Source: an optimization exercise on an open RTL-to-GDS flow (aim: small area and a short achievable clock period). Production flows keep margins and buffers that such runs may drop.
Where RTL was checked, it was by simulation tests only, not by an equivalence proof against the original.
Some runs may be left out. An edit can pass the tests and still lose a function that they never use.
Only the layout flow was run in runs 2 and 3; the RTL was not checked for function there.
No activity file was given, so power comes from the tool's default toggle rates.

$ cat flow/config.mk
export PLATFORM = sky130hd
export DESIGN_NAME = Microprocessor
export DESIGN_NICKNAME = Microprocessor
export VERILOG_FILES = /design/flow/design.v
export SDC_FILE = /design/flow/constraint.sdc
export NUM_CORES = 4
export LEC_CHECK = 0
export CAP_MARGIN = 20
export CORE_MARGIN = 2
export CORE_UTILIZATION = 40
export SLEW_MARGIN = 20
$ cat flow/constraint.sdc
create_clock -name core_clock -period 11.0 [get_ports {clk}]
set_input_delay 2.2000 -clock core_clock [delete_from_list [all_inputs] [get_ports {clk}]]
set_output_delay 2.2000 -clock core_clock [all_outputs]
set_load 0.01 [all_outputs]
$ cat flow/design.v
`timescale 1ns / 1ps
module Microprocessor(ins, A, B, current_address, ans_ex, mux_ans_dm, ans_wb, data_out, data_in, interrupt, clk, reset,
                      pm_data, dm_en, dm_we, dm_wdata, dm_rdata);
input [7:0] data_in;
input clk;
input interrupt;
input reset;
input [19:0] pm_data;
input [7:0] dm_rdata;
output [7:0] data_out;
output [19:0] ins;
output [7:0] A;
output [7:0] B;
output [7:0] current_address;
output [7:0] ans_ex;
output [7:0] mux_ans_dm;
output [7:0] ans_wb;
output dm_en;
output dm_we;
output [7:0] dm_wdata;
wire[19:0] ins_pm;
wire[4:0] RW_dec, RW_dm, RW_ex, op_dec;
wire[7:0] jmp_loc, B_Bypass, Imm;
wire pc_mux_sel, stall, stall_pm, mem_en_ex, mem_rw_ex, mem_mux_sel_ex, imm_sel, mem_en_dec, mem_rw_dec, mem_mux_sel_dec;
wire[1:0] mux_sel_A, mux_sel_B;
wire[3:0] flag_ex;
assign dm_en = mem_en_ex;
assign dm_we = mem_rw_ex;
assign dm_wdata = B_Bypass;
DM inst0(mux_ans_dm, RW_dm, ans_ex, B_Bypass, RW_ex, mem_en_ex, mem_rw_ex, mem_mux_sel_ex, clk, reset, dm_rdata);
DependencyCheckBlock inst1(mux_sel_A, mux_sel_B, imm_sel, Imm, mem_en_dec, mem_rw_dec, mem_mux_sel_dec, RW_dec, op_dec, ins, clk, reset);
ExecutionBlock inst2(flag_ex, ans_ex, data_out, B_Bypass, mem_en_ex, mem_rw_ex, mem_mux_sel_ex, RW_ex, A, B, data_in, op_dec, clk, mem_en_dec, mem_rw_dec, mem_mux_sel_dec, RW_dec, reset);
JumpControlBlock inst3(pc_mux_sel, jmp_loc, ins, clk, interrupt, current_address, flag_ex, reset);
PCandIM inst4(ins, ins_pm, current_address, jmp_loc, pc_mux_sel, stall, stall_pm, reset, clk, pm_data);
RB inst5(A, B, ins, RW_dm, ans_ex, mux_ans_dm, ans_wb, Imm, mux_sel_A, mux_sel_B, imm_sel, clk, reset);
StallControlBlock inst6(stall, stall_pm, ins_pm, clk, reset);
WriteBackBlock inst7(ans_wb, mux_ans_dm, clk, reset);
endmodule
`timescale 1ns / 1ps
module PCandIM(ins, ins_pm, current_address, jmp_loc, pc_mux_sel, stall, stall_pm, reset, clk, pm_data);
input[7:0] jmp_loc;
input pc_mux_sel, stall, stall_pm, reset, clk;
input[19:0] pm_data;				 
output[19:0] ins, ins_pm;
output[7:0] current_address;
wire[7:0] current_address_temp, new_current_address, increment_address, address_hold_reg, next_address_reg;
reg[7:0] next_address, address_hold;
wire[19:0] ins_reg, ins_pm_temp;
reg[19:0] ins_temp;
reg reset_FF;
assign current_address_temp = stall ? address_hold : next_address;							 
assign new_current_address = (pc_mux_sel==1'b1) ? jmp_loc : current_address_temp;		 
assign current_address = reset_FF ? new_current_address : 8'b0;									 
assign increment_address = current_address + 8'b00000001;
assign ins_reg = reset ? ins : 20'b0;
assign address_hold_reg = reset ? current_address : 8'b0;
assign next_address_reg = reset ? increment_address : 8'b0;
always@(posedge clk)
begin
		address_hold <= address_hold_reg;
		next_address <= next_address_reg;
		ins_temp <= ins_reg;
		reset_FF <= reset;
end
assign ins_pm_temp = pm_data;
assign ins = stall_pm ? ins_temp : ins_pm_temp;
assign ins_pm = reset_FF ? ins : 20'b0;
endmodule
`timescale 1ns / 1ps
module DependencyCheckBlock(mux_sel_A, mux_sel_B, imm_sel, Imm, mem_en_dec, mem_rw_dec, mem_mux_sel_dec, RW_dec, op_dec, ins, clk, reset);
input[19:0] ins;
input clk, reset;
output[1:0] mux_sel_A, mux_sel_B;
output reg imm_sel, mem_en_dec, mem_rw_dec;
output mem_mux_sel_dec;
output reg[7:0] Imm;
output reg[4:0] op_dec;
output[4:0] RW_dec;
wire Jump, Con_Jump, Load, Clear_adr, inter_imm, Ld_St, Ld_reg_input, mem_rw_dec_reg_input;
wire[14:0] register_adr;
wire sel_a_input1, sel_a_input2, sel_a_input3, sel_b_input1, sel_b_input2, sel_b_input3;
wire aEqualw2, aEqualw3, aEqualw4, bEqualw2, bEqualw3, bEqualw4;
wire[4:0] reset5bit;
reg[4:0] Ra, Rb, Rw1, Rw2, Rw3, Rw4;
reg [0:0] Load_reg;
assign reset5bit = {reset, reset, reset, reset, reset};
assign Jump = ins[19:15] == 5'b11000 ? 1'b1 : 1'b0;                           
assign Con_Jump = ins[19:17] == 3'b111 ? 1'b1 : 1'b0;                         
assign Load = (ins[19:15] == 5'b10100)&&(~Load_reg) ? 1'b1 : 1'b0;            
assign Clear_adr = ~(Jump | Con_Jump | Load_reg);                             
assign register_adr = Clear_adr ? ins[14:0] : 15'b0;                          
assign inter_imm = (~ins[19]) & ins[18];                                      
assign Ld_St = ins[19:16] == 4'b1010 ? 1'b1 : 1'b0;                           
assign Ld_reg_input = Ld_St & (~mem_en_dec);                                  
assign mem_rw_dec_reg_input = ins[0] & (~mem_rw_dec);                         
assign mem_mux_sel_dec = (~mem_rw_dec) & mem_en_dec;                          
always@(posedge clk)
begin
		Load_reg <= Load & reset;          						 
		imm_sel <= inter_imm & reset;            				 
		Imm[4:0] <= ins[4:0] & reset5bit;						 
		Imm[7:5] <= 3'b000;
		mem_en_dec <= Ld_reg_input & reset;						 
		mem_rw_dec <= mem_rw_dec_reg_input & reset;			 
		op_dec <= ins[19:15] & reset5bit;                   
		Rw1 <= register_adr[14:10] & reset5bit;             
		Rw2 <= Rw1 & reset5bit;                             
		Rw3 <= Rw2 & reset5bit;                             
		Rw4 <= Rw3 & reset5bit;                             
		Rb <= register_adr[4:0] & reset5bit;                
		Ra <= register_adr[9:5] & reset5bit;                
end
assign RW_dec = Rw1;                          
assign aEqualw2 = Ra == Rw2 ? 1'b1 : 1'b0;
assign aEqualw3 = Ra == Rw3 ? 1'b1 : 1'b0;
assign aEqualw4 = Ra == Rw4 ? 1'b1 : 1'b0;
assign bEqualw2 = Rb == Rw2 ? 1'b1 : 1'b0;
assign bEqualw3 = Rb == Rw3 ? 1'b1 : 1'b0;
assign bEqualw4 = Rb == Rw4 ? 1'b1 : 1'b0;
assign sel_a_input1 = aEqualw2;
assign sel_a_input2 = (~aEqualw2) & (aEqualw3); 
assign sel_a_input3 = (~aEqualw2) & (~aEqualw3) & (aEqualw4);
assign sel_b_input1 = bEqualw2;
assign sel_b_input2 = (~bEqualw2) & (bEqualw3); 
assign sel_b_input3 = (~bEqualw2) & (~bEqualw3) & (bEqualw4);
assign mux_sel_A[0] = sel_a_input3 | ((~sel_a_input2) & sel_a_input1);
assign mux_sel_A[1] = sel_a_input3 | sel_a_input2;
assign mux_sel_B[0] = sel_b_input3 | ((~sel_b_input2) & sel_b_input1);
assign mux_sel_B[1] = sel_b_input3 | sel_b_input2;
endmodule
`timescale 1ns / 1ps
module ExecutionBlock(flag_ex, ans_ex, data_out, B_Bypass, mem_en_ex, mem_rw_ex, mem_mux_sel_ex, RW_ex, A, B, data_in, op_dec, clk, mem_en_dec, mem_rw_dec, mem_mux_sel_dec, RW_dec, reset);
input[7:0] A, B, data_in;
input[4:0] op_dec, RW_dec;
input clk, mem_en_dec, mem_rw_dec, mem_mux_sel_dec, reset;
output reg[7:0] ans_ex, data_out, B_Bypass;
output reg[4:0] RW_ex;
output [3:0] flag_ex;
output reg mem_en_ex, mem_rw_ex, mem_mux_sel_ex;
wire[7:0] ans_ex_reg, B_Bypass_reg, data_out_reg; 
wire[4:0] RW_ex_reg;
wire mem_en_ex_reg, mem_rw_ex_reg, mem_mux_sel_ex_reg;
wire[7:0] ans_temp;
wire[7:0] data_out_buff;
reg[3:0] flag_ex_clk;
wire[7:0] temp1, temp2, temp3, temp4, temp5, temp6, temp7, temp8, temp9, temp10, temp11, temp12, temp13, temp14, temp15, temp16, temp17, temp18, temp19, temp20, temp21, temp22, temp23, temp24, temp25, temp26, temp27, temp28;
wire[3:0] f_temp1, f_temp2, f_temp3, f_temp4;
wire P, Z, C, V;
wire[7:0] A_temp;
wire[2:0] shiftAmt;
assign A_temp = A;
assign shiftAmt = B[2:0];
wire[7:0] retain1, retain2, retain3, retain4, retain5, retain6, retain7, retain8;
assign retain1 = {A[7], 7'b0000000};
assign retain2 = {A[7], A[7], 6'b000000};
assign retain3 = {A[7], A[7], A[7], 5'b00000};
assign retain4 = {A[7], A[7], A[7], A[7], 4'b0000};
assign retain5 = {A[7], A[7], A[7], A[7], A[7], 3'b000};
assign retain6 = {A[7], A[7], A[7], A[7], A[7], A[7], 2'b00};
assign retain7 = {A[7], A[7], A[7], A[7], A[7], A[7], A[7], 1'b0};
assign retain8 = {A[7], A[7], A[7], A[7], A[7], A[7], A[7], A[7]};
wire[7:0] Sum_temp1, Sum_temp2, B_SUB;
wire temp_carry, temp_carry1, C_temp1, C_temp2, V_temp1, V_temp2;
assign B_SUB = ~B + 8'b00000001;
assign {temp_carry , Sum_temp1[6:0] } = A[6:0] + B[6:0];
assign { C_temp1 ,Sum_temp1[7] } = A[7] + B[7] + temp_carry;
assign V_temp1 = temp_carry ^ C_temp1;
assign {temp_carry1 , Sum_temp2[6:0] } = A[6:0] + B_SUB[6:0];
assign { C_temp2 ,Sum_temp2[7] } = A[7] + B_SUB[7] + temp_carry1;
assign V_temp2 = temp_carry1 ^ C_temp2;
assign temp1 = (op_dec == 5'b00000) ? Sum_temp1 : 8'b00000000;
assign temp2 = (op_dec == 5'b00001) ? Sum_temp2 : 8'b00000000;
assign temp3 = (op_dec == 5'b00010) ? B : 8'b00000000;
assign temp4 = (op_dec == 5'b00100) ? (A & B) : 8'b00000000;
assign temp5 = (op_dec == 5'b00101) ? (A | B) : 8'b00000000;
assign temp6 = (op_dec == 5'b00110) ? (A ^ B) : 8'b00000000;
assign temp7 = (op_dec == 5'b00111) ? (~B) : 8'b00000000;
assign temp8 = (op_dec == 5'b01000) ? Sum_temp1 : 8'b00000000;
assign temp9 = (op_dec == 5'b01001) ? Sum_temp2 : 8'b00000000;
assign temp10 = (op_dec == 5'b01010) ? B : 8'b00000000;
assign temp11 = (op_dec == 5'b01100) ? (A & B) : 8'b00000000;
assign temp12 = (op_dec == 5'b01101) ? (A | B) : 8'b00000000;
assign temp13 = (op_dec == 5'b01110) ? (A ^ B) : 8'b00000000;
assign temp14 = (op_dec == 5'b01111) ? (~B) : 8'b00000000;
assign temp15 = (op_dec == 5'b10000) ? (ans_ex) : 8'b00000000;
assign temp16 = (op_dec == 5'b10001) ? (ans_ex) : 8'b00000000;
assign temp17 = (op_dec == 5'b10100) ? A : 8'b00000000;
assign temp18 = (op_dec == 5'b10101) ? A : 8'b00000000;
assign temp19 = (op_dec == 5'b10110) ? data_in : 8'b00000000;
assign temp20 = (op_dec == 5'b10111) ? (ans_ex) : 8'b00000000;
assign temp21 = (op_dec == 5'b11000) ? (ans_ex) : 8'b00000000;
assign temp22 = (op_dec == 5'b11001) ? (A_temp << shiftAmt) : 8'b00000000;
assign temp23 = (op_dec == 5'b11010) ? (A_temp >> shiftAmt) : 8'b00000000;
assign temp24 = (op_dec == 5'b11011) ? (shiftAmt == 3'b000 ? A_temp : (shiftAmt == 3'b001 ? ((A_temp >> 3'b001) | retain1) : (shiftAmt == 3'b010 ? ((A_temp >> 3'b010) | retain2) : (shiftAmt == 3'b011 ? ((A_temp >> 3'b011) | retain3) : (shiftAmt == 3'b100 ? ((A_temp >> 3'b100) | retain4) : (shiftAmt == 3'b101 ? ((A_temp >> 3'b101) | retain5) : (shiftAmt == 3'b110 ? ((A_temp >> 3'b110) | retain6) : (shiftAmt == 3'b111 ? ((A_temp >> 3'b111) | retain7) : retain8)))))))) : 8'b00000000;
assign temp25 = (op_dec == 5'b11100) ? (ans_ex) : 8'b00000000;
assign temp26 = (op_dec == 5'b11101) ? (ans_ex) : 8'b00000000;
assign temp27 = (op_dec == 5'b11110) ? (ans_ex) : 8'b00000000;
assign temp28 = (op_dec == 5'b11111) ? (ans_ex) : 8'b00000000;
assign ans_temp = (temp1 | temp2 | temp3 | temp4 | temp5 | temp6 | temp7 | temp8 | temp9 | temp10 | temp11 | temp12 | temp13 | temp14 | temp15 | temp16 | temp17 | temp18 | temp19 | temp20 | temp21 | temp22 | temp23 | temp24 | temp25 | temp26 | temp27 | temp28);
assign P = (ans_temp[7] ^ ans_temp[6] ^ ans_temp[5] ^ ans_temp[4] ^ ans_temp[3] ^ ans_temp[2] ^ ans_temp[1] ^ ans_temp[0]); 
assign Z = ~(ans_temp[7] | ans_temp[6] | ans_temp[5] | ans_temp[4] | ans_temp[3] | ans_temp[2] | ans_temp[1] | ans_temp[0]);
assign C = (op_dec == 5'b00000 || op_dec == 5'b01000) ? C_temp1 : ((op_dec == 5'b01001 || op_dec == 5'b00001) ? C_temp2 : 1'b0);
assign V = (op_dec == 5'b00000 || op_dec == 5'b01000) ? V_temp1 : ((op_dec == 5'b01001 || op_dec == 5'b00001) ? V_temp2 : 1'b0);
assign f_temp1 = (op_dec == 5'b00000 || op_dec == 5'b00001 || op_dec == 5'b01000 || op_dec == 5'b01001) ? ({P, V, Z, C}) : 4'b0000;
assign f_temp2 = (op_dec == 5'b00010 || op_dec == 5'b00100 || op_dec == 5'b00101 || op_dec == 5'b00110 || op_dec == 5'b00111 || op_dec == 5'b01010 || op_dec == 5'b01100 || op_dec == 5'b01101 || op_dec == 5'b01110 || op_dec == 5'b01111 || op_dec == 5'b10110 || op_dec == 5'b11001 || op_dec == 5'b11010 || op_dec == 5'b11011) ? ({P, 1'b0, Z, 1'b0}) : 4'b0000;
assign f_temp3 = 4'b0000;
assign f_temp4 = (op_dec == 5'b10100 || op_dec == 5'b10101 || op_dec == 5'b10111 || op_dec == 5'b11000 || op_dec == 5'b11100 || op_dec == 5'b11101 || op_dec == 5'b11110 || op_dec == 5'b11111) ? flag_ex_clk : 4'b0000;
assign flag_ex = f_temp1 | f_temp2 | f_temp3 | f_temp4;
assign ans_ex_reg = reset ? ans_temp : 8'b0;
assign data_out_reg = reset ? data_out_buff : 8'b0;
assign B_Bypass_reg = reset ? B : 8'b0;
assign mem_en_ex_reg = reset ? mem_en_dec : 1'b0;
assign mem_rw_ex_reg = reset ? mem_rw_dec : 1'b0;
assign RW_ex_reg = reset ? RW_dec : 5'b0;
assign mem_mux_sel_ex_reg = reset ? mem_mux_sel_dec : 1'b0;
assign data_out_buff = (op_dec==5'b10111) ? A : data_out;
always@(posedge clk)
begin 
	ans_ex <= ans_ex_reg;
	data_out <= data_out_reg;
	B_Bypass <= B_Bypass_reg;
	mem_en_ex <= mem_en_ex_reg;
	mem_rw_ex <= mem_rw_ex_reg;
	RW_ex <= RW_ex_reg;
	mem_mux_sel_ex <= mem_mux_sel_ex_reg;
	flag_ex_clk <= flag_ex;
end
endmodule
`timescale 1ns / 1ps
module JumpControlBlock(pc_mux_sel, jmp_loc, ins, clk, interrupt, current_address, flag_ex, reset);
input[19:0] ins;
input clk, interrupt, reset;
input[7:0] current_address;
input[3:0] flag_ex;
output pc_mux_sel;
output[7:0] jmp_loc;
wire JC, JNC, JZ, JNZ, JMP, RET, interrupt_reg_temp;
wire[7:0] jump_adr, jump_adr_mux, current_adr_mux, current_adr_reg_temp;
wire[1:0] final_flag, flag_in_reg, flag_reg_temp;
reg interrupt_reg;
reg[1:0] flag_reg;
reg[7:0] current_adr_reg;
assign JC = ins[19:15] == 5'b11100 ? 1'b1 : 1'b0;          
assign JNC = ins[19:15] == 5'b11101 ? 1'b1 : 1'b0;         
assign JZ = ins[19:15] == 5'b11110 ? 1'b1 : 1'b0;          
assign JNZ = ins[19:15] == 5'b11111 ? 1'b1 : 1'b0;         
assign JMP = ins[19:15] == 5'b11000 ? 1'b1 : 1'b0;         
assign RET = ins[19:15] == 5'b10000 ? 1'b1 : 1'b0;         
assign jump_adr = ins[7:0];                         		  
assign jump_adr_mux = interrupt_reg ? 8'hf0 : jump_adr;                		 
assign current_adr_mux = interrupt ? current_address : current_adr_reg;     
assign flag_in_reg = interrupt ? flag_ex[1:0] : flag_reg;                   
assign final_flag = RET ? flag_reg : flag_ex[1:0];                          
assign jmp_loc = RET ? current_adr_reg : jump_adr_mux;
assign pc_mux_sel = (JC & final_flag[0]) | (JNC & (~final_flag[0])) | (JZ & final_flag[1]) | (JNZ & (~final_flag[1])) | JMP | interrupt_reg | RET;
assign interrupt_reg_temp = reset ? interrupt : 1'b0;
assign current_adr_reg_temp = reset ? current_adr_mux : 8'b0;
assign flag_reg_temp = reset ? flag_in_reg : 4'b0;
always@(posedge clk)
begin
		interrupt_reg <= interrupt_reg_temp;
		current_adr_reg <= current_adr_reg_temp;
		flag_reg <= flag_reg_temp;
end
endmodule
`timescale 1ns / 1ps
module RB(A, B, ins, RW_dm, ans_ex, mux_ans_dm, ans_wb, imm, mux_sel_A, mux_sel_B, imm_sel, clk, reset);
input imm_sel, clk, reset;
input[19:0] ins;
input[4:0] RW_dm;
input[7:0] ans_ex, mux_ans_dm, ans_wb, imm;
input[1:0] mux_sel_A, mux_sel_B;
output[7:0] A, B;
wire[7:0] temp_B;
reg[7:0] Register_Bank[0:31];
reg[7:0] reg_A, reg_B;
wire[7:0] regA_temp, regB_temp;
assign regA_temp = reset ? Register_Bank[ins[9:5]] : 8'b0;
assign regB_temp = reset ? Register_Bank[ins[4:0]] : 8'b0;
integer k;
always@(posedge clk)
begin
	if (!reset)
	begin
		for (k = 0; k < 32; k = k + 1)
			Register_Bank[k] <= ((k / 10) << 4) | (k % 10);
	end
	else
		Register_Bank[RW_dm] <= mux_ans_dm;
	reg_A <= regA_temp;
	reg_B <= regB_temp;
end
assign A = mux_sel_A == 2'b00 ? reg_A : (mux_sel_A == 2'b01 ? ans_ex : (mux_sel_A == 2'b10 ? mux_ans_dm : (mux_sel_A == 2'b11 ? ans_wb : 8'b0)));
assign temp_B = mux_sel_B == 2'b00 ? reg_B : (mux_sel_B == 2'b01 ? ans_ex : (mux_sel_B == 2'b10 ? mux_ans_dm : (mux_sel_B == 2'b11 ? ans_wb : 8'b0)));
assign B = imm_sel ? imm : temp_B;
endmodule
`timescale 1ns / 1ps
module DM(mux_ans_dm, RW_dm, ans_ex, B_Bypass, RW_ex, mem_en_ex, mem_rw_ex, mem_mux_sel_ex, clk, reset, dm_rdata);
input[7:0] ans_ex, B_Bypass;
input[4:0] RW_ex;
input mem_en_ex, mem_rw_ex, mem_mux_sel_ex, clk, reset;
input[7:0] dm_rdata;				 
output [7:0] mux_ans_dm;
output reg[4:0] RW_dm;
wire[7:0] ans_dm;
reg[7:0] ans_reg;
reg mem_mux_sel_dm;
wire[7:0] ans_ex_temp;
wire[4:0] RW_ex_temp;
wire mem_mux_sel_ex_temp;
assign ans_ex_temp = reset ? ans_ex : 8'b0;
assign mem_mux_sel_ex_temp = reset ? mem_mux_sel_ex : 1'b0;
assign RW_ex_temp = reset ? RW_ex : 5'b0;
always@(posedge clk)
begin
	ans_reg <= ans_ex_temp;
	mem_mux_sel_dm <= mem_mux_sel_ex_temp;
	RW_dm <= RW_ex_temp;
end
assign ans_dm = dm_rdata;
assign mux_ans_dm = mem_mux_sel_dm ? ans_dm : ans_reg;
endmodule
`timescale 1ns / 1ps
module StallControlBlock(stall, stall_pm, ins_pm, clk, reset);
input[19:0] ins_pm;
input clk, reset;
output stall;
output reg stall_pm;
wire Jump, Load, HLT;
wire Q_LD_temp, Q_JMP1_temp, Q_JMP2_temp, stall_pm_temp;
reg Q_LD, Q_JMP1, Q_JMP2;
assign Load = (ins_pm[19: 15] == 5'b10100) & (~Q_LD) ? 1 : 0;		 
assign HLT = (ins_pm[19: 15] == 5'b10001) ? 1'b1 : 1'b0;				 
assign Jump = (ins_pm[19:17] == 3'b111) & (~Q_JMP2) ? 1 : 0;		 
assign Q_LD_temp = reset ? Load : 1'b0;
assign Q_JMP1_temp = reset ? Jump : 1'b0;
assign Q_JMP2_temp = reset ? Q_JMP1 : 1'b0;
assign stall_pm_temp = reset ? stall : 1'b0;
always@(posedge clk)
begin
	stall_pm <= stall_pm_temp;
	Q_LD <= Q_LD_temp;
	Q_JMP1 <= Q_JMP1_temp;
	Q_JMP2 <= Q_JMP2_temp;
end
assign stall = Load | HLT | Jump;
endmodule
`timescale 1ns / 1ps
module WriteBackBlock(ans_wb, mux_ans_dm, clk, reset);
input[7:0] mux_ans_dm;
input clk, reset;
output reg[7:0] ans_wb;
wire[7:0] ans_wb_reg;
assign ans_wb_reg = reset ? mux_ans_dm : 8'b0;
always@(posedge clk)
begin
	ans_wb <= ans_wb_reg;
end
endmodule
$ cat flow/run.sh
#!/bin/bash
# synth_recipe.tcl (not shown) runs the flow's synth.tcl, then flattens the netlist and writes it again
# the make line also repeats each setting of config.mk as NAME=value (left out here)
make -C /OpenROAD-flow-scripts/flow DESIGN_CONFIG=/design/flow/config.mk WORK_HOME=/design/flow/orfs CLKGATE_MAP_FILE= SYNTH_SCRIPT=/design/flow/synth_recipe.tcl finish
**Run 1: wiring by layer**

Scale bar: 50 um. Only two layers are drawn.
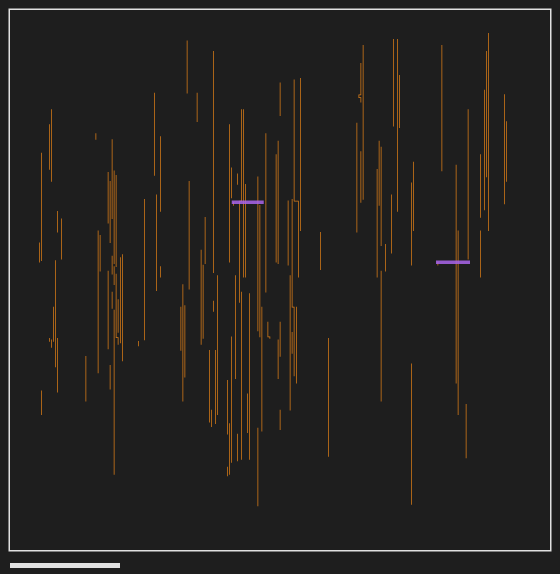
met5 -> purple  # wire length 26.7 um
met4 -> orange  # wire length 4370 um

**Run 1: routed clock nets over the placement**

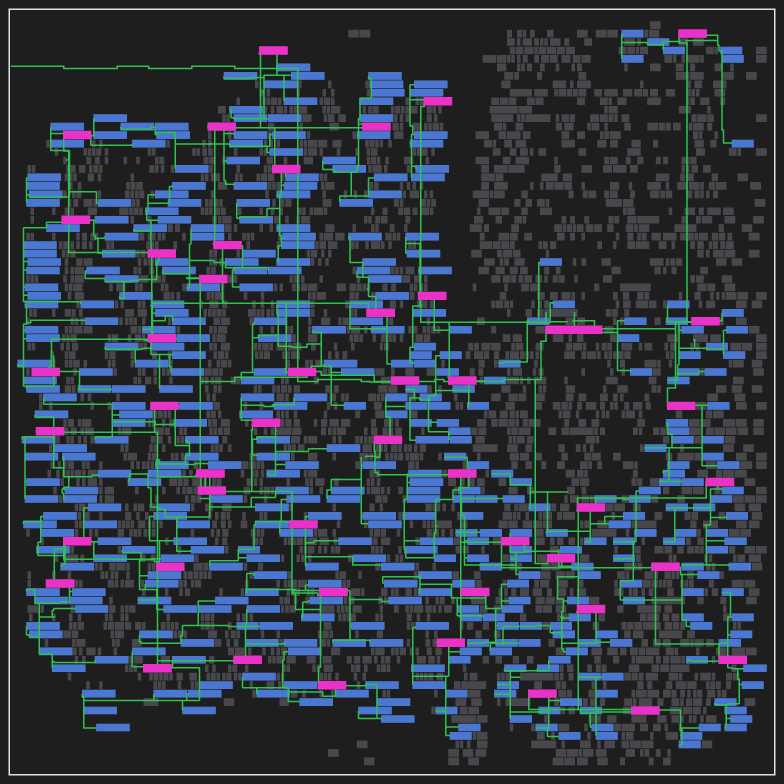
cells driving clock nets -> magenta  # count 48
flip-flops -> blue  # count 424
clock wires -> green  # length 5800 um
flops lie = all over the die
Clock power frac: 32.3%
clock latency (worst-skew pair): 0.60 ns
Clk power: 1.59 mW
Clock Skews: 0.0237 ns

**Run 1: cells coloured by class**

Scale bar: 50 um.
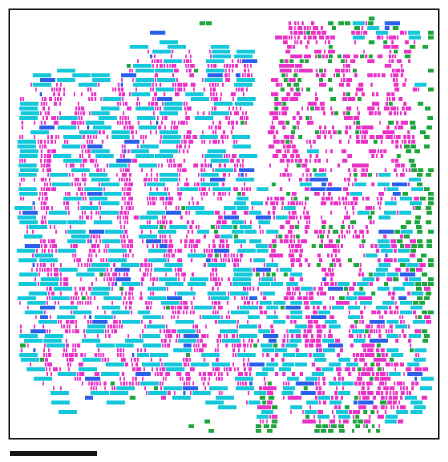
flops -> cyan  # cells 424, share of their area 42%
other buffers and delay cells -> green  # cells 253, share of their area 8.2%
all other logic -> magenta  # cells 2160, share of their area 44%
clock drivers and dummy loads -> blue  # cells 86, share of their area 5.8%

**Run 1: final layout**

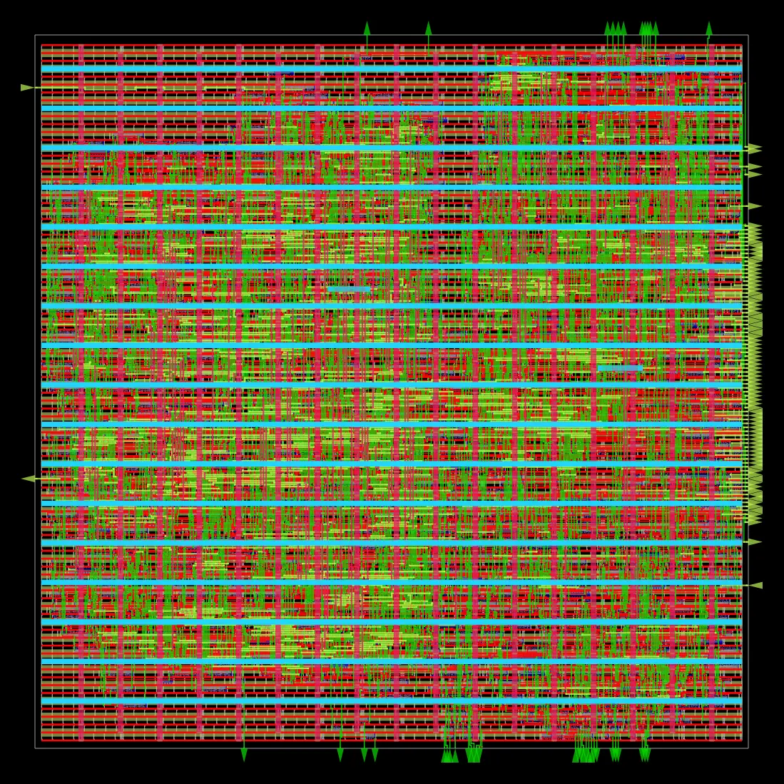
Finished Layout Cells: 3688
full die area: 0.0603 mm2

==> results.cfg, run 1 <==
[route]
top_layer_used = met5
dr.first_iter.drc_count = 2432
vias_per_cell = 6.04
dr.pass1.iters = 6
routed_wl_um = 92400
final_antenna_net_count = 0
drc = 0
route.met3.wl_um = 9150
dr_total_vias = 22281
wl_met1_um = 36800

[grt]
grtUsageMet3_pct = 4.98
met2_usage_pct = 48.2
grt_usage_pct = 29.9
first_global_vias = 21377
antenna_found_initial = 2
grt_max_degree = 76
grt-ovfl-total = 0
grt_first_pass_wirelength_um = 136000
grt-busiest-layer = met2

[synthesis]
syn_area_mm2 = 0.0233
ys_async_sr_fraction_pct = 0
synth-edff-count = 256
synthSimpleGateAreaFrac_pct = 28.1
synth_fp_nets = 2845
synthTopCellsByCount = 749 x nand2_1, 348 x nor2_1, 256 x edfxtp_1
synth_area_leaders = edfxtp_1 33%, dfxtp_1 14%, nand2_1 12%
muxShareOfSynthArea_pct = 3.09
avgSynthCellArea_um2 = 8.42
synthAdderAreaFrac_pct = 1.95
ys_ff_latch = 424
synth_warnings = 8
synth_most_common_cell = nand2_1
ys_types = 88

[cells_and_area]
multiInputCombCellCount = 2082
inv_count = 78
seq_cell_count = 424
diodes = 0
drive_gt1_share_pct = 9.51
reg_top3 = inst5.Register_Bank (256), inst4.ins_temp (20)
final_cell_area_mm2 = 0.0275
dominant_cells = multi-input gates
largest_reg_flops = 256
multi_input_area_share_pct = 41.7
buf_share_pct = 7.96
fin_nets = 2960
final_common_cell = nand2_1
seq_share_pct = 40.2
fin_util_pct = 47.7

[min_path]
min_path_type = register to register

[sta]
layout_setup_ws_ns = 0.237
slew-limit-headroom_pct = 26.5
hold_ws_ns = 0.408
hold_violations = 0
tightest_slew_ns = 1.09
setup_viol = 0
slew_viol_final = 0
fmax_ghz = 0.0929
fin_tns_setup_ns = 0

[pwr]
p_per_area_mw_per_mm2 = 179
p_leak_nw = 10.4
combPwrFrac_pct = 30.3
switchingPower_mw = 1.69
power_frac_seq_pct = 37.4
pg_seq_mw = 1.84
total_power_mw = 4.93
powerComb_mw = 1.49
power_leader = sequential cells

[place]
place_inst = 3600
dpl_worst_slack_ns = -0.422
portBuffers = 124
place_area_mm2 = 0.0259

[worst_setup_path]
end_kind = output pin
crit_start = dm_rdata[0]
ff2ff_path_depth = 34
crit_type = input port to output pin
slowest_delay_ns = 0.57
r2r-start = inst1.Rb[4]
r2r_end = inst4.next_address[4]
worstPathArrival_ns = 8.56
cp.depth = 30
crit_family = simple AND/OR/NAND/NOR gates
endpoint = current_address[0]
slowest_stage = or4_4
rrSetupSlack_ns = 3.17
crit_fanout = 5

[cts]
ctsHtreeMaxLevel = 2
clk_pin_slew_ns = 0.06
cts_hold_buf = 0
cts_tree = yes
post_cts_resize_count = 16
cts.sink_count = 424
cts-root-buf = clkbuf_16

[die]
nWellTaps = 765
die_y_um = 246
start_util_pct = 40.5
core_area_mm2 = 0.0577
die_w_um = 246
rows = 88
pin_count = 125

[run_status]
status = timing/DRC/antenna clean

[run]
cap_violations = 0
## Run 2: files that changed since run 1, shown whole
==> flow/design.v <==
`timescale 1ns / 1ps
module Microprocessor(ins, A, B, current_address, ans_ex, mux_ans_dm, ans_wb, data_out, data_in, interrupt, clk, reset,
                      pm_data, dm_en, dm_we, dm_wdata, dm_rdata);
input [7:0] data_in;
input clk;
input interrupt;
input reset;
input [19:0] pm_data;
input [7:0] dm_rdata;
output [7:0] data_out;
output [19:0] ins;
output [7:0] A;
output [7:0] B;
output [7:0] current_address;
output [7:0] ans_ex;
output [7:0] mux_ans_dm;
output [7:0] ans_wb;
output dm_en;
output dm_we;
output [7:0] dm_wdata;
reg        rst_d;                     
reg [19:0] ins_temp;                  
reg        stall_pm, Q_LD, Q_JMP1, Q_JMP2;
reg [7:0]  address_hold;              
reg        interrupt_reg;
reg [7:0]  current_adr_reg;
reg [1:0]  flag_reg;
reg        Load_reg, imm_sel, mem_en_dec, mem_rw_dec;
reg [4:0]  Imm;
reg [4:0]  op_dec;
reg [4:0]  Rw1, Rw2, Rw3, Rw4;
reg [4:0]  ra_raw, rb_raw;            
reg [1:0]  selA, selB;                
reg [7:0]  ans_ex_r, data_out_r, B_Bypass;
reg        mem_en_ex, mem_rw_ex;
reg [1:0]  flag_ex_clk;               
reg [7:0]  ans_reg;
reg        mem_mux_sel_dm;
reg [7:0]  ans_wb_r;
reg [7:0]  rf [0:31];
assign ins = stall_pm ? ins_temp : pm_data;
wire [4:0] op_i = ins[19:15];
wire st_load = (op_i == 5'b10100) & ~Q_LD;
wire st_hlt  = (op_i == 5'b10001);
wire st_jump = (ins[19:17] == 3'b111) & ~Q_JMP2;
wire stall   = rst_d & (st_load | st_hlt | st_jump);
wire d_jump    = (op_i == 5'b11000);
wire d_conj    = (ins[19:17] == 3'b111);
wire d_load    = (op_i == 5'b10100) & ~Load_reg;
wire clear_adr = ~(d_jump | d_conj | Load_reg);
wire ld_st     = (ins[19:16] == 4'b1010);
wire [4:0] ra_n  = (reset & clear_adr) ? ins[9:5]   : 5'b0;
wire [4:0] rb_n  = (reset & clear_adr) ? ins[4:0]   : 5'b0;
wire [4:0] rw1_n = (reset & clear_adr) ? ins[14:10] : 5'b0;
wire [4:0] rw2_n = reset ? Rw1 : 5'b0;
wire [4:0] rw3_n = reset ? Rw2 : 5'b0;
wire [4:0] rw4_n = reset ? Rw3 : 5'b0;
function [1:0] fsel;
	input [4:0] r, w2, w3, w4;
	fsel = (r == w2) ? 2'b01 : (r == w3) ? 2'b10 : (r == w4) ? 2'b11 : 2'b00;
endfunction
wire j_jmp = d_jump;
wire j_ret = (op_i == 5'b10000);
wire [7:0] jmp_loc = j_ret ? current_adr_reg : (interrupt_reg ? 8'hf0 : ins[7:0]);
wire taken_static = j_jmp | j_ret | interrupt_reg;
wire [7:0] A_bank = rf[ra_raw];
wire [7:0] B_bank = rf[rb_raw];
assign mux_ans_dm = mem_mux_sel_dm ? dm_rdata : ans_reg;
assign A = (selA == 2'b00) ? A_bank : (selA == 2'b01) ? ans_ex_r : (selA == 2'b10) ? mux_ans_dm : ans_wb_r;
wire [7:0] tB = (selB == 2'b00) ? B_bank : (selB == 2'b01) ? ans_ex_r : (selB == 2'b10) ? mux_ans_dm : ans_wb_r;
assign B = imm_sel ? {3'b000, Imm} : tB;
wire       op4 = op_dec[4];
wire [2:0] s   = B[2:0];
wire [8:0] sum = {1'b0, A} + {1'b0, B};
wire [7:0] dif = A - B;
wire [7:0] shl = A << s;
wire [7:0] shr = A >> s;
wire [7:0] sar = $signed(A) >>> s;
reg [7:0] ans_temp;
always @(*) begin
	case (op_dec)
		5'b00000, 5'b01000: ans_temp = sum[7:0];
		5'b00001, 5'b01001: ans_temp = dif;
		5'b00010, 5'b01010: ans_temp = B;
		5'b00100, 5'b01100: ans_temp = A & B;
		5'b00101, 5'b01101: ans_temp = A | B;
		5'b00110, 5'b01110: ans_temp = A ^ B;
		5'b00111, 5'b01111: ans_temp = ~B;
		5'b10100, 5'b10101: ans_temp = A;
		5'b10110:           ans_temp = data_in;
		5'b11001:           ans_temp = shl;
		5'b11010:           ans_temp = shr;
		5'b11011:           ans_temp = sar;
		5'b10000, 5'b10001, 5'b10111, 5'b11000,
		5'b11100, 5'b11101, 5'b11110, 5'b11111: ans_temp = ans_ex_r;
		default:            ans_temp = 8'b0;
	endcase
end
wire [7:0] axb = A ^ B;
wire [7:0] aob = A | B;
wire z_add = ~axb[0] & (axb[7:1] == aob[6:0]);
wire z_eq  = (axb == 8'b0);
reg z_f, c_f;
always @(*) begin
	case (op_dec)
		5'b00000, 5'b01000: begin z_f = z_add;             c_f = sum[8]; end
		5'b00001, 5'b01001: begin z_f = z_eq;              c_f = (A >= B) & (B != 8'b0); end
		5'b00010, 5'b01010: begin z_f = (B == 8'b0);       c_f = 1'b0; end
		5'b00100, 5'b01100: begin z_f = ((A & B) == 8'b0); c_f = 1'b0; end
		5'b00101, 5'b01101: begin z_f = (aob == 8'b0);     c_f = 1'b0; end
		5'b00110, 5'b01110: begin z_f = z_eq;              c_f = 1'b0; end
		5'b00111, 5'b01111: begin z_f = (B == 8'hff);      c_f = 1'b0; end
		5'b10110:           begin z_f = (data_in == 8'b0); c_f = 1'b0; end
		5'b11001:           begin z_f = (shl == 8'b0);     c_f = 1'b0; end
		5'b11010, 5'b11011: begin z_f = (shr == 8'b0);     c_f = 1'b0; end
		5'b10100, 5'b10101, 5'b10111, 5'b11000,
		5'b11100, 5'b11101, 5'b11110, 5'b11111: begin z_f = flag_ex_clk[1]; c_f = flag_ex_clk[0]; end
		default:            begin z_f = 1'b0;              c_f = 1'b0; end
	endcase
end
wire [1:0] flag_ex = {z_f, c_f};
wire cond_taken = (ins[19:17] == 3'b111) & ((ins[16] ? z_f : c_f) ^ ins[15]);
wire [7:0] seq_adr = stall ? address_hold : address_hold + 8'd1;
wire [7:0] ca_nt = rst_d ? (taken_static ? jmp_loc : seq_adr) : 8'b0;
wire [7:0] ca_t  = rst_d ? jmp_loc : 8'b0;
assign current_address = cond_taken ? ca_t : ca_nt;
assign ans_ex   = ans_ex_r;
assign data_out = data_out_r;
assign ans_wb   = ans_wb_r;
assign dm_en    = mem_en_ex;
assign dm_we    = mem_rw_ex;
assign dm_wdata = B_Bypass;
always @(posedge clk) begin
	rst_d        <= reset;
	ins_temp     <= ins;
	address_hold <= current_address;
	stall_pm     <= reset & stall;
	Q_LD         <= reset & st_load & rst_d;
	Q_JMP1       <= reset & st_jump & rst_d;
	Q_JMP2       <= reset & Q_JMP1;
	interrupt_reg   <= reset & interrupt;
	current_adr_reg <= reset ? (interrupt ? current_address : current_adr_reg) : 8'b0;
	flag_reg        <= reset ? (interrupt ? flag_ex : flag_reg) : 2'b0;
	Load_reg   <= reset & d_load;
	imm_sel    <= reset & ~ins[19] & ins[18];
	Imm        <= ins[4:0];
	mem_en_dec <= reset & ld_st & ~mem_en_dec;
	mem_rw_dec <= reset & ins[0] & ~mem_rw_dec;
	op_dec     <= reset ? op_i : 5'b0;
	Rw1 <= rw1_n;
	Rw2 <= rw2_n;
	Rw3 <= rw3_n;
	Rw4 <= rw4_n;
	ra_raw <= ins[9:5];
	rb_raw <= ins[4:0];
	selA <= fsel(ra_n, rw2_n, rw3_n, rw4_n);
	selB <= fsel(rb_n, rw2_n, rw3_n, rw4_n);
	ans_ex_r    <= reset ? ans_temp : 8'b0;
	data_out_r  <= reset ? ((op_dec == 5'b10111) ? A : data_out_r) : 8'b0;
	B_Bypass    <= B;
	mem_en_ex   <= reset & mem_en_dec;
	mem_rw_ex   <= reset & mem_rw_dec;
	flag_ex_clk <= flag_ex;
	ans_reg        <= reset ? ans_ex_r : 8'b0;
	mem_mux_sel_dm <= reset & mem_en_ex & ~mem_rw_ex;
	ans_wb_r       <= reset ? mux_ans_dm : 8'b0;
end
wire [7:0] wd0 = ans_wb_r & {8{rst_d}};
wire [7:0] wd1 = ans_wb_r | {8{~rst_d}};
genvar g;
generate
	for (g = 0; g < 32; g = g + 1) begin : bank
		localparam [7:0] RV = ((g / 10) << 4) | (g % 10);
		wire we = ~rst_d | (Rw4 == g);
		wire [7:0] wd = (wd1 & RV) | (wd0 & ~RV);
		always @(posedge clk)
			if (we) rf[g] <= wd;
	end
endgenerate
endmodule
==> flow/config.mk <==
export PLATFORM = sky130hd
export DESIGN_NAME = Microprocessor
export DESIGN_NICKNAME = Microprocessor
export VERILOG_FILES = /design/flow/design.v
export SDC_FILE = /design/flow/constraint.sdc
export NUM_CORES = 4
export LEC_CHECK = 0
export CAP_MARGIN = 20
export CORE_MARGIN = 2
export CORE_UTILIZATION = 40
export SETUP_SLACK_MARGIN = 4.0
export SLEW_MARGIN = 20
==> results.cfg, run 2 <==
[die]
nWellTaps = 688
die_y_um = 233
die_w_um = 233
pin_count = 125
die_area_mm2 = 0.0544
core_area_mm2 = 0.0522
start_util_pct = 40.2

[cells_and_area]
syn2layout_area_growth_pct = 22.1
seq_share_pct = 39.4
seq_cell_count = 376
diodes = 2
seq_area_mm2 = 0.0101
drive_gt1_share_pct = 19.4
n_all_buffers = 272
multi_input_area_mm2 = 0.0106
fin_util_pct = 49.2
buf_share_pct = 9.40
final_cell_mix = 256 x edfxtp_1, 144 x nand2_1, 137 x buf_4, 111 x nor2_1
largest_reg_flops = 256
multiInputCombCellCount = 1460
multi_input_area_share_pct = 41.3
reg_top3 = rf (256), ins_temp (12)
final_common_cell = edfxtp_1
largest-register = rf
fin_nets = 2287
dominant_cells = multi-input gates
inv_count = 64
clk_share_pct = 5.53
nClkBuffers = 61

[route]
dr.pass1.iters = 6
drc = 0
wl_per_cell_um = 33.8
dr.first_iter.drc_count = 3106
vias_per_cell = 6.83
met2_length_um = 41100
dr_total_vias = 20059
final_antenna_net_count = 0
route.met3.wl_um = 13400
top_layer_used = met5
wl_met1_um = 37000

[cts]
post_cts_resize_count = 89
cts_buffers = 45
clock_path_buffers = 3
cts.sink_count = 376
cts_hold_buf = 0
clk_pin_slew_ns = 0.06
cts_tree = yes
cts-root-buf = clkbuf_16
cts_setup_buffers = 29
ctsHtreeMaxLevel = 2
clkLatencyLatePin_ns = 0.60

[pwr]
p_leak_nw = 9.56
total_power_mw = 4.64
power_frac_seq_pct = 37.4
p_per_area_mw_per_mm2 = 181
power.internal_mw = 3.04
switching_share_pct = 34.5
pg_seq_mw = 1.74
power_leader = sequential cells
switchingPower_mw = 1.60
powerComb_mw = 1.43
combPwrFrac_pct = 30.7
ir_drop_v = 0.000103

[grt]
grt_usage_pct = 35.6
grtUsageMet3_pct = 10.9
grt_first_pass_wirelength_um = 138000
use_met1_pct = 46.3
grt-busiest-layer = met2
grt_max_degree = 62
first_global_vias = 18862
antenna_found_initial = 2
met2_usage_pct = 50.9
grt-ovfl-total = 0

[worst_setup_path]
rrSetupSlack_ns = 4.32
crit_start = ra_raw[2]
crit_family = compound AO/OA/AOI/OAI gates
crit_type = register to output pin
cp.depth = 23
r2r-start = ra_raw[2]
required_ns = 8.80
r2r_end = current_adr_reg[7]
slowest_stage = dfxtp_2
endpoint = current_address[6]
cp-start-kind = register
end_kind = output pin
worst-path-buf-inv = 4
crit_fanout = 27
ff2ff_path_depth = 24
slowest_delay_ns = 0.64
worstPathArrival_ns = 6.88
crit_chain = buf_4 > nor2_2 > buf_4 > and3_1 > a311oi_1 > nand4_1 > a211oi_1 > a21oi_2 > inv_1 > ha_4 > or4_1 > or4_4 > o311ai_4 > a211oi_2 > o41ai_2 > a21o_1 > a21o_1 > o22ai_4 > and3_4 > o311a_4 > mux2i_4 > and2_4 > buf_6

[place]
dpl.hpwl_um = 68600
place_area_mm2 = 0.0233
dpl_worst_slack_ns = 0.645
place_inst = 2804
portBuffers = 124

[min_path]
min_path_type = register to register
holdPathEnd = mem_en_dec
whs_path_depth = 1
min_from = mem_en_dec

[synthesis]
synth_most_common_cell = edfxtp_1
synthAdderAreaFrac_pct = 1.80
synthSimpleGateAreaFrac_pct = 18.1
ys_ff_latch = 376
yosysSeqAreaShare_pct = 48.0
ys_types = 100
muxShareOfSynthArea_pct = 7.20
avgSynthCellArea_um2 = 10.3
synth_area_leaders = edfxtp_1 37%, dfxtp_1 11%, mux2i_1 3.6%
synth_fp_nets = 2115
synth_top_flop_cell = edfxtp_1
synthTopCellsByCount = 256 x edfxtp_1, 145 x nand2_1, 124 x o21ai_0
synth-edff-count = 256
synth_xor_area_share_pct = 1.58
synth_top_area_share_pct = 36.6
synth_compound_area_share_pct = 18.8
syn_inst = 2047
syn_area_mm2 = 0.0210
synth_warnings = 2
ys_async_sr_fraction_pct = 0

[sta]
slew_viol_final = 0
hold_ws_ns = 0.419
post-route-period-util_pct = 82.5
hold_violations = 0
rsz0062_at_grt = true
slew-limit-headroom_pct = 17.6
layout_setup_ws_ns = 1.92
setup_viol = 0
tightest_slew_ns = 1.24
fin_tns_setup_ns = 0
fmax_ghz = 0.110
finalCriticalPeriod_ns = 9.08

[run]
cap_violations = 0

[run_status]
status = timing/DRC/antenna clean
**Run 2: wiring by layer**

Scale bar: 50 um. Only two layers are drawn.
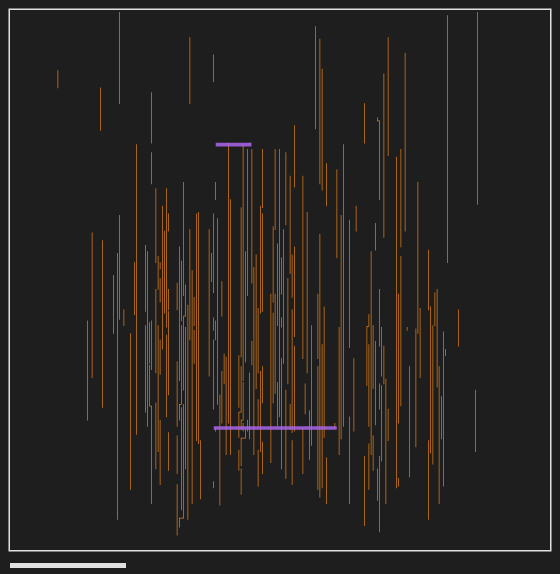
met4 -> orange  # wire length 7860 um
met5 -> purple  # wire length 65.3 um

**Run 2: final layout**

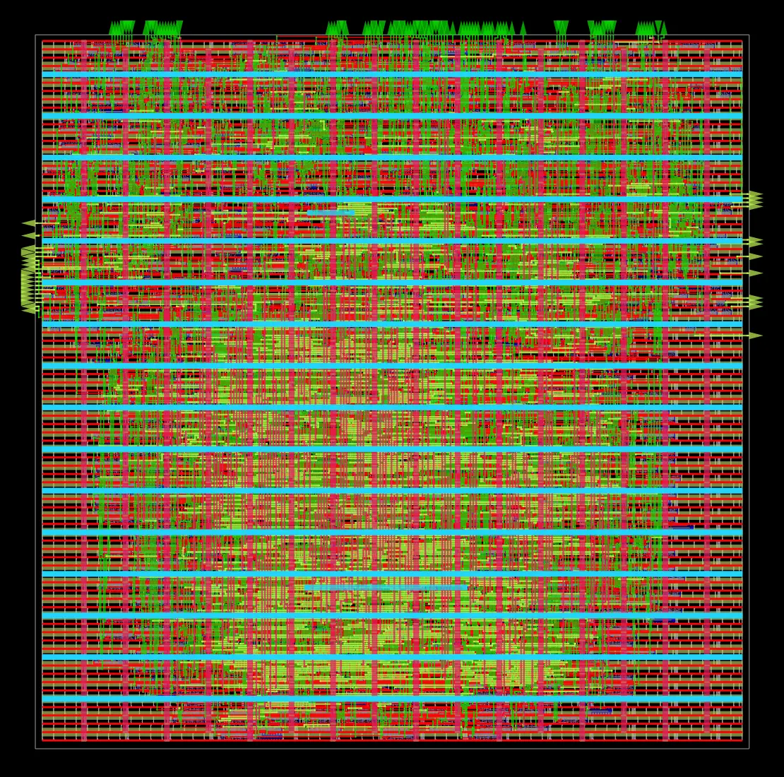
Finished Layout Cells: 2939
routed wire length: 99400 um
row cnt: 84
post-route cell area: 0.0257 mm2

**Run 2: routed clock nets over the placement**

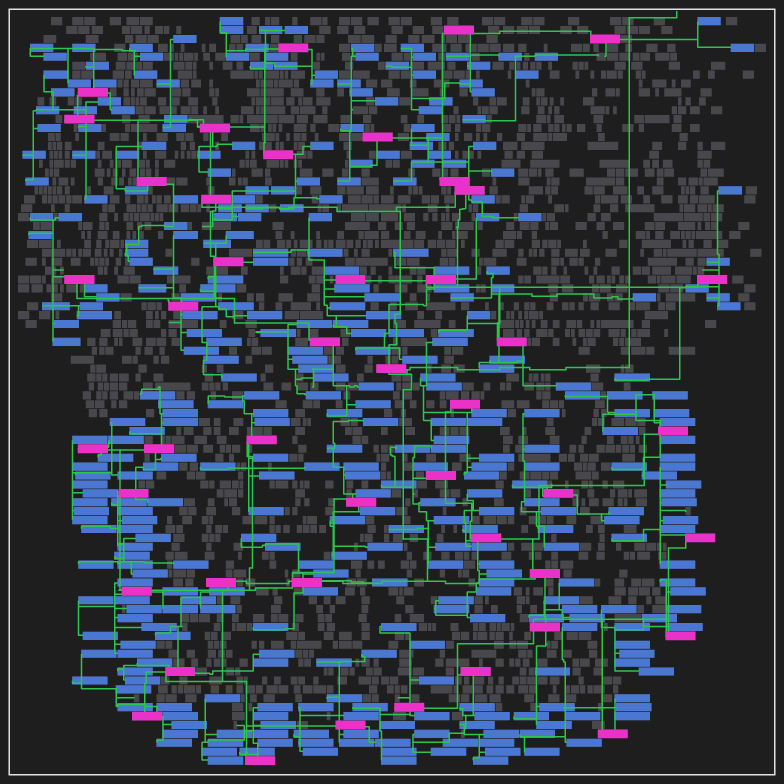
flip-flops -> blue  # count 376
cells driving clock nets -> magenta  # count 45
clock wires -> green  # length 5420 um
routed clock nets = 46
Clk power: 1.48 mW
Clock Skews: 0.0286 ns
Clock power frac: 31.8%

## Run 3: files that changed since run 2, shown whole
removed: flow/run.sh
==> flow/design.v <==
`timescale 1ns / 1ps
module Microprocessor(ins, A, B, current_address, ans_ex, mux_ans_dm, ans_wb, data_out, data_in, interrupt, clk, reset,
                      pm_data, dm_en, dm_we, dm_wdata, dm_rdata);
input [7:0] data_in;
input clk;
input interrupt;
input reset;
input [19:0] pm_data;
input [7:0] dm_rdata;
output [7:0] data_out;
output [19:0] ins;
output [7:0] A;
output [7:0] B;
output [7:0] current_address;
output [7:0] ans_ex;
output [7:0] mux_ans_dm;
output [7:0] ans_wb;
output dm_en;
output dm_we;
output [7:0] dm_wdata;
reg        rst_d;                     
reg [19:0] ins_temp;                  
reg        stall_pm, Q_LD, Q_JMP1, Q_JMP2;
reg [7:0]  address_hold;              
reg        interrupt_reg;
reg [7:0]  current_adr_reg;
reg [1:0]  flag_reg;
reg        Load_reg, imm_sel, mem_en_dec, mem_rw_dec;
reg [4:0]  Imm;
reg [4:0]  op_dec;
reg [4:0]  Rw1, Rw2, Rw3, Rw4;
reg [4:0]  ra_raw, rb_raw;            
reg [1:0]  selA, selB;                
reg [7:0]  ans_ex_r, data_out_r, B_Bypass;
reg        mem_en_ex, mem_rw_ex;
reg [1:0]  flag_ex_clk;               
reg [7:0]  ans_reg;
reg        mem_mux_sel_dm;
reg [7:0]  ans_wb_r;
reg [7:0]  rf [0:31];
assign ins = stall_pm ? ins_temp : pm_data;
wire [4:0] op_i = ins[19:15];
wire st_load = (op_i == 5'b10100) & ~Q_LD;
wire st_hlt  = (op_i == 5'b10001);
wire st_jump = (ins[19:17] == 3'b111) & ~Q_JMP2;
wire stall   = rst_d & (st_load | st_hlt | st_jump);
wire d_jump    = (op_i == 5'b11000);
wire d_conj    = (ins[19:17] == 3'b111);
wire d_load    = (op_i == 5'b10100) & ~Load_reg;
wire clear_adr = ~(d_jump | d_conj | Load_reg);
wire ld_st     = (ins[19:16] == 4'b1010);
wire [4:0] ra_n  = (reset & clear_adr) ? ins[9:5]   : 5'b0;
wire [4:0] rb_n  = (reset & clear_adr) ? ins[4:0]   : 5'b0;
wire [4:0] rw1_n = (reset & clear_adr) ? ins[14:10] : 5'b0;
wire [4:0] rw2_n = reset ? Rw1 : 5'b0;
wire [4:0] rw3_n = reset ? Rw2 : 5'b0;
wire [4:0] rw4_n = reset ? Rw3 : 5'b0;
function [1:0] fsel;
	input [4:0] r, w2, w3, w4;
	fsel = (r == w2) ? 2'b01 : (r == w3) ? 2'b10 : (r == w4) ? 2'b11 : 2'b00;
endfunction
wire j_jmp = d_jump;
wire j_ret = (op_i == 5'b10000);
wire [7:0] jmp_loc = j_ret ? current_adr_reg : (interrupt_reg ? 8'hf0 : ins[7:0]);
wire taken_static = j_jmp | j_ret | interrupt_reg;
wire [7:0] A_bank = rf[ra_raw];
wire [7:0] B_bank = rf[rb_raw];
assign mux_ans_dm = mem_mux_sel_dm ? dm_rdata : ans_reg;
assign A = (selA == 2'b00) ? A_bank : (selA == 2'b01) ? ans_ex_r : (selA == 2'b10) ? mux_ans_dm : ans_wb_r;
wire [7:0] tB = (selB == 2'b00) ? B_bank : (selB == 2'b01) ? ans_ex_r : (selB == 2'b10) ? mux_ans_dm : ans_wb_r;
assign B = imm_sel ? {3'b000, Imm} : tB;
wire       lo     = ~op_dec[4];
wire [2:0] f      = op_dec[2:0];
wire       e_add  = lo & (f == 3'b000);
wire       e_sub  = lo & (f == 3'b001);
wire       e_mov  = lo & (f == 3'b010);
wire       e_and  = lo & (f == 3'b100);
wire       e_or   = lo & (f == 3'b101);
wire       e_xor  = lo & (f == 3'b110);
wire       e_not  = lo & (f == 3'b111);
wire       e_pasa = (op_dec[4:1] == 4'b1010);             
wire       e_in   = (op_dec == 5'b10110);
wire       e_shl  = (op_dec == 5'b11001);
wire       e_shr  = (op_dec == 5'b11010);
wire       e_sar  = (op_dec == 5'b11011);
wire       e_sh   = e_shl | e_shr | e_sar;
wire       e_keep = (op_dec == 5'b10000) | (op_dec == 5'b10001) | (op_dec == 5'b10111) |
                    (op_dec == 5'b11000) | (op_dec[4:2] == 3'b111);    
wire       e_fkeep = e_pasa | (op_dec == 5'b10111) | (op_dec == 5'b11000) | (op_dec[4:2] == 3'b111);   
wire [3:0] lut = ({4{e_mov}}  & 4'b1010) | ({4{e_and}} & 4'b1000) | ({4{e_or}} & 4'b1110) |
                 ({4{e_xor}}  & 4'b0110) | ({4{e_not}} & 4'b0101) | ({4{e_pasa}} & 4'b1100);
wire [7:0] lres;
genvar gi;
generate
	for (gi = 0; gi < 8; gi = gi + 1) begin : lu
		assign lres[gi] = lut[{A[gi], B[gi]}];
	end
endgenerate
wire [8:0] sum    = {1'b0, A} + {1'b0, B ^ {8{f[0]}}} + {8'b0, f[0]};
wire [2:0] s = B[2:0];
wire [7:0] Ar = {A[0], A[1], A[2], A[3], A[4], A[5], A[6], A[7]};
wire [7:0] shin = e_shl ? Ar : A;
wire       fill = e_sar & A[7];
wire [15:0] shw = {{8{fill}}, shin} >> s;
wire [7:0] sho = shw[7:0];
wire [7:0] shres = e_shl ? {sho[0], sho[1], sho[2], sho[3], sho[4], sho[5], sho[6], sho[7]} : sho;
wire [7:0] ans_temp = lres | ({8{e_add | e_sub}} & sum[7:0]) | ({8{e_in}} & data_in) |
                      ({8{e_sh}} & shres) | ({8{e_keep}} & ans_ex_r);
wire [7:0] axb = A ^ B;
wire [7:0] aob = A | B;
wire z_add = ~axb[0] & (axb[7:1] == aob[6:0]);
wire z_eq  = (axb == 8'b0);
wire [7:0] mlo = 8'hff >> s;
wire [7:0] mhi = 8'hff << s;
wire z_shl = ((A & mlo) == 8'b0);
wire z_shr = ((A & mhi) == 8'b0);
wire c_sub = (A >= B) & (B != 8'b0);
wire z_f = (e_add & z_add) | ((e_sub | e_xor) & z_eq) | (e_mov & (B == 8'b0)) |
           (e_and & ((A & B) == 8'b0)) | (e_or & (aob == 8'b0)) | (e_not & (B == 8'hff)) |
           (e_in & (data_in == 8'b0)) | (e_shl & z_shl) | ((e_shr | e_sar) & z_shr) |
           (e_fkeep & flag_ex_clk[1]);
wire c_f = (e_add & sum[8]) | (e_sub & c_sub) | (e_fkeep & flag_ex_clk[0]);
wire [1:0] flag_ex = {z_f, c_f};
wire cond_taken = (ins[19:17] == 3'b111) & ((ins[16] ? z_f : c_f) ^ ins[15]);
wire [7:0] seq_adr = stall ? address_hold : address_hold + 8'd1;
wire [7:0] ca_nt = rst_d ? (taken_static ? jmp_loc : seq_adr) : 8'b0;
wire [7:0] ca_t  = rst_d ? jmp_loc : 8'b0;
assign current_address = cond_taken ? ca_t : ca_nt;
assign ans_ex   = ans_ex_r;
assign data_out = data_out_r;
assign ans_wb   = ans_wb_r;
assign dm_en    = mem_en_ex;
assign dm_we    = mem_rw_ex;
assign dm_wdata = B_Bypass;
always @(posedge clk) begin
	rst_d        <= reset;
	ins_temp     <= ins;
	address_hold <= current_address;
	stall_pm     <= reset & stall;
	Q_LD         <= reset & st_load & rst_d;
	Q_JMP1       <= reset & st_jump & rst_d;
	Q_JMP2       <= reset & Q_JMP1;
	interrupt_reg   <= reset & interrupt;
	current_adr_reg <= reset ? (interrupt ? current_address : current_adr_reg) : 8'b0;
	flag_reg        <= reset ? (interrupt ? flag_ex : flag_reg) : 2'b0;
	Load_reg   <= reset & d_load;
	imm_sel    <= reset & ~ins[19] & ins[18];
	Imm        <= ins[4:0];
	mem_en_dec <= reset & ld_st & ~mem_en_dec;
	mem_rw_dec <= reset & ins[0] & ~mem_rw_dec;
	op_dec     <= reset ? op_i : 5'b0;
	Rw1 <= rw1_n;
	Rw2 <= rw2_n;
	Rw3 <= rw3_n;
	Rw4 <= rw4_n;
	ra_raw <= ins[9:5];
	rb_raw <= ins[4:0];
	selA <= fsel(ra_n, rw2_n, rw3_n, rw4_n);
	selB <= fsel(rb_n, rw2_n, rw3_n, rw4_n);
	ans_ex_r    <= reset ? ans_temp : 8'b0;
	data_out_r  <= reset ? ((op_dec == 5'b10111) ? A : data_out_r) : 8'b0;
	B_Bypass    <= B;
	mem_en_ex   <= reset & mem_en_dec;
	mem_rw_ex   <= reset & mem_rw_dec;
	flag_ex_clk <= flag_ex;
	ans_reg        <= reset ? ans_ex_r : 8'b0;
	mem_mux_sel_dm <= reset & mem_en_ex & ~mem_rw_ex;
	ans_wb_r       <= reset ? mux_ans_dm : 8'b0;
end
wire [7:0] wd0 = ans_wb_r & {8{rst_d}};
wire [7:0] wd1 = ans_wb_r | {8{~rst_d}};
genvar g;
generate
	for (g = 0; g < 32; g = g + 1) begin : bank
		localparam [7:0] RV = ((g / 10) << 4) | (g % 10);
		wire we = ~rst_d | (Rw4 == g);
		wire [7:0] wd = (wd1 & RV) | (wd0 & ~RV);
		always @(posedge clk)
			if (we) rf[g] <= wd;
	end
endgenerate
endmodule
==> flow/flow/run.sh <==
#!/bin/bash
# Own layout flow: the standard layout (standard.sh), with one change to
# synthesis: Yosys's full/half-adder extraction (extract_fa + ADDER_MAP_FILE)
# is skipped, so ABC maps the adders and comparators as plain logic and can
# build fast carry paths instead of ripple chains of fa/ha cells. Everything
# else (registers, flattening, renaming, floorplan to finish) is unchanged.
set -euo pipefail
W=$PWD
# synthesis script = synth_recipe.tcl with ADDER_MAP_FILE cleared before ORFS's synth.tcl runs
awk 'NR==1 {print; print "set ::env(ADDER_MAP_FILE) \"\""; next} {print}' synth_recipe.tcl > own_synth.tcl
sed "s#SYNTH_SCRIPT=[^ ]*#SYNTH_SCRIPT=$W/own_synth.tcl#" standard.sh > own_standard.sh
bash own_standard.sh finish > flow_make.log 2>&1
==> flow/standard.sh <==
#!/bin/bash
# synth_recipe.tcl (not shown) runs the flow's synth.tcl, then flattens the netlist and writes it again
# the make line also repeats each setting of config.mk as NAME=value (left out here)
make -C /OpenROAD-flow-scripts/flow DESIGN_CONFIG=/design/flow/config.mk WORK_HOME=/design/flow/orfs CLKGATE_MAP_FILE= SYNTH_SCRIPT=/design/flow/synth_recipe.tcl "${@:-finish}"
==> results.cfg, run 3 <==
[run_status]
status = timing/DRC/antenna clean

[place]
place_inst = 2788
portBuffers = 124
dpl.hpwl_um = 65300
dpl_worst_slack_ns = 1.42
place_area_mm2 = 0.0230

[synthesis]
synth_xor_area_share_pct = 1.84
synth_top_flop_cell = edfxtp_1
ys_async_sr_fraction_pct = 0
syn_area_mm2 = 0.0209
synthTopCellsByCount = 256 x edfxtp_1, 157 x nand2_1, 150 x nand3_1
yosysSeqAreaShare_pct = 48.3
ys_types = 102
muxShareOfSynthArea_pct = 7.12
synth_area_leaders = edfxtp_1 37%, dfxtp_1 11%, nand3_1 3.6%
synth_most_common_cell = edfxtp_1
avgSynthCellArea_um2 = 10.1
synth_compound_area_share_pct = 18.2
synth_fp_nets = 2105
syn_inst = 2066
ys_ff_latch = 376
synthAdderAreaFrac_pct = 0.197
synth_warnings = 2
synth-edff-count = 256

[cells_and_area]
seq_cell_count = 376
syn2layout_area_growth_pct = 22.7
largest_reg_flops = 256
final_cell_mix = 256 x edfxtp_1, 154 x nand2_1, 149 x nand3_1, 134 x buf_4
seq_share_pct = 39.5
final_common_cell = edfxtp_1
largest-register = rf
dominant_cells = multi-input gates
final_cell_area_mm2 = 0.0257
multi_input_area_mm2 = 0.0105
multi_input_area_share_pct = 41.1
multiInputCombCellCount = 1472
seq_area_mm2 = 0.0101
fin_nets = 2274
buf_share_pct = 9.94
inv_count = 60
clk_share_pct = 5.17
drive_gt1_share_pct = 20.7
reg_top3 = rf (256), ins_temp (12)
nClkBuffers = 52

[sta]
hold_violations = 0
rsz0062_at_grt = true
layout_setup_ws_ns = 2.56
finalCriticalPeriod_ns = 8.44
fin_tns_setup_ns = 0
setup_viol = 0
post-route-period-util_pct = 76.7
slew-limit-headroom_pct = 12.5

[die]
die_y_um = 233
rows = 83
nWellTaps = 680
start_util_pct = 40.6
die_w_um = 233
pin_count = 125
die_area_mm2 = 0.0541

[pwr]
powerComb_mw = 1.66
power_frac_seq_pct = 37.0
total_power_mw = 4.86
p_per_area_mw_per_mm2 = 189
power.internal_mw = 3.11
p_leak_nw = 9.40
ir_drop_v = 0.000106
p_clk_share_pct = 28.8
switchingPower_mw = 1.75
pg_seq_mw = 1.80
switching_share_pct = 35.9
power_leader = sequential cells

[cts]
ctsHtreeMaxLevel = 2
cts_tree = yes
post_cts_resize_count = 135
clock_path_buffers = 3
cts_hold_buf = 0
cts.sink_count = 376

[grt]
first_global_vias = 18989
grt-busiest-layer = met2
grt_first_pass_wirelength_um = 137000
grtUsageMet3_pct = 10.3
antenna_found_initial = 1
grt_max_degree = 53
grt_usage_pct = 35.2

[route]
vias_per_cell = 6.85
met2_length_um = 41800
route.met3.wl_um = 12600
final_antenna_net_count = 0
wl_per_cell_um = 33.2
wl_met1_um = 37300
drc = 0
dr.pass1.iters = 7

[run]
cap_violations = 0

[worst_setup_path]
crit_type = input port to output pin
crit_chain = buf_6 > mux2_4 > mux2_4 > a221o_1 > a21oi_2 > a31o_4 > inv_6 > a31o_4 > a21oi_4 > buf_4 > nor4_4 > a221oi_4 > o21ai_2 > a221oi_4 > a211oi_2 > buf_4 > mux2i_1 > buf_4 > buf_6 > and3_4 > a211oi_2 > buf_2
cp-start-kind = input port
rrSetupSlack_ns = 5.35
required_ns = 8.80
slowest_stage = a221oi_4
slowest_delay_ns = 0.34
endpoint = current_address[6]
crit_fanout = 5
end_kind = output pin
cp.depth = 22

[min_path]
min_from = mem_en_dec
min_path_type = register to register
whs_path_depth = 1
holdPathEnd = mem_en_dec
**Run 3: supply network**

Pins as bars on the die edge.
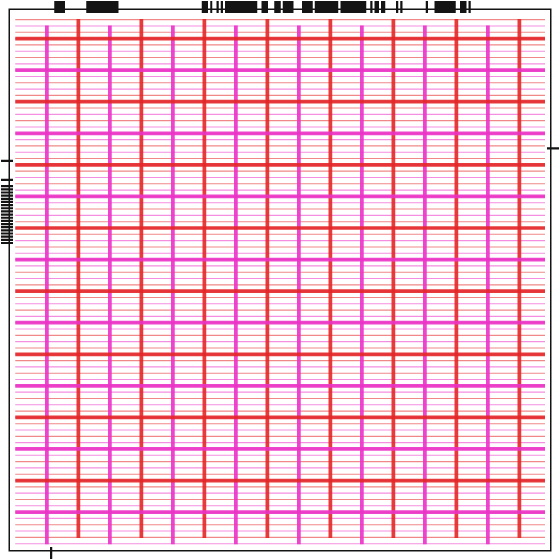
VDD -> red
VSS -> magenta
met4 straps = 16
met1 rails = 84
met5 straps = 16

**Run 3: final layout**

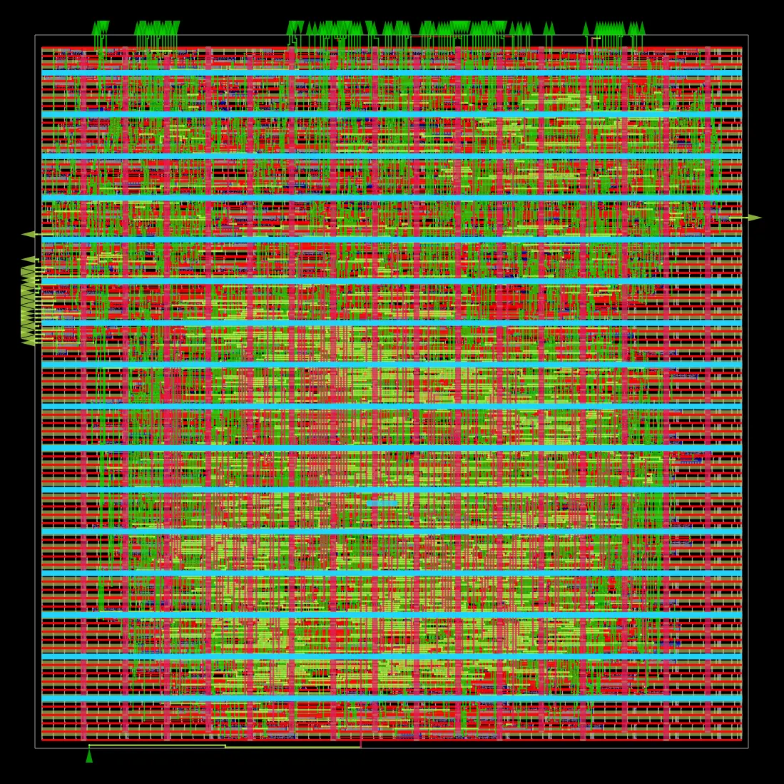
routed wire length: 98000 um
Util after Layout: 49.8%
Finished Layout Cells: 2948

**Run 3: routed clock nets over the placement**

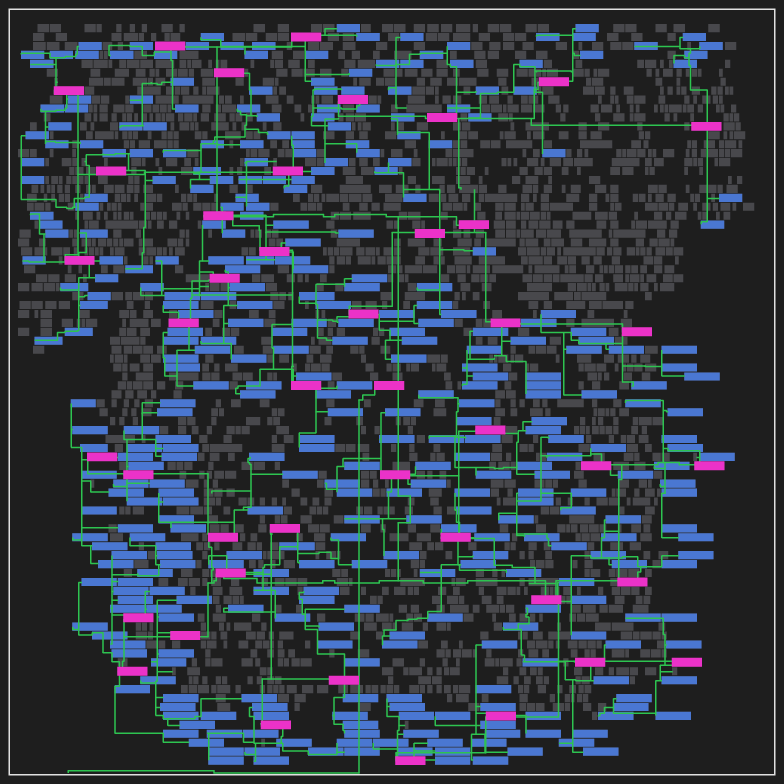
clock wires -> green  # length 5380 um
cells driving clock nets -> magenta  # count 43
flip-flops -> blue  # count 376
routed clock nets = 44
Clock Skews: 0.0227 ns
Clk power: 1.40 mW

--- run 4 (changed files replaced; the others as in run 3) ---
==> flow/design.v <==
`timescale 1ns / 1ps
module Microprocessor(ins, A, B, current_address, ans_ex, mux_ans_dm, ans_wb, data_out, data_in, interrupt, clk, reset,
                      pm_data, dm_en, dm_we, dm_wdata, dm_rdata);
input [7:0] data_in;
input clk;
input interrupt;
input reset;
input [19:0] pm_data;
input [7:0] dm_rdata;
output [7:0] data_out;
output [19:0] ins;
output [7:0] A;
output [7:0] B;
output [7:0] current_address;
output [7:0] ans_ex;
output [7:0] mux_ans_dm;
output [7:0] ans_wb;
output dm_en;
output dm_we;
output [7:0] dm_wdata;
reg        rst_d;                     
reg [19:0] ins_temp;                  
reg        stall_pm, Q_LD, Q_JMP1, Q_JMP2;
reg [7:0]  address_hold;              
reg        interrupt_reg;
reg [7:0]  current_adr_reg;
reg [1:0]  flag_reg;
reg        Load_reg, imm_sel, mem_en_dec, mem_rw_dec;
reg [4:0]  op_dec;
reg [4:0]  Rw1, Rw2, Rw3, Rw4;
reg [1:0]  selA, selB;                
reg        dmA, dmB;                  
reg        ubA, ubB;                  
reg [7:0]  ans_ex_r, data_out_r, B_Bypass;
reg        mem_en_ex, mem_rw_ex;
reg [1:0]  flag_ex_clk;               
reg [7:0]  ans_reg;
reg        mem_mux_sel_dm;
reg [7:0]  ans_wb_r;
reg [7:0]  rf [0:31];
wire [4:0] ra_raw = ins_temp[9:5];
wire [4:0] rb_raw = ins_temp[4:0];
wire [4:0] Imm    = ins_temp[4:0];
assign ins = stall_pm ? ins_temp : pm_data;
wire [4:0] op_i = ins[19:15];
wire d_jump    = (op_i == 5'b11000);
wire d_conj    = (ins[19:17] == 3'b111);
wire d_load    = (op_i == 5'b10100) & ~Load_reg;
wire clear_adr = ~(d_jump | d_conj | Load_reg);
wire ld_st     = (ins[19:16] == 4'b1010);
wire [4:0] rw1_n = (reset & clear_adr) ? ins[14:10] : 5'b0;
wire [4:0] rw2_n = reset ? Rw1 : 5'b0;
wire [4:0] rw3_n = reset ? Rw2 : 5'b0;
wire [4:0] rw4_n = reset ? Rw3 : 5'b0;
wire z1 = (Rw1 == 5'b0), z2 = (Rw2 == 5'b0), z3 = (Rw3 == 5'b0);
function [1:0] fsel;
	input rst, clr;
	input [4:0] r;
	input [4:0] w2, w3, w4;
	input y2, y3, y4;
	reg e2, e3, e4;
	begin
		e2 = ~rst | (clr ? (r == w2) : y2);
		e3 = ~rst | (clr ? (r == w3) : y3);
		e4 = ~rst | (clr ? (r == w4) : y4);
		fsel = e2 ? 2'b01 : e3 ? 2'b10 : e4 ? 2'b11 : 2'b00;
	end
endfunction
wire [1:0] selA_n = fsel(reset, clear_adr, ins[9:5], Rw1, Rw2, Rw3, z1, z2, z3);
wire [1:0] selB_n = fsel(reset, clear_adr, ins[4:0], Rw1, Rw2, Rw3, z1, z2, z3);
wire       msel_n = reset & mem_en_ex & ~mem_rw_ex;
wire [255:0] rfv;
genvar g;
generate
	for (g = 0; g < 32; g = g + 1) begin : rfw
		assign rfv[g*8 +: 8] = rf[g];
	end
endgenerate
assign mux_ans_dm = mem_mux_sel_dm ? dm_rdata : ans_reg;
wire [7:0] A_f, B_f;                  
opsel_a opA(.y(A), .yf(A_f), .m(rfv), .a(ra_raw), .ub(ubA), .tex(selA == 2'b01),
            .treg((selA == 2'b10) & ~dmA), .twb(selA == 2'b11), .tdm(dmA),
            .ex(ans_ex_r), .rg(ans_reg), .wb(ans_wb_r), .dm(dm_rdata));
opsel_b opB(.y(B), .yf(B_f), .m(rfv), .a(rb_raw), .ub(ubB), .tex((selB == 2'b01) & ~imm_sel),
            .treg((selB == 2'b10) & ~dmB & ~imm_sel), .twb((selB == 2'b11) & ~imm_sel), .tdm(dmB),
            .ex(ans_ex_r), .rg(ans_reg), .wb(ans_wb_r), .dm(dm_rdata), .timm(imm_sel), .imm(Imm));
wire       lo     = ~op_dec[4];
wire [2:0] f      = op_dec[2:0];
wire       e_add  = lo & (f == 3'b000);
wire       e_sub  = lo & (f == 3'b001);
wire       e_mov  = lo & (f == 3'b010);
wire       e_and  = lo & (f == 3'b100);
wire       e_or   = lo & (f == 3'b101);
wire       e_xor  = lo & (f == 3'b110);
wire       e_not  = lo & (f == 3'b111);
wire       e_pasa = (op_dec[4:1] == 4'b1010);             
wire       e_in   = (op_dec == 5'b10110);
wire       e_shl  = (op_dec == 5'b11001);
wire       e_sar  = (op_dec == 5'b11011);
wire       e_sh   = e_shl | (op_dec == 5'b11010) | e_sar;
wire       e_keep = (op_dec == 5'b10000) | (op_dec == 5'b10001) | (op_dec == 5'b10111) |
                    (op_dec == 5'b11000) | (op_dec[4:2] == 3'b111);    
wire [3:0] lut = ({4{e_mov}}  & 4'b1010) | ({4{e_and}} & 4'b1000) | ({4{e_or}} & 4'b1110) |
                 ({4{e_xor}}  & 4'b0110) | ({4{e_not}} & 4'b0101) | ({4{e_pasa}} & 4'b1100);
wire [7:0] lres;
genvar gi;
generate
	for (gi = 0; gi < 8; gi = gi + 1) begin : lu
		assign lres[gi] = lut[{A[gi], B[gi]}];
	end
endgenerate
wire [7:0] sum = A + (B ^ {8{f[0]}}) + {7'b0, f[0]};
wire [2:0] s = B[2:0];
wire [7:0] Ar = {A[0], A[1], A[2], A[3], A[4], A[5], A[6], A[7]};
wire [7:0] shin = e_shl ? Ar : A;
wire       fill = e_sar & A[7];
wire [15:0] shw = {{8{fill}}, shin} >> s;
wire [7:0] sho = shw[7:0];
wire [7:0] shres = e_shl ? {sho[0], sho[1], sho[2], sho[3], sho[4], sho[5], sho[6], sho[7]} : sho;
wire [7:0] ans_temp = lres | ({8{e_add | e_sub}} & sum) | ({8{e_in}} & data_in) |
                      ({8{e_sh}} & shres) | ({8{e_keep}} & ans_ex_r);
wire st_load = (op_i == 5'b10100) & ~Q_LD;
wire st_hlt  = (op_i == 5'b10001);
wire st_jump = (ins[19:17] == 3'b111) & ~Q_JMP2;
wire stall   = rst_d & (st_load | st_hlt | st_jump);
wire j_ret = (op_i == 5'b10000);
wire [7:0] jmp_loc = j_ret ? current_adr_reg : (interrupt_reg ? 8'hf0 : ins[7:0]);
wire taken_static = d_jump | j_ret | interrupt_reg;
wire [7:0] inc_adr = address_hold + 8'd1;
wire [7:0] Jr = rst_d ? jmp_loc : 8'b0;
wire T1 = taken_static | (d_conj & ~ins[15]);
wire T0 = taken_static | (d_conj &  ins[15]);
wire e_fkeep = e_pasa | (op_dec == 5'b10111) | (op_dec == 5'b11000) | (op_dec[4:2] == 3'b111);   
wire zk = (e_in & (data_in == 8'b0)) | (e_fkeep & flag_ex_clk[1]);
wire ck = e_fkeep & flag_ex_clk[0];
wire z_f, c_f;
flagpc fpc(.ca(current_address), .Z(z_f), .C(c_f), .A(A_f), .B(B_f), .e_add(e_add), .e_sub(e_sub),
           .e_eq(e_sub | e_xor), .e_mov(e_mov), .e_and(e_and), .e_or(e_or), .e_not(e_not),
           .e_shl(e_shl), .e_shr((op_dec == 5'b11010) | e_sar), .zk(zk), .ck(ck), .fsel(ins[16]),
           .H(address_hold), .I(inc_adr), .Jr(Jr), .stall(stall), .T0(T0), .T1(T1), .rst_d(rst_d));
wire [1:0] flag_ex = {z_f, c_f};
assign ans_ex   = ans_ex_r;
assign data_out = data_out_r;
assign ans_wb   = ans_wb_r;
assign dm_en    = mem_en_ex;
assign dm_we    = mem_rw_ex;
assign dm_wdata = B_Bypass;
always @(posedge clk) begin
	rst_d        <= reset;
	ins_temp     <= ins;
	address_hold <= current_address;
	stall_pm     <= reset & stall;
	Q_LD         <= reset & rst_d & st_load;
	Q_JMP1       <= reset & rst_d & st_jump;
	Q_JMP2       <= reset & Q_JMP1;
	interrupt_reg   <= reset & interrupt;
	current_adr_reg <= reset ? (interrupt ? current_address : current_adr_reg) : 8'b0;
	flag_reg        <= reset ? (interrupt ? flag_ex : flag_reg) : 2'b0;
	Load_reg   <= reset & d_load;
	imm_sel    <= reset & ~ins[19] & ins[18];
	mem_en_dec <= reset & ld_st & ~mem_en_dec;
	mem_rw_dec <= reset & ins[0] & ~mem_rw_dec;
	op_dec     <= reset ? op_i : 5'b0;
	Rw1 <= rw1_n;
	Rw2 <= rw2_n;
	Rw3 <= rw3_n;
	Rw4 <= rw4_n;
	selA <= selA_n;
	selB <= selB_n;
	dmA  <= (selA_n == 2'b10) & msel_n;
	dmB  <= (selB_n == 2'b10) & msel_n & ~(reset & ~ins[19] & ins[18]);
	ubA  <= (selA_n == 2'b00);
	ubB  <= (selB_n == 2'b00) & ~(reset & ~ins[19] & ins[18]);
	ans_ex_r    <= reset ? ans_temp : 8'b0;
	data_out_r  <= reset ? ((op_dec == 5'b10111) ? A : data_out_r) : 8'b0;
	B_Bypass    <= B;
	mem_en_ex   <= reset & mem_en_dec;
	mem_rw_ex   <= reset & mem_rw_dec;
	flag_ex_clk <= flag_ex;
	ans_reg        <= reset ? ans_ex_r : 8'b0;
	mem_mux_sel_dm <= msel_n;
	ans_wb_r       <= reset ? mux_ans_dm : 8'b0;
end
wire [7:0] wd0 = ans_wb_r & {8{rst_d}};
wire [7:0] wd1 = ans_wb_r | {8{~rst_d}};
generate
	for (g = 0; g < 32; g = g + 1) begin : bank
		localparam [7:0] RV = ((g / 10) << 4) | (g % 10);
		wire we = ~rst_d | (Rw4 == g);
		wire [7:0] wd = (wd1 & RV) | (wd0 & ~RV);
		always @(posedge clk)
			if (we) rf[g] <= wd;
	end
endgenerate
endmodule
`timescale 1ns / 1ps
module flagpc(ca, Z, C, A, B, e_add, e_sub, e_eq, e_mov, e_and, e_or, e_not, e_shl, e_shr, zk, ck, fsel,
              H, I, Jr, stall, T0, T1, rst_d);
output [7:0] ca;
output Z, C;
input [7:0] A, B;
input e_add, e_sub, e_eq, e_mov, e_and, e_or, e_not, e_shl, e_shr, zk, ck, fsel;
input [7:0] H, I, Jr;
input stall, T0, T1, rst_d;
wire [8:0] sum = {1'b0, A} + {1'b0, B};
wire [2:0] s = B[2:0];
wire [7:0] mlo = 8'hff >> s;
wire [7:0] mhi = 8'hff << s;
assign Z = zk | (e_add & (sum[7:0] == 8'b0)) | (e_eq & (A == B)) | (e_mov & (B == 8'b0)) |
           (e_and & ((A & B) == 8'b0)) | (e_or & ((A | B) == 8'b0)) | (e_not & (B == 8'hff)) |
           ((e_shl | e_shr) & ((A & (({8{e_shl}} & mlo) | ({8{e_shr}} & mhi))) == 8'b0));
assign C = ck | (e_add & sum[8]) | (e_sub & (A >= B) & (B != 8'b0));
wire F = fsel ? Z : C;
wire [7:0] seq = stall ? H : I;
wire [7:0] P1 = T1 ? Jr : (seq & {8{rst_d}});
wire [7:0] P0 = T0 ? Jr : (seq & {8{rst_d}});
assign ca = F ? P1 : P0;
endmodule
`timescale 1ns / 1ps
module opsel_a(y, yf, m, a, ub, tex, treg, twb, tdm, ex, rg, wb, dm);
output [7:0] y, yf;
input [255:0] m;
input [4:0] a;
input ub, tex, treg, twb, tdm;
input [7:0] ex, rg, wb, dm;
assign yf = y;
assign y = ({8{ub}} & m[a*8 +: 8]) | ({8{tex}} & ex) | ({8{treg}} & rg) | ({8{twb}} & wb) | ({8{tdm}} & dm);
endmodule
module opsel_b(y, yf, m, a, ub, tex, treg, twb, tdm, ex, rg, wb, dm, timm, imm);
output [7:0] y, yf;
input [255:0] m;
input [4:0] a;
input ub, tex, treg, twb, tdm;
input [7:0] ex, rg, wb, dm;
input timm;
input [4:0] imm;
assign yf = y;
assign y = ({8{ub}} & m[a*8 +: 8]) | ({8{tex}} & ex) | ({8{treg}} & rg) | ({8{twb}} & wb) | ({8{tdm}} & dm) |
           {3'b000, {5{timm}} & imm};
endmodule
==> flow/flow/run.sh <==
#!/bin/bash
# Own layout flow: the standard layout (standard.sh) with three changes to
# synthesis only. Registers, flattening, renaming, and floorplan to finish are
# as in the standard flow.
#  1. Yosys's full/half-adder extraction (ADDER_MAP_FILE) is skipped, so ABC
#     maps adders and comparators as plain logic with fast carry paths.
#  2. The combinational modules opsel_a, opsel_b (register-bank read port
#     merged with operand forwarding) and flagpc (flags and next address) are
#     replaced by gl.v, hand-mapped sky130hd netlists of the same functions,
#     which flow/gen_gl.py writes here first. Synthesis treats them as black
#     boxes (SYNTH_BLACKBOXES), and they are read in before the final flatten.
# One change to placement: the buffers that the standard flow puts on every
# input and output port are sky130_fd_sc_hd__buf_1 (BUFFER_PORTS_ARGS) rather
# than the delay cell buffer_ports picks by default; the resizer may size them.
set -euo pipefail
W=$PWD
python3 flow/gen_gl.py gl.v > gen_gl.log 2>&1
{
  head -n 1 synth_recipe.tcl
  echo 'set ::env(ADDER_MAP_FILE) ""'
  sed -n '2p' synth_recipe.tcl
  echo "read_verilog -overwrite $W/gl.v"
  echo 'hierarchy -check -top $::env(DESIGN_NAME)'
  tail -n +3 synth_recipe.tcl
} > own_synth.tcl
sed "s#SYNTH_SCRIPT=[^ ]*#SYNTH_SCRIPT=$W/own_synth.tcl#" standard.sh > own_standard.sh
export SYNTH_BLACKBOXES='opsel_a opsel_b flagpc'
export BUFFER_PORTS_ARGS='-buffer_cell sky130_fd_sc_hd__buf_1'
bash own_standard.sh finish > flow_make.log 2>&1
==> flow/flow/gen_gl.py <==
#!/usr/bin/env python3
"""Generates hand-mapped sky130hd netlists for the combinational modules
opsel_a, opsel_b (register-bank read port merged with the operand-forwarding
mux) and flagpc (ALU flags and next program-memory address).
Each has the same function as the behavioural module of the same name in
rtl/RB.v / rtl/JumpControlBlock.v.  Usage: gen_gl.py OUTFILE (run by flow/run.sh)"""
import sys
P = 'sky130_fd_sc_hd__'

class Mod:
    def __init__(self, name, ports, decls):
        self.name, self.ports, self.decls = name, ports, decls
        self.cells, self.wires, self.n = [], [], 0
    def w(self, name):
        self.wires.append(name)
        return name
    def c(self, typ, out, **pins):
        self.n += 1
        if out is not None:
            op, net = out
            pins[op] = net
        conn = ', '.join('.%s(%s)' % (k, v) for k, v in pins.items())
        self.cells.append('  %s%s g%d (%s);' % (P, typ, self.n, conn))
    def g(self, typ, opin, **pins):
        """cell with a fresh output wire, returns the wire"""
        o = self.w('n%d' % (self.n + 1))
        self.c(typ, (opin, o), **pins)
        return o
    def text(self):
        s = 'module %s(%s);\n' % (self.name, ', '.join(self.ports))
        s += ''.join('  %s;\n' % d for d in self.decls)
        s += ''.join('  wire %s;\n' % x for x in self.wires)
        s += '\n'.join(self.cells) + '\nendmodule\n'
        return s

def opsel(name, with_imm):
    ports = ['y', 'yf', 'm', 'a', 'ub', 'tex', 'treg', 'twb', 'tdm', 'ex', 'rg', 'wb', 'dm']
    decls = ['output [7:0] y, yf', 'input [255:0] m', 'input [4:0] a', 'input ub, tex, treg, twb, tdm',
             'input [7:0] ex, rg, wb, dm']
    if with_imm:
        ports += ['timm', 'imm']
        decls += ['input timm', 'input [4:0] imm']
    M = Mod(name, ports, decls)
    an = [M.g('inv_1', 'Y', A='a[%d]' % i) for i in range(5)]
    bit = lambda i, v: ('a[%d]' % i) if v else an[i]
    pn = [M.g('nand3_1', 'Y', A='ub', B=bit(0, k & 1), C=bit(1, k >> 1)) for k in range(4)]
    qn = [M.g('nand3_1', 'Y', A=bit(2, j & 1), B=bit(3, (j >> 1) & 1), C=bit(4, j >> 2)) for j in range(8)]
    s = [M.g('nor2_1', 'Y', A=pn[i & 3], B=qn[i >> 2]) for i in range(32)]
    for b in range(8):
        terms = [(s[i], 'm[%d]' % (i * 8 + b)) for i in range(32)]
        terms += [('tex', 'ex[%d]' % b), ('treg', 'rg[%d]' % b), ('twb', 'wb[%d]' % b)]
        if with_imm and b < 5:
            terms.append(('timm', 'imm[%d]' % b))
        lo = []   # active-low partial terms
        for k in range(0, len(terms), 2):
            pr = terms[k:k + 2]
            if len(pr) == 2:
                lo.append(M.g('a22oi_1', 'Y', A1=pr[0][0], A2=pr[0][1], B1=pr[1][0], B2=pr[1][1]))
            else:
                lo.append(M.g('nand2_1', 'Y', A=pr[0][0], B=pr[0][1]))
        hi = []   # active-high partial ORs
        k = 0
        while k < len(lo):
            grp = lo[k:k + 4]
            if len(grp) == 4:
                hi.append(M.g('nand4_1', 'Y', A=grp[0], B=grp[1], C=grp[2], D=grp[3]))
            elif len(grp) == 3:
                hi.append(M.g('nand3_1', 'Y', A=grp[0], B=grp[1], C=grp[2]))
            elif len(grp) == 2:
                hi.append(M.g('nand2_1', 'Y', A=grp[0], B=grp[1]))
            else:
                hi.append(M.g('inv_1', 'Y', A=grp[0]))
            k += 4
        assert len(hi) == 5, len(hi)
        v0 = M.g('nor3_1', 'Y', A=hi[0], B=hi[1], C=hi[2])
        v1 = M.g('nor2_1', 'Y', A=hi[3], B=hi[4])
        dn = M.g('nand2_1', 'Y', A='tdm', B='dm[%d]' % b)
        M.c('nand3_1', ('Y', 'y[%d]' % b), A=v0, B=v1, C=dn)
        M.c('nand3_1', ('Y', 'yf[%d]' % b), A=v0, B=v1, C=dn)
    return M

def flagpc():
    ports = ['ca', 'Z', 'C', 'A', 'B', 'e_add', 'e_sub', 'e_eq', 'e_mov', 'e_and', 'e_or', 'e_not',
             'e_shl', 'e_shr', 'zk', 'ck', 'fsel', 'H', 'I', 'Jr', 'stall', 'T0', 'T1', 'rst_d']
    decls = ['output [7:0] ca', 'output Z, C', 'input [7:0] A, B',
             'input e_add, e_sub, e_eq, e_mov, e_and, e_or, e_not, e_shl, e_shr, zk, ck, fsel',
             'input [7:0] H, I, Jr', 'input stall, T0, T1, rst_d']
    M = Mod('flagpc', ports, decls)
    a = ['A[%d]' % i for i in range(8)]
    b = ['B[%d]' % i for i in range(8)]
    xn = [M.g('xnor2_1', 'Y', A=a[i], B=b[i]) for i in range(8)]
    o = [M.g('or2_1', 'X', A=a[i], B=b[i]) for i in range(8)]
    gn = [M.g('nand2_1', 'Y', A=a[i], B=b[i]) for i in range(8)]
    pn = [M.g('nor2_1', 'Y', A=a[i], B=b[i]) for i in range(8)]
    bn = [M.g('inv_1', 'Y', A=b[i]) for i in range(8)]
    ne = {k: M.g('inv_1', 'Y', A=k) for k in ('e_add', 'e_eq', 'e_mov', 'e_and', 'e_or', 'e_not', 'zk', 'fsel')}
    ne_sh = M.g('nor2_1', 'Y', A='e_shl', B='e_shr')
    def zero8(v, nen):
        f1 = M.g('nand4_1', 'Y', A=v[0], B=v[1], C=v[2], D=v[3])
        f2 = M.g('nand4_1', 'Y', A=v[4], B=v[5], C=v[6], D=v[7])
        if nen is None:
            return None, f1, f2
        return M.g('nor3_1', 'Y', A=f1, B=f2, C=nen), f1, f2
    t = [xn[0]] + [M.g('xor2_1', 'X', A=xn[i], B=o[i - 1]) for i in range(1, 8)]
    zadd, _, _ = zero8(t, ne['e_add'])
    zeq, _, _ = zero8(xn, ne['e_eq'])
    zmov, fM1, fM2 = zero8(bn, ne['e_mov'])
    znot, _, _ = zero8(b, ne['e_not'])
    zand, _, _ = zero8(gn, ne['e_and'])
    zor, _, _ = zero8(pn, ne['e_or'])
    # shift thresholds th[k] = (B[2:0] <= k)
    th = [None] * 8
    th[0] = M.g('nor3_1', 'Y', A=b[0], B=b[1], C=b[2])
    th[1] = M.g('nor2_1', 'Y', A=b[1], B=b[2])
    th[2] = M.g('a21oi_1', 'Y', A1=b[1], A2=b[0], B1=b[2])
    th[3] = bn[2]
    th[4] = M.g('o21ai_0', 'Y', A1=b[1], A2=b[0], B1=b[2])
    th[5] = M.g('nand2_1', 'Y', A=b[2], B=b[1])
    th[6] = M.g('nand3_1', 'Y', A=b[2], B=b[1], C=b[0])
    wn = [None] * 8
    wn[0] = M.g('a21oi_1', 'Y', A1='e_shr', A2=th[0], B1='e_shl')
    wn[7] = M.g('a21oi_1', 'Y', A1='e_shl', A2=th[0], B1='e_shr')
    for i in range(1, 7):
        wn[i] = M.g('a22oi_1', 'Y', A1='e_shl', A2=th[7 - i], B1='e_shr', B2=th[i])
    k = [M.g('nand2b_1', 'Y', A_N=wn[i], B=a[i]) for i in range(8)]
    _, fS1, fS2 = zero8(k, None)
    zsh = M.g('nor3_1', 'Y', A=fS1, B=fS2, C=ne_sh)
    y1 = M.g('nor3_1', 'Y', A=zadd, B=zeq, C=zmov)
    y2 = M.g('nor3_1', 'Y', A=znot, B=zand, C=zor)
    y3 = M.g('nor2_1', 'Y', A=zsh, B='zk')
    M.c('nand3_1', ('Y', 'Z'), A=y1, B=y2, C=y3)
    y2f = M.g('nor4_1', 'Y', A=znot, B=zand, C=zor, D=ne['fsel'])   # y2 & fsel
    # carries: prefix trees on active-low generate / propagate, generates gated by the op
    def carry(gl, pl):
        G10 = M.g('o21ai_0', 'Y', A1=pl[1], A2=gl[0], B1=gl[1])
        G32 = M.g('o21ai_0', 'Y', A1=pl[3], A2=gl[2], B1=gl[3])
        P32 = M.g('nor2_1', 'Y', A=pl[3], B=pl[2])
        G54 = M.g('o21ai_0', 'Y', A1=pl[5], A2=gl[4], B1=gl[5])
        P54 = M.g('nor2_1', 'Y', A=pl[5], B=pl[4])
        G76 = M.g('o21ai_0', 'Y', A1=pl[7], A2=gl[6], B1=gl[7])
        P76 = M.g('nor2_1', 'Y', A=pl[7], B=pl[6])
        G30n = M.g('a21oi_1', 'Y', A1=P32, A2=G10, B1=G32)
        G74n = M.g('a21oi_1', 'Y', A1=P76, A2=G54, B1=G76)
        P74n = M.g('nand2_1', 'Y', A=P76, B=P54)
        return M.g('o21ai_0', 'Y', A1=P74n, A2=G30n, B1=G74n)
    gan = [M.g('nand3_1', 'Y', A=a[i], B=b[i], C='e_add') for i in range(8)]
    cadd_e = carry(gan, pn)
    gsn = [M.g('nand3b_1', 'Y', A_N=b[i], B=a[i], C='e_sub') for i in range(8)]
    psn = [M.g('nor2b_1', 'Y', A=a[i], B_N=b[i]) for i in range(8)]
    gsn[0] = M.g('o21ai_0', 'Y', A1=a[0], A2=bn[0], B1='e_sub')   # carry-in 1: bit 0 generates when a0 | ~b0
    csub_e = carry(gsn, psn)
    bnz = M.g('or2_1', 'X', A=fM1, B=fM2)
    Cn = M.g('a211oi_1', 'Y', A1=csub_e, A2=bnz, B1=cadd_e, C1='ck')
    M.c('inv_1', ('Y', 'C'), A=Cn)
    # F = fsel ? Z : C  =  ~(fsel & y1 & y2 & y3 | ~fsel & Cn)
    F = M.g('a32oi_1', 'Y', A1=y1, A2=y2f, A3=y3, B1=ne['fsel'], B2=Cn)
    # next address: seq = stall ? H : I; P_f = T_f ? Jr : (seq & rst_d); ca = F ? P_1 : P_0
    nrst = M.g('inv_1', 'Y', A='rst_d')
    for i in range(8):
        seqn = M.g('mux2i_1', 'Y', A0='I[%d]' % i, A1='H[%d]' % i, S='stall')
        sr = M.g('nor2_1', 'Y', A=seqn, B=nrst)
        p1n = M.g('mux2i_1', 'Y', A0=sr, A1='Jr[%d]' % i, S='T1')
        p0n = M.g('mux2i_1', 'Y', A0=sr, A1='Jr[%d]' % i, S='T0')
        M.c('mux2i_1', ('Y', 'ca[%d]' % i), A0=p0n, A1=p1n, S=F)
    return M

with open(sys.argv[1], 'w') as f:
    f.write('// Generated by gen_gl.py: hand-mapped sky130hd netlists.\n')
    for M in (opsel('opsel_a', False), opsel('opsel_b', True), flagpc()):
        f.write(M.text())
==> flow/config.mk <==
export PLATFORM = sky130hd
export DESIGN_NAME = Microprocessor
export DESIGN_NICKNAME = Microprocessor
export VERILOG_FILES = /design/flow/design.v
export SDC_FILE = /design/flow/constraint.sdc
export NUM_CORES = 4
export LEC_CHECK = 0
export CAP_MARGIN = 20
export CORE_MARGIN = 2
export CORE_UTILIZATION = 45
export CTS_CLUSTER_DIAMETER = 100
export CTS_CLUSTER_SIZE = 24
export SETUP_SLACK_MARGIN = 4.3
export SLEW_MARGIN = 20
==> results.cfg, run 4 <==
[synthesis]
synth_warnings = 2
syn_area_mm2 = 0.0190
syn_inst = 1784
avgSynthCellArea_um2 = 10.6
synth_fp_nets = 1823

[cts]
cts_hold_buf = 0
post_cts_resize_count = 106
cts_buffers = 20
cts_setup_buffers = 12
clkLatencyLatePin_ns = 0.56
clk_pin_slew_ns = 0.09
clock_path_buffers = 3
cts.sink_count = 380
cts_tree = yes
cts-root-buf = clkbuf_16
ctsHtreeMaxLevel = 1

[cells_and_area]
final_cell_area_mm2 = 0.0229
multiInputCombCellCount = 1293
nClkBuffers = 33
fill_cells = 3585
multi_input_area_share_pct = 42.8
drive_gt1_share_pct = 19.2
clk_share_pct = 2.70
inv_count = 60
fin_nets = 2022
final_common_cell = a22oi_1
seq_share_pct = 44.5
largest_reg_flops = 256
final_cell_mix = 261 x a22oi_1, 256 x edfxtp_1, 114 x nor2_1, 112 x dfxtp_1, 110 x buf_1
seq_cell_count = 380
syn2layout_area_growth_pct = 20.9
largest-register = rf
reg_top3 = rf (256), ins_temp (20)
multi_input_area_mm2 = 0.00981
diodes = 1
dominant_cells = flip-flops and latches
n_all_buffers = 228
final_cell_count_no_fill = 2536
buf_share_pct = 5.99
fin_util_pct = 54.9
seq_area_mm2 = 0.0102

[grt]
grt-busiest-layer = met2
met2_usage_pct = 44.7
grt_first_pass_wirelength_um = 97000
antenna_found_initial = 1
grt_usage_pct = 29.1
grt-ovfl-total = 0
grtUsageMet3_pct = 5.21
first_global_vias = 15395
use_met1_pct = 43.1
grt_max_degree = 58

[pwr]
power_leader = sequential cells
p_leak_nw = 8.03
clock_net_power_mw = 0.840
switchingPower_mw = 0.986
switching_share_pct = 30.4
powerComb_mw = 0.696
ir_drop_v = 0.000123
pg_seq_mw = 1.71
p_per_area_mw_per_mm2 = 141
p_clk_share_pct = 25.9
power.internal_mw = 2.26
combPwrFrac_pct = 21.5
power_frac_seq_pct = 52.6
total_power_mw = 3.24

[run_status]
status = timing/DRC/antenna clean

[sta]
post-route-period-util_pct = 61.1
fin_skew_ns = 0.0242
layout_setup_ws_ns = 4.28
finalCriticalPeriod_ns = 6.72
fmax_ghz = 0.149
slew-limit-headroom_pct = 28.2
hold_ws_ns = 0.416
setup_viol = 0
rsz0062_at_grt = true
tightest_slew_ns = 1.07
slew_viol_final = 0
hold_violations = 0
fin_tns_setup_ns = 0

[route]
dr.first_iter.drc_count = 2306
dr.pass1.iters = 8
final_antenna_net_count = 0
wl_per_cell_um = 26.3
wl_met1_um = 28700
dr_total_vias = 16702
met2_length_um = 29500
drc = 0
vias_per_cell = 6.59
route.met3.wl_um = 6820
top_layer_used = met4

[run]
cap_violations = 0

[worst_setup_path]
slowest_delay_ns = 0.30
crit_family = simple AND/OR/NAND/NOR gates
required_ns = 8.80
slowest_stage = nor3_1
end_kind = output pin
crit_start = dm_rdata[3]
critPathMostFrequentCell = clkbuf_2
cp-start-kind = input port
endpoint = current_address[4]
ff2ff_path_depth = 15
crit_type = input port to output pin
rrSetupSlack_ns = 6.02
worstPathArrival_ns = 4.52
crit_fanout = 8
r2r-start = ins_temp[4]
worst-path-buf-inv = 5
cp.depth = 12
crit_chain = buf_2 > nand2_1 > nand3_4 > clkbuf_2 > buf_4 > nand4_1 > nor3_1 > nor4_1 > a32oi_4 > buf_12 > mux2i_4 > clkbuf_2
r2r_end = ans_ex_r[7]

[die]
nWellTaps = 539
pin_count = 125
start_util_pct = 45.4
core_area_mm2 = 0.0418
rows = 75
die_area_mm2 = 0.0438
die_w_um = 209

[place]
portBuffers = 124
place_area_mm2 = 0.0202
dpl_worst_slack_ns = 3.44
place_inst = 2429
dpl.hpwl_um = 47600
gp_congestion = 0.944

[min_path]
min_from = mem_en_dec
whs_path_depth = 1
holdPathEnd = mem_en_dec
min_path_type = register to register
**Run 4: supply network**

Pins as bars on the die edge.
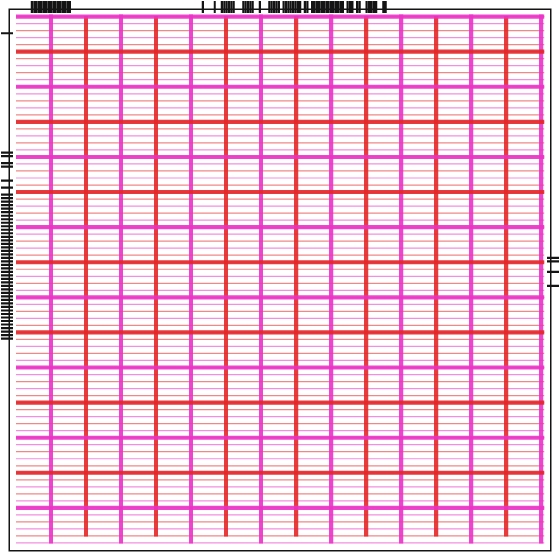
VSS -> magenta
VDD -> red
met5 straps = 15
rows = 75
met1 rails = 76
signal pins = 125

**Run 4: final layout**

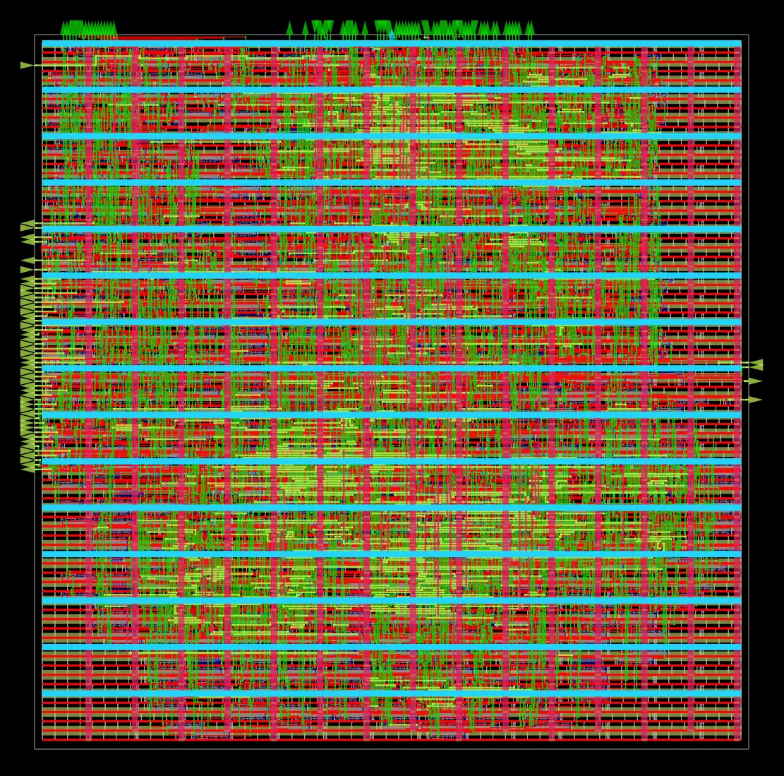
routed wire length: 66800 um
Die Height: 209 um

**Run 4: wiring by layer**

Scale bar: 50 um. Only two layers are drawn.
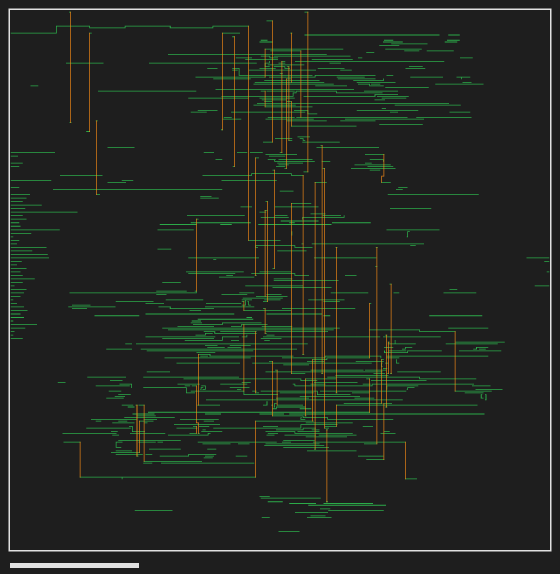
met3 -> green  # wire length 6820 um
met4 -> orange  # wire length 1800 um

==> run 5, diff against run 4 <==
--- a/flow/config.mk
+++ b/flow/config.mk
@@ -10,5 +10,5 @@
 export CORE_UTILIZATION = 45
 export CTS_CLUSTER_DIAMETER = 100
-export CTS_CLUSTER_SIZE = 24
+export CTS_CLUSTER_SIZE = 30
 export SETUP_SLACK_MARGIN = 4.3
 export SLEW_MARGIN = 20
==> results.cfg, run 5 <==
[sta]
fmax_ghz = 0.150
layout_setup_ws_ns = 4.35
fin_skew_ns = 0.0403
post-route-period-util_pct = 60.5
finalCriticalPeriod_ns = 6.65
fin_tns_setup_ns = 0
tightest_slew_ns = 1.05
slew_viol_final = 0
rsz0062_at_grt = false
setup_viol = 0

[worst_setup_path]
slowest_stage = nor3_4
cp.depth = 16
worst-path-buf-inv = 3
crit_start = ins_temp[5]
cp-start-kind = register
end_kind = output pin
rrSetupSlack_ns = 5.97
crit_type = register to output pin
crit_fanout = 8
endpoint = current_address[5]
ff2ff_path_depth = 14
r2r_end = ans_ex_r[7]
r2r-start = ins_temp[9]

[cells_and_area]
largest-register = rf
multiInputCombCellCount = 1295
fill_cells = 3652
inv_count = 60
seq_area_mm2 = 0.0102
multi_input_area_mm2 = 0.00957
n_all_buffers = 200
final_common_cell = a22oi_1
fin_nets = 1993
largest_reg_flops = 256
diodes = 1
buf_share_pct = 5.02
reg_top3 = rf (256), ins_temp (20)
multi_input_area_share_pct = 42.8
final_cell_count_no_fill = 2505
drive_gt1_share_pct = 16.9
syn2layout_area_growth_pct = 17.8
final_cell_mix = 278 x a22oi_1, 256 x edfxtp_1, 114 x nor2_1, 111 x dfxtp_1, 110 x buf_1
nClkBuffers = 25
dominant_cells = flip-flops and latches

[cts]
cts_buffers = 17
cts_tree = yes
cts_setup_buffers = 13
post_cts_resize_count = 107
ctsHtreeMaxLevel = 1
cts-root-buf = clkbuf_16
cts.sink_count = 380
clk_pin_slew_ns = 0.11
clock_path_buffers = 3

[pwr]
powerComb_mw = 0.674
pg_seq_mw = 1.71
p_leak_nw = 7.85
combPwrFrac_pct = 21.4
switching_share_pct = 30.7
clock_net_power_mw = 0.775
power_leader = sequential cells
ir_drop_v = 0.000121
p_per_area_mw_per_mm2 = 141
power.internal_mw = 2.19
p_clk_share_pct = 24.6
switchingPower_mw = 0.967

[grt]
first_global_vias = 15466
grt-busiest-layer = met2
grt-ovfl-total = 0
grt_first_pass_wirelength_um = 97000
grt_max_degree = 58
met2_usage_pct = 44.3
use_met1_pct = 43.1
grtUsageMet3_pct = 4.79
antenna_found_initial = 1

[route]
drc = 0
top_layer_used = met4
met2_length_um = 28900
vias_per_cell = 6.63
dr_total_vias = 16609
final_antenna_net_count = 0
dr.first_iter.drc_count = 2355
wl_per_cell_um = 26.4
route.met3.wl_um = 6260
wl_met1_um = 28800

[die]
die_w_um = 209
start_util_pct = 45.4
die_y_um = 209
nWellTaps = 539

[place]
portBuffers = 124
dpl_worst_slack_ns = 3.44
gp_congestion = 0.944
dpl.hpwl_um = 47600
place_area_mm2 = 0.0202
place_inst = 2429

[min_path]
min_path_type = register to register
whs_path_depth = 1
holdPathEnd = mem_en_dec
min_from = mem_en_dec

[synthesis]
synth_fp_nets = 1823
syn_area_mm2 = 0.0190
synth_warnings = 2
avgSynthCellArea_um2 = 10.6

[run_status]
status = timing/DRC/antenna clean

[run]
cap_violations = 0
**Run 5: cells coloured by class**

Scale bar: 50 um.
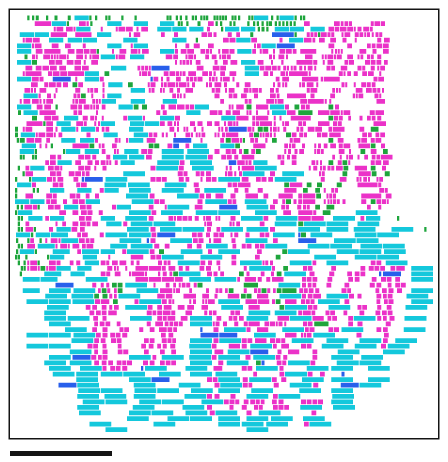
other buffers and delay cells -> green  # cells 200, share of their area 5.2%
all other logic -> magenta  # cells 1355, share of their area 45%
clock drivers and dummy loads -> blue  # cells 30, share of their area 2.5%
flops -> cyan  # cells 380, share of their area 47%
sequential share of cell area: 45.7%
row cnt: 75
post-route cell area: 0.0223 mm2
Util after Layout: 53.5%
core area: 0.0418 mm2

**Run 5: wiring by layer**

Scale bar: 50 um. Only two layers are drawn.
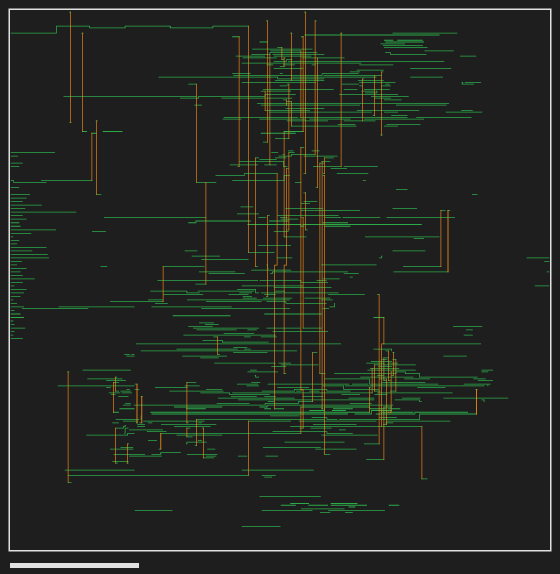
met4 -> orange  # wire length 2140 um
met3 -> green  # wire length 6260 um

**Run 5: routed clock nets over the placement**

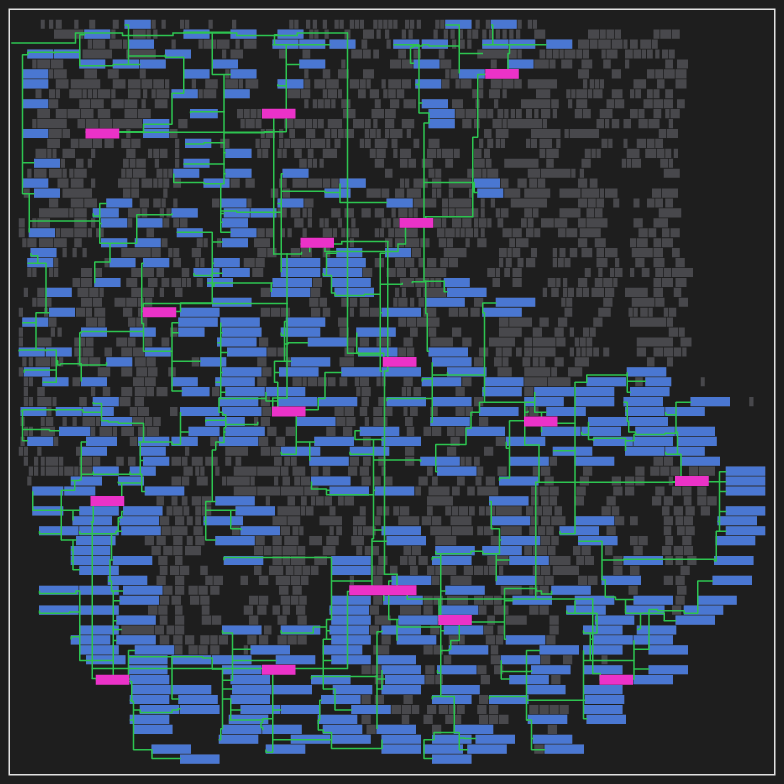
clock wires -> green  # length 4050 um
cells driving clock nets -> magenta  # count 17
flip-flops -> blue  # count 380
routed clock nets = 18

==> run 6, diff against run 5 <==
--- a/flow/design.v
+++ b/flow/design.v
@@ -120,23 +120,17 @@
 wire [7:0] ans_temp = lres | ({8{e_add | e_sub}} & sum) | ({8{e_in}} & data_in) |
                       ({8{e_sh}} & shres) | ({8{e_keep}} & ans_ex_r);
-wire st_load = (op_i == 5'b10100) & ~Q_LD;
-wire st_hlt  = (op_i == 5'b10001);
-wire st_jump = (ins[19:17] == 3'b111) & ~Q_JMP2;
-wire stall   = rst_d & (st_load | st_hlt | st_jump);
 wire j_ret = (op_i == 5'b10000);
 wire [7:0] jmp_loc = j_ret ? current_adr_reg : (interrupt_reg ? 8'hf0 : ins[7:0]);
-wire taken_static = d_jump | j_ret | interrupt_reg;
 wire [7:0] inc_adr = address_hold + 8'd1;
 wire [7:0] Jr = rst_d ? jmp_loc : 8'b0;
-wire T1 = taken_static | (d_conj & ~ins[15]);
-wire T0 = taken_static | (d_conj &  ins[15]);
 wire e_fkeep = e_pasa | (op_dec == 5'b10111) | (op_dec == 5'b11000) | (op_dec[4:2] == 3'b111);   
 wire zk = (e_in & (data_in == 8'b0)) | (e_fkeep & flag_ex_clk[1]);
 wire ck = e_fkeep & flag_ex_clk[0];
-wire z_f, c_f;
+wire z_f, c_f, stall;
 flagpc fpc(.ca(current_address), .Z(z_f), .C(c_f), .A(A_f), .B(B_f), .e_add(e_add), .e_sub(e_sub),
            .e_eq(e_sub | e_xor), .e_mov(e_mov), .e_and(e_and), .e_or(e_or), .e_not(e_not),
-           .e_shl(e_shl), .e_shr((op_dec == 5'b11010) | e_sar), .zk(zk), .ck(ck), .fsel(ins[16]),
-           .H(address_hold), .I(inc_adr), .Jr(Jr), .stall(stall), .T0(T0), .T1(T1), .rst_d(rst_d));
+           .e_shl(e_shl), .e_shr((op_dec == 5'b11010) | e_sar), .zk(zk), .ck(ck), .op(op_i),
+           .H(address_hold), .I(inc_adr), .Jr(Jr), .rst_d(rst_d), .Q_LD(Q_LD), .Q_JMP2(Q_JMP2),
+           .intr(interrupt_reg), .stall(stall));
 wire [1:0] flag_ex = {z_f, c_f};
 assign ans_ex   = ans_ex_r;
@@ -151,6 +145,6 @@
 	address_hold <= current_address;
 	stall_pm     <= reset & stall;
-	Q_LD         <= reset & rst_d & st_load;
-	Q_JMP1       <= reset & rst_d & st_jump;
+	Q_LD         <= reset & rst_d & (op_i == 5'b10100) & ~Q_LD;
+	Q_JMP1       <= reset & rst_d & (ins[19:17] == 3'b111) & ~Q_JMP2;
 	Q_JMP2       <= reset & Q_JMP1;
 	interrupt_reg   <= reset & interrupt;
@@ -195,12 +189,13 @@
 endmodule
 `timescale 1ns / 1ps
-module flagpc(ca, Z, C, A, B, e_add, e_sub, e_eq, e_mov, e_and, e_or, e_not, e_shl, e_shr, zk, ck, fsel,
-              H, I, Jr, stall, T0, T1, rst_d);
+module flagpc(ca, Z, C, A, B, e_add, e_sub, e_eq, e_mov, e_and, e_or, e_not, e_shl, e_shr, zk, ck, op,
+              H, I, Jr, rst_d, Q_LD, Q_JMP2, intr, stall);
 output [7:0] ca;
-output Z, C;
+output Z, C, stall;
 input [7:0] A, B;
-input e_add, e_sub, e_eq, e_mov, e_and, e_or, e_not, e_shl, e_shr, zk, ck, fsel;
+input e_add, e_sub, e_eq, e_mov, e_and, e_or, e_not, e_shl, e_shr, zk, ck;
+input [4:0] op;                
 input [7:0] H, I, Jr;
-input stall, T0, T1, rst_d;
+input rst_d, Q_LD, Q_JMP2, intr;
 wire [8:0] sum = {1'b0, A} + {1'b0, B};
 wire [2:0] s = B[2:0];
@@ -211,4 +206,10 @@
            ((e_shl | e_shr) & ((A & (({8{e_shl}} & mlo) | ({8{e_shr}} & mhi))) == 8'b0));
 assign C = ck | (e_add & sum[8]) | (e_sub & (A >= B) & (B != 8'b0));
+wire fsel = op[1];
+wire conj = (op[4:2] == 3'b111);
+assign stall = rst_d & (((op == 5'b10100) & ~Q_LD) | (op == 5'b10001) | (conj & ~Q_JMP2));
+wire ts = (op == 5'b11000) | (op == 5'b10000) | intr;
+wire T1 = ts | (conj & ~op[0]);
+wire T0 = ts | (conj &  op[0]);
 wire F = fsel ? Z : C;
 wire [7:0] seq = stall ? H : I;
--- a/flow/flow/run.sh
+++ b/flow/flow/run.sh
@@ -10,4 +10,7 @@
 #     which flow/gen_gl.py writes here first. Synthesis treats them as black
 #     boxes (SYNTH_BLACKBOXES), and they are read in before the final flatten.
+#  3. ABC maps the rest of the top module for area (flow/own_abc.script in
+#     place of ORFS's speed script): its logic is off the critical paths,
+#     which run through the hand-mapped modules.
 # One change to placement: the buffers that the standard flow puts on every
 # input and output port are sky130_fd_sc_hd__buf_1 (BUFFER_PORTS_ARGS) rather
@@ -19,4 +22,7 @@
   head -n 1 synth_recipe.tcl
   echo 'set ::env(ADDER_MAP_FILE) ""'
+  echo "set ::own_abc_script $W/flow/own_abc.script"
+  echo 'proc own_fix_abc {args} { global abc_args; set i [lsearch -exact $abc_args -script]; if {$i >= 0} { lset abc_args [expr {$i + 1}] $::own_abc_script } }'
+  echo 'trace add variable ::abc_args write own_fix_abc'
   sed -n '2p' synth_recipe.tcl
   echo "read_verilog -overwrite $W/gl.v"
--- a/flow/flow/gen_gl.py
+++ b/flow/flow/gen_gl.py
@@ -82,8 +82,8 @@
 def flagpc():
     ports = ['ca', 'Z', 'C', 'A', 'B', 'e_add', 'e_sub', 'e_eq', 'e_mov', 'e_and', 'e_or', 'e_not',
-             'e_shl', 'e_shr', 'zk', 'ck', 'fsel', 'H', 'I', 'Jr', 'stall', 'T0', 'T1', 'rst_d']
-    decls = ['output [7:0] ca', 'output Z, C', 'input [7:0] A, B',
-             'input e_add, e_sub, e_eq, e_mov, e_and, e_or, e_not, e_shl, e_shr, zk, ck, fsel',
-             'input [7:0] H, I, Jr', 'input stall, T0, T1, rst_d']
+             'e_shl', 'e_shr', 'zk', 'ck', 'op', 'H', 'I', 'Jr', 'rst_d', 'Q_LD', 'Q_JMP2', 'intr', 'stall']
+    decls = ['output [7:0] ca', 'output Z, C, stall', 'input [7:0] A, B',
+             'input e_add, e_sub, e_eq, e_mov, e_and, e_or, e_not, e_shl, e_shr, zk, ck',
+             'input [4:0] op', 'input [7:0] H, I, Jr', 'input rst_d, Q_LD, Q_JMP2, intr']
     M = Mod('flagpc', ports, decls)
     a = ['A[%d]' % i for i in range(8)]
@@ -94,5 +94,6 @@
     pn = [M.g('nor2_1', 'Y', A=a[i], B=b[i]) for i in range(8)]
     bn = [M.g('inv_1', 'Y', A=b[i]) for i in range(8)]
-    ne = {k: M.g('inv_1', 'Y', A=k) for k in ('e_add', 'e_eq', 'e_mov', 'e_and', 'e_or', 'e_not', 'zk', 'fsel')}
+    ne = {k: M.g('inv_1', 'Y', A=k) for k in ('e_add', 'e_eq', 'e_mov', 'e_and', 'e_or', 'e_not', 'zk', 'op[1]')}
+    ne['fsel'] = ne['op[1]']
     ne_sh = M.g('nor2_1', 'Y', A='e_shl', B='e_shr')
     def zero8(v, nen):
@@ -155,4 +156,19 @@
     # F = fsel ? Z : C  =  ~(fsel & y1 & y2 & y3 | ~fsel & Cn)
     F = M.g('a32oi_1', 'Y', A1=y1, A2=y2f, A3=y3, B1=ne['fsel'], B2=Cn)
+    # decode of the instruction in decode (op = ins[19:15]): stall and jumps
+    i15, i16, i17, i18, i19 = ('op[%d]' % k for k in range(5))
+    c1 = M.g('nor2_1', 'Y', A=i15, B='Q_LD')                 # ~i15 & ~Q_LD
+    bb = M.g('mux2_1', 'X', A0=i15, A1=c1, S=i17)            # LD (i17) or HLT (~i17) pattern of the low bits
+    aa = M.g('nor2_1', 'Y', A=i18, B=i16)
+    nqj = M.g('inv_1', 'Y', A='Q_JMP2')
+    dd = M.g('and3_1', 'X', A=i18, B=i17, C=nqj)             # conditional jump, not repeated
+    ee = M.g('a21o_1', 'X', A1=aa, A2=bb, B1=dd)
+    M.c('and3_1', ('X', 'stall'), A='rst_d', B=i19, C=ee)
+    uu = M.g('nor3_1', 'Y', A=i17, B=i16, C=i15)
+    jr = M.g('a21o_1', 'X', A1=uu, A2=i19, B1='intr')        # JMP, RET or interrupt
+    cj = M.g('and3_1', 'X', A=i19, B=i18, C=i17)
+    n15 = M.g('inv_1', 'Y', A=i15)
+    T1 = M.g('a21o_1', 'X', A1=cj, A2=n15, B1=jr)
+    T0 = M.g('a21o_1', 'X', A1=cj, A2=i15, B1=jr)
     # next address: seq = stall ? H : I; P_f = T_f ? Jr : (seq & rst_d); ca = F ? P_1 : P_0
     nrst = M.g('inv_1', 'Y', A='rst_d')
@@ -160,6 +176,6 @@
         seqn = M.g('mux2i_1', 'Y', A0='I[%d]' % i, A1='H[%d]' % i, S='stall')
         sr = M.g('nor2_1', 'Y', A=seqn, B=nrst)
-        p1n = M.g('mux2i_1', 'Y', A0=sr, A1='Jr[%d]' % i, S='T1')
-        p0n = M.g('mux2i_1', 'Y', A0=sr, A1='Jr[%d]' % i, S='T0')
+        p1n = M.g('mux2i_1', 'Y', A0=sr, A1='Jr[%d]' % i, S=T1)
+        p0n = M.g('mux2i_1', 'Y', A0=sr, A1='Jr[%d]' % i, S=T0)
         M.c('mux2i_1', ('Y', 'ca[%d]' % i), A0=p0n, A1=p1n, S=F)
     return M
==> flow/flow/own_abc.script (new file) <==
strash
dch
map -a
topo
stime -c
--- a/flow/config.mk
+++ b/flow/config.mk
@@ -10,5 +10,5 @@
 export CORE_UTILIZATION = 45
 export CTS_CLUSTER_DIAMETER = 100
-export CTS_CLUSTER_SIZE = 30
-export SETUP_SLACK_MARGIN = 4.3
+export CTS_CLUSTER_SIZE = 26
+export SETUP_SLACK_MARGIN = 4.6
 export SLEW_MARGIN = 20
==> results.cfg, run 6 <==
[cts]
cts-root-buf = clkbuf_16
cts_buffers = 19
post_cts_resize_count = 277
clk_pin_slew_ns = 0.11
clock_path_buffers = 3
cts_setup_buffers = 57
cts_tree = yes
ctsHtreeMaxLevel = 1
cts.sink_count = 380

[cells_and_area]
final_cell_mix = 273 x a22oi_1, 256 x edfxtp_1, 193 x nor2_1, 151 x nand2_1, 130 x clkinv_1
reg_top3 = rf (256), ins_temp (20)
inv_count = 163
drive_gt1_share_pct = 17.5
largest-register = rf
final_cell_area_mm2 = 0.0222
final_cell_count_no_fill = 2633
syn2layout_area_growth_pct = 22.3
multiInputCombCellCount = 1299
fin_nets = 2135
seq_area_mm2 = 0.0102
largest_reg_flops = 256
final_common_cell = a22oi_1
n_all_buffers = 233
diodes = 0
seq_share_pct = 46.0
fill_cells = 3496
buf_share_pct = 6.65
multi_input_area_mm2 = 0.00866
dominant_cells = flip-flops and latches
nClkBuffers = 29
fin_util_pct = 55.9
multi_input_area_share_pct = 39.0

[grt]
antenna_found_initial = 0
first_global_vias = 15641
use_met1_pct = 45.2
grt-busiest-layer = met2
grt-ovfl-total = 0
grtUsageMet3_pct = 6.24
met2_usage_pct = 46.7
grt_first_pass_wirelength_um = 97600

[pwr]
power.internal_mw = 2.33
switchingPower_mw = 1.20
switching_share_pct = 34.0
power_leader = sequential cells
pg_seq_mw = 1.75
p_leak_nw = 7.73
powerComb_mw = 0.963
combPwrFrac_pct = 27.3
p_per_area_mw_per_mm2 = 159

[worst_setup_path]
slowest_stage = dfxtp_4
endpoint = current_address[7]
end_kind = output pin
crit_start = ins_temp[4]
crit_type = register to output pin
cp-start-kind = register
ff2ff_path_depth = 19
r2r_end = ans_ex_r[4]
r2r-start = ins_temp[1]
worst-path-buf-inv = 3
rrSetupSlack_ns = 6.18
cp.depth = 16
worstPathArrival_ns = 4.46
crit_fanout = 8

[route]
dr.first_iter.drc_count = 2211
wl_met1_um = 28500
met2_length_um = 29300
drc = 0
final_antenna_net_count = 0
route.met3.wl_um = 6510
top_layer_used = met4
vias_per_cell = 6.33

[min_path]
holdPathEnd = Q_JMP2
whs_path_depth = 2
min_path_type = register to register

[sta]
setup_viol = 0
hold_ws_ns = 0.420
post-route-period-util_pct = 60.5
tightest_slew_ns = 1.07
fmax_ghz = 0.150
finalCriticalPeriod_ns = 6.66
slew_viol_final = 0
rsz0062_at_grt = true
layout_setup_ws_ns = 4.34
fin_tns_setup_ns = 0

[place]
dpl.hpwl_um = 47800
portBuffers = 124
place_inst = 2521
gp_congestion = 0.985
dpl_worst_slack_ns = 3.60
place_area_mm2 = 0.0196

[die]
start_util_pct = 45.7
nWellTaps = 525
rows = 73
pin_count = 125

[synthesis]
synth_warnings = 2
syn_area_mm2 = 0.0181
synth_fp_nets = 1878
syn_inst = 1839

[run_status]
status = timing/DRC/antenna clean

[run]
cap_violations = 0
**Run 6: routed clock nets over the placement**

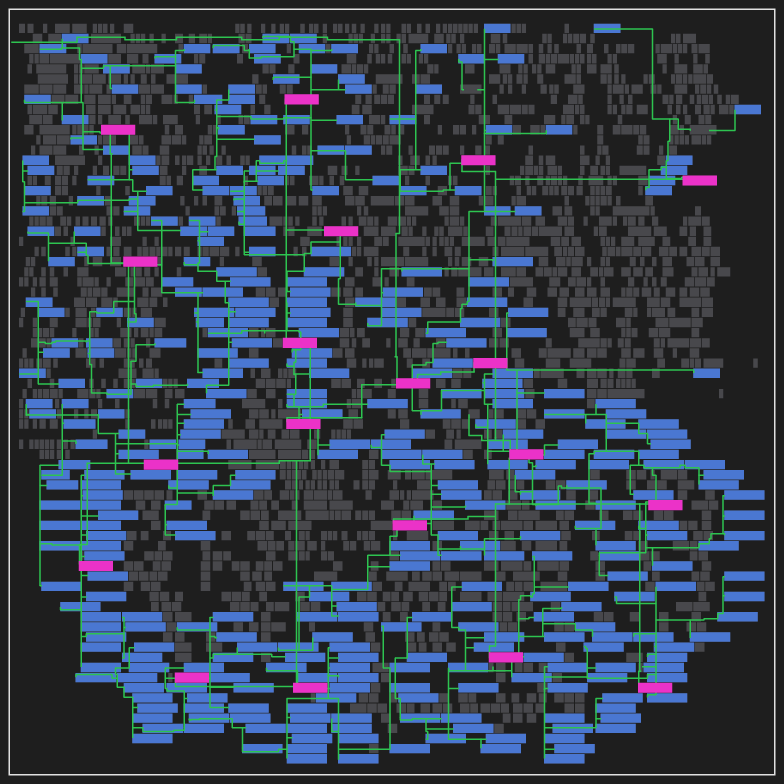
flip-flops -> blue  # count 380
cells driving clock nets -> magenta  # count 19
clock wires -> green  # length 4270 um
flops lie = all over the die
Clk power: 0.813 mW
Clock power frac: 23.0%
Clock Skews: 0.0375 ns
clock latency (worst-skew pair): 0.56 ns

**Run 6: supply network**

Pins as bars on the die edge.
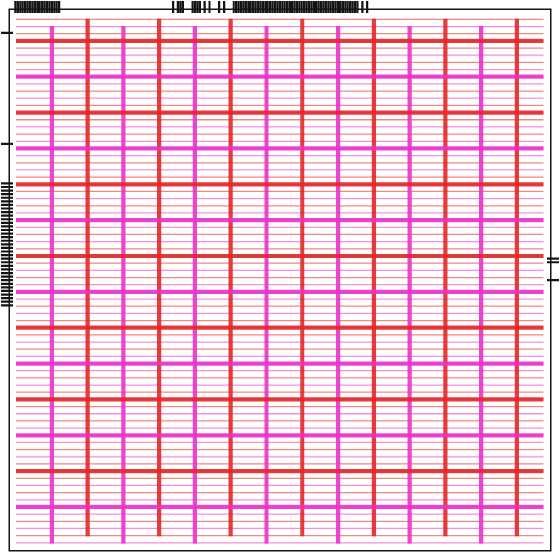
VSS -> magenta
VDD -> red
met5 straps = 14
met1 rails = 74
Die Height: 205 um
core area: 0.0397 mm2
die width: 205 um
peak supply drop: 0.0000904 V

**Run 6: wiring by layer**

Scale bar: 50 um. Only two layers are drawn.
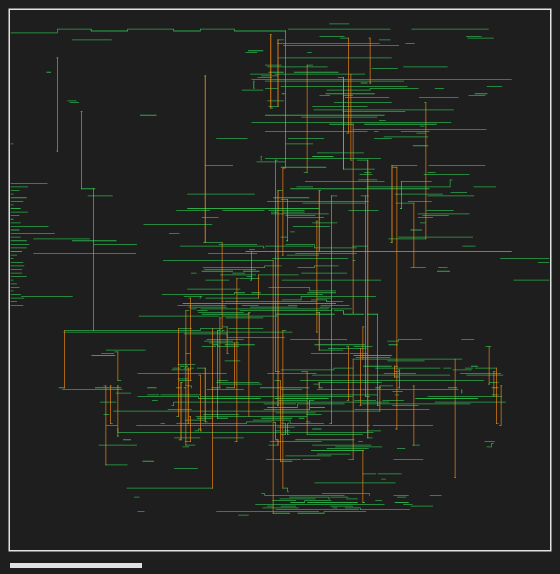
met3 -> green  # wire length 6510 um
met4 -> orange  # wire length 2430 um
Global Route Usage Sum: 31.1%
routed wire length: 66800 um
routed vias: 16671
routed len/inst: 25.4 um

==> run 7, diff against run 6 <==
--- a/flow/config.mk
+++ b/flow/config.mk
@@ -11,4 +11,4 @@
 export CTS_CLUSTER_DIAMETER = 100
 export CTS_CLUSTER_SIZE = 26
-export SETUP_SLACK_MARGIN = 4.6
+export SETUP_SLACK_MARGIN = 4.3
 export SLEW_MARGIN = 20
==> results.cfg, run 7 <==
[run_status]
status = timing/DRC/antenna clean

[cells_and_area]
inv_count = 163
seq_share_pct = 46.3
reg_top3 = rf (256), ins_temp (20)
buf_share_pct = 6.03
final_cell_count_no_fill = 2622
final_common_cell = a22oi_1
final_cell_mix = 272 x a22oi_1, 256 x edfxtp_1, 195 x nor2_1, 161 x nand2_1, 130 x clkinv_1
multiInputCombCellCount = 1299
seq_area_mm2 = 0.0102
final_cell_area_mm2 = 0.0221
multi_input_area_mm2 = 0.00868
fill_cells = 3505

[sta]
fmax_ghz = 0.151
finalCriticalPeriod_ns = 6.62
hold_ws_ns = 0.407
fin_tns_setup_ns = 0
rsz0062_at_grt = false
slew_viol_final = 0
post-route-period-util_pct = 60.2
layout_setup_ws_ns = 4.38
tightest_slew_ns = 1.03

[worst_setup_path]
crit_fanout = 8
worstPathArrival_ns = 4.42
crit_start = ins_temp[3]
ff2ff_path_depth = 18
crit_type = register to output pin
rrSetupSlack_ns = 6.08
r2r_end = ans_ex_r[6]
end_kind = output pin
endpoint = current_address[4]
slowest_stage = dfxtp_4

[grt]
grtUsageMet3_pct = 7.37
grt_first_pass_wirelength_um = 96300
grt_usage_pct = 30.7
use_met1_pct = 43.6
met2_usage_pct = 46.5
grt-busiest-layer = met2
antenna_found_initial = 1

[place]
gp_congestion = 0.989
place_area_mm2 = 0.0196
dpl_worst_slack_ns = 3.35

[pwr]
p_leak_nw = 7.59
p_per_area_mw_per_mm2 = 159
switching_share_pct = 34.1
powerComb_mw = 0.938
switchingPower_mw = 1.19
power_leader = sequential cells

[synthesis]
syn_area_mm2 = 0.0181
synth_fp_nets = 1878
syn_inst = 1839

[min_path]
holdPathEnd = Q_JMP2
whs_path_depth = 2

[run]
cap_violations = 0

[cts]
ctsHtreeMaxLevel = 1
clock_path_buffers = 3
cts_tree = yes
cts_setup_buffers = 19
clk_pin_slew_ns = 0.11
cts.sink_count = 380

[route]
final_antenna_net_count = 0
route.met3.wl_um = 6620
drc = 0
dr.first_iter.drc_count = 1916
top_layer_used = met4
dr_total_vias = 16462

[die]
start_util_pct = 45.7
die_w_um = 205
die_y_um = 205
**Run 7: wiring by layer**

Scale bar: 50 um. Only two layers are drawn.
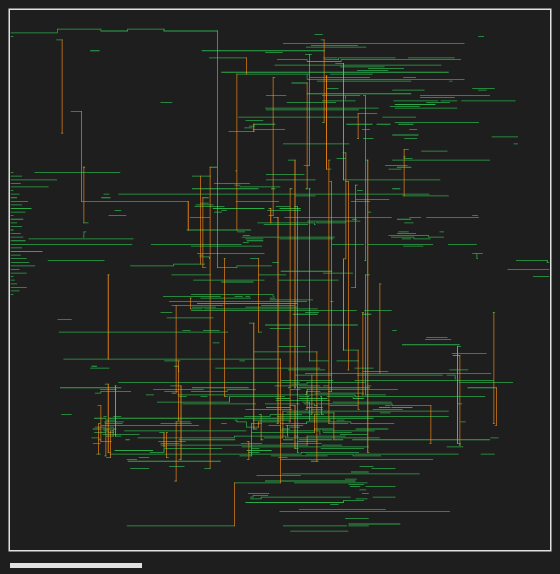
met3 -> green  # wire length 6620 um
met4 -> orange  # wire length 2530 um

**Run 7: routed clock nets over the placement**

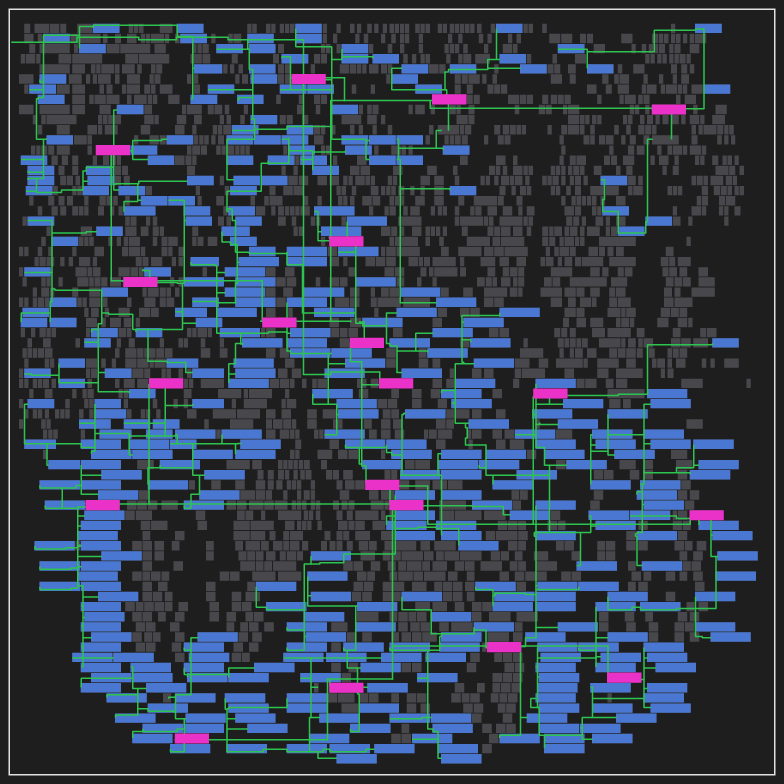
flip-flops -> blue  # count 380
clock wires -> green  # length 4210 um
cells driving clock nets -> magenta  # count 19
flops lie = all over the die
routed clock nets = 20
Clock Skews: 0.0421 ns
Clk power: 0.811 mW
Clock power frac: 23.1%

**Run 7: final layout**

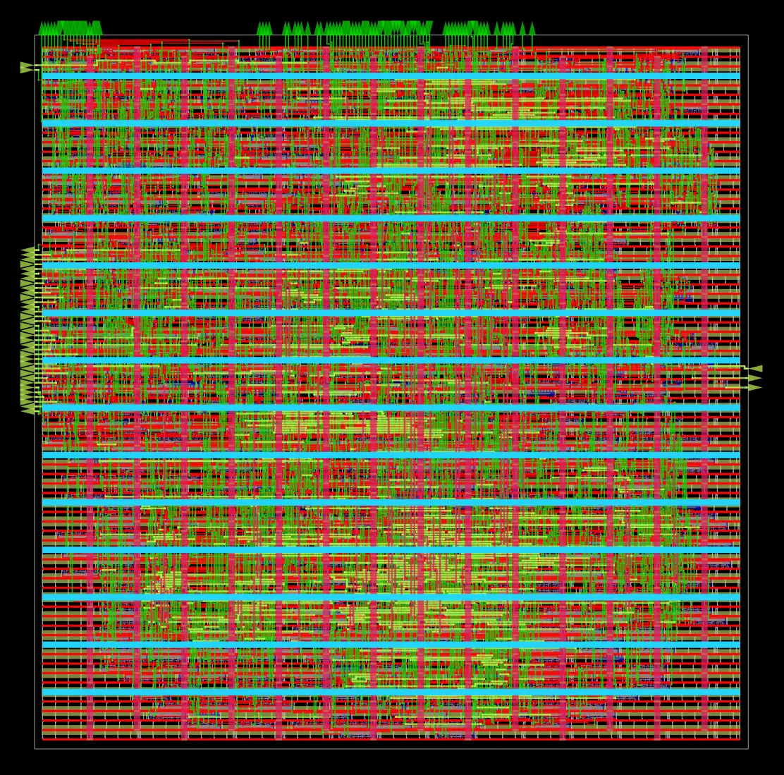
Ports: 125
routed wire length: 66500 um
Util after Layout: 55.5%

-- port drivers added, routing unchanged --
In the flow no input, the clock included, has a driving cell. The finished layouts below were timed again as built, in two steps.
Step 1 assumes that a clkbuf_16 drives the clock port and a buf_2 every other input.
Step 2 also shifts input and output timing later by t, the mid clock arrival at the registers, as if the neighbouring blocks saw the same clock.
a / b / c = ideal ports / drivers / drivers and shift; a / b = the first two.
| run | t, ns | slack for setup (ns) | clock arrival spread, ns | cell pins on the clock port's net |
|---|---|---|---|---|
| run 1 | 0.645 | 0.237 / 0.210 / 0.210 | 0.025 / 0.025 | 1 |
| run 2 | 0.648 | 1.920 / 1.862 / 1.922 | 0.029 / 0.030 | 1 |
| run 3 | 0.639 | 2.560 / 2.514 / 2.514 | 0.032 / 0.033 | 1 |
| run 4 | 0.603 | 4.275 / 4.245 / 4.245 | 0.024 / 0.024 | 1 |
| run 5 | 0.597 | 4.350 / 4.294 / 4.350 | 0.040 / 0.041 | 1 |
| run 6 | 0.601 | 4.344 / 4.284 / 4.400 | 0.038 / 0.037 | 1 |
| run 7 | 0.601 | 4.377 / 4.318 / 4.357 | 0.042 / 0.042 | 1 |
After both steps every run listed still meets setup and hold. The setup slack of run 3, which loses most, moves by -0.046 ns with the drivers and by -0.046 ns with both steps.
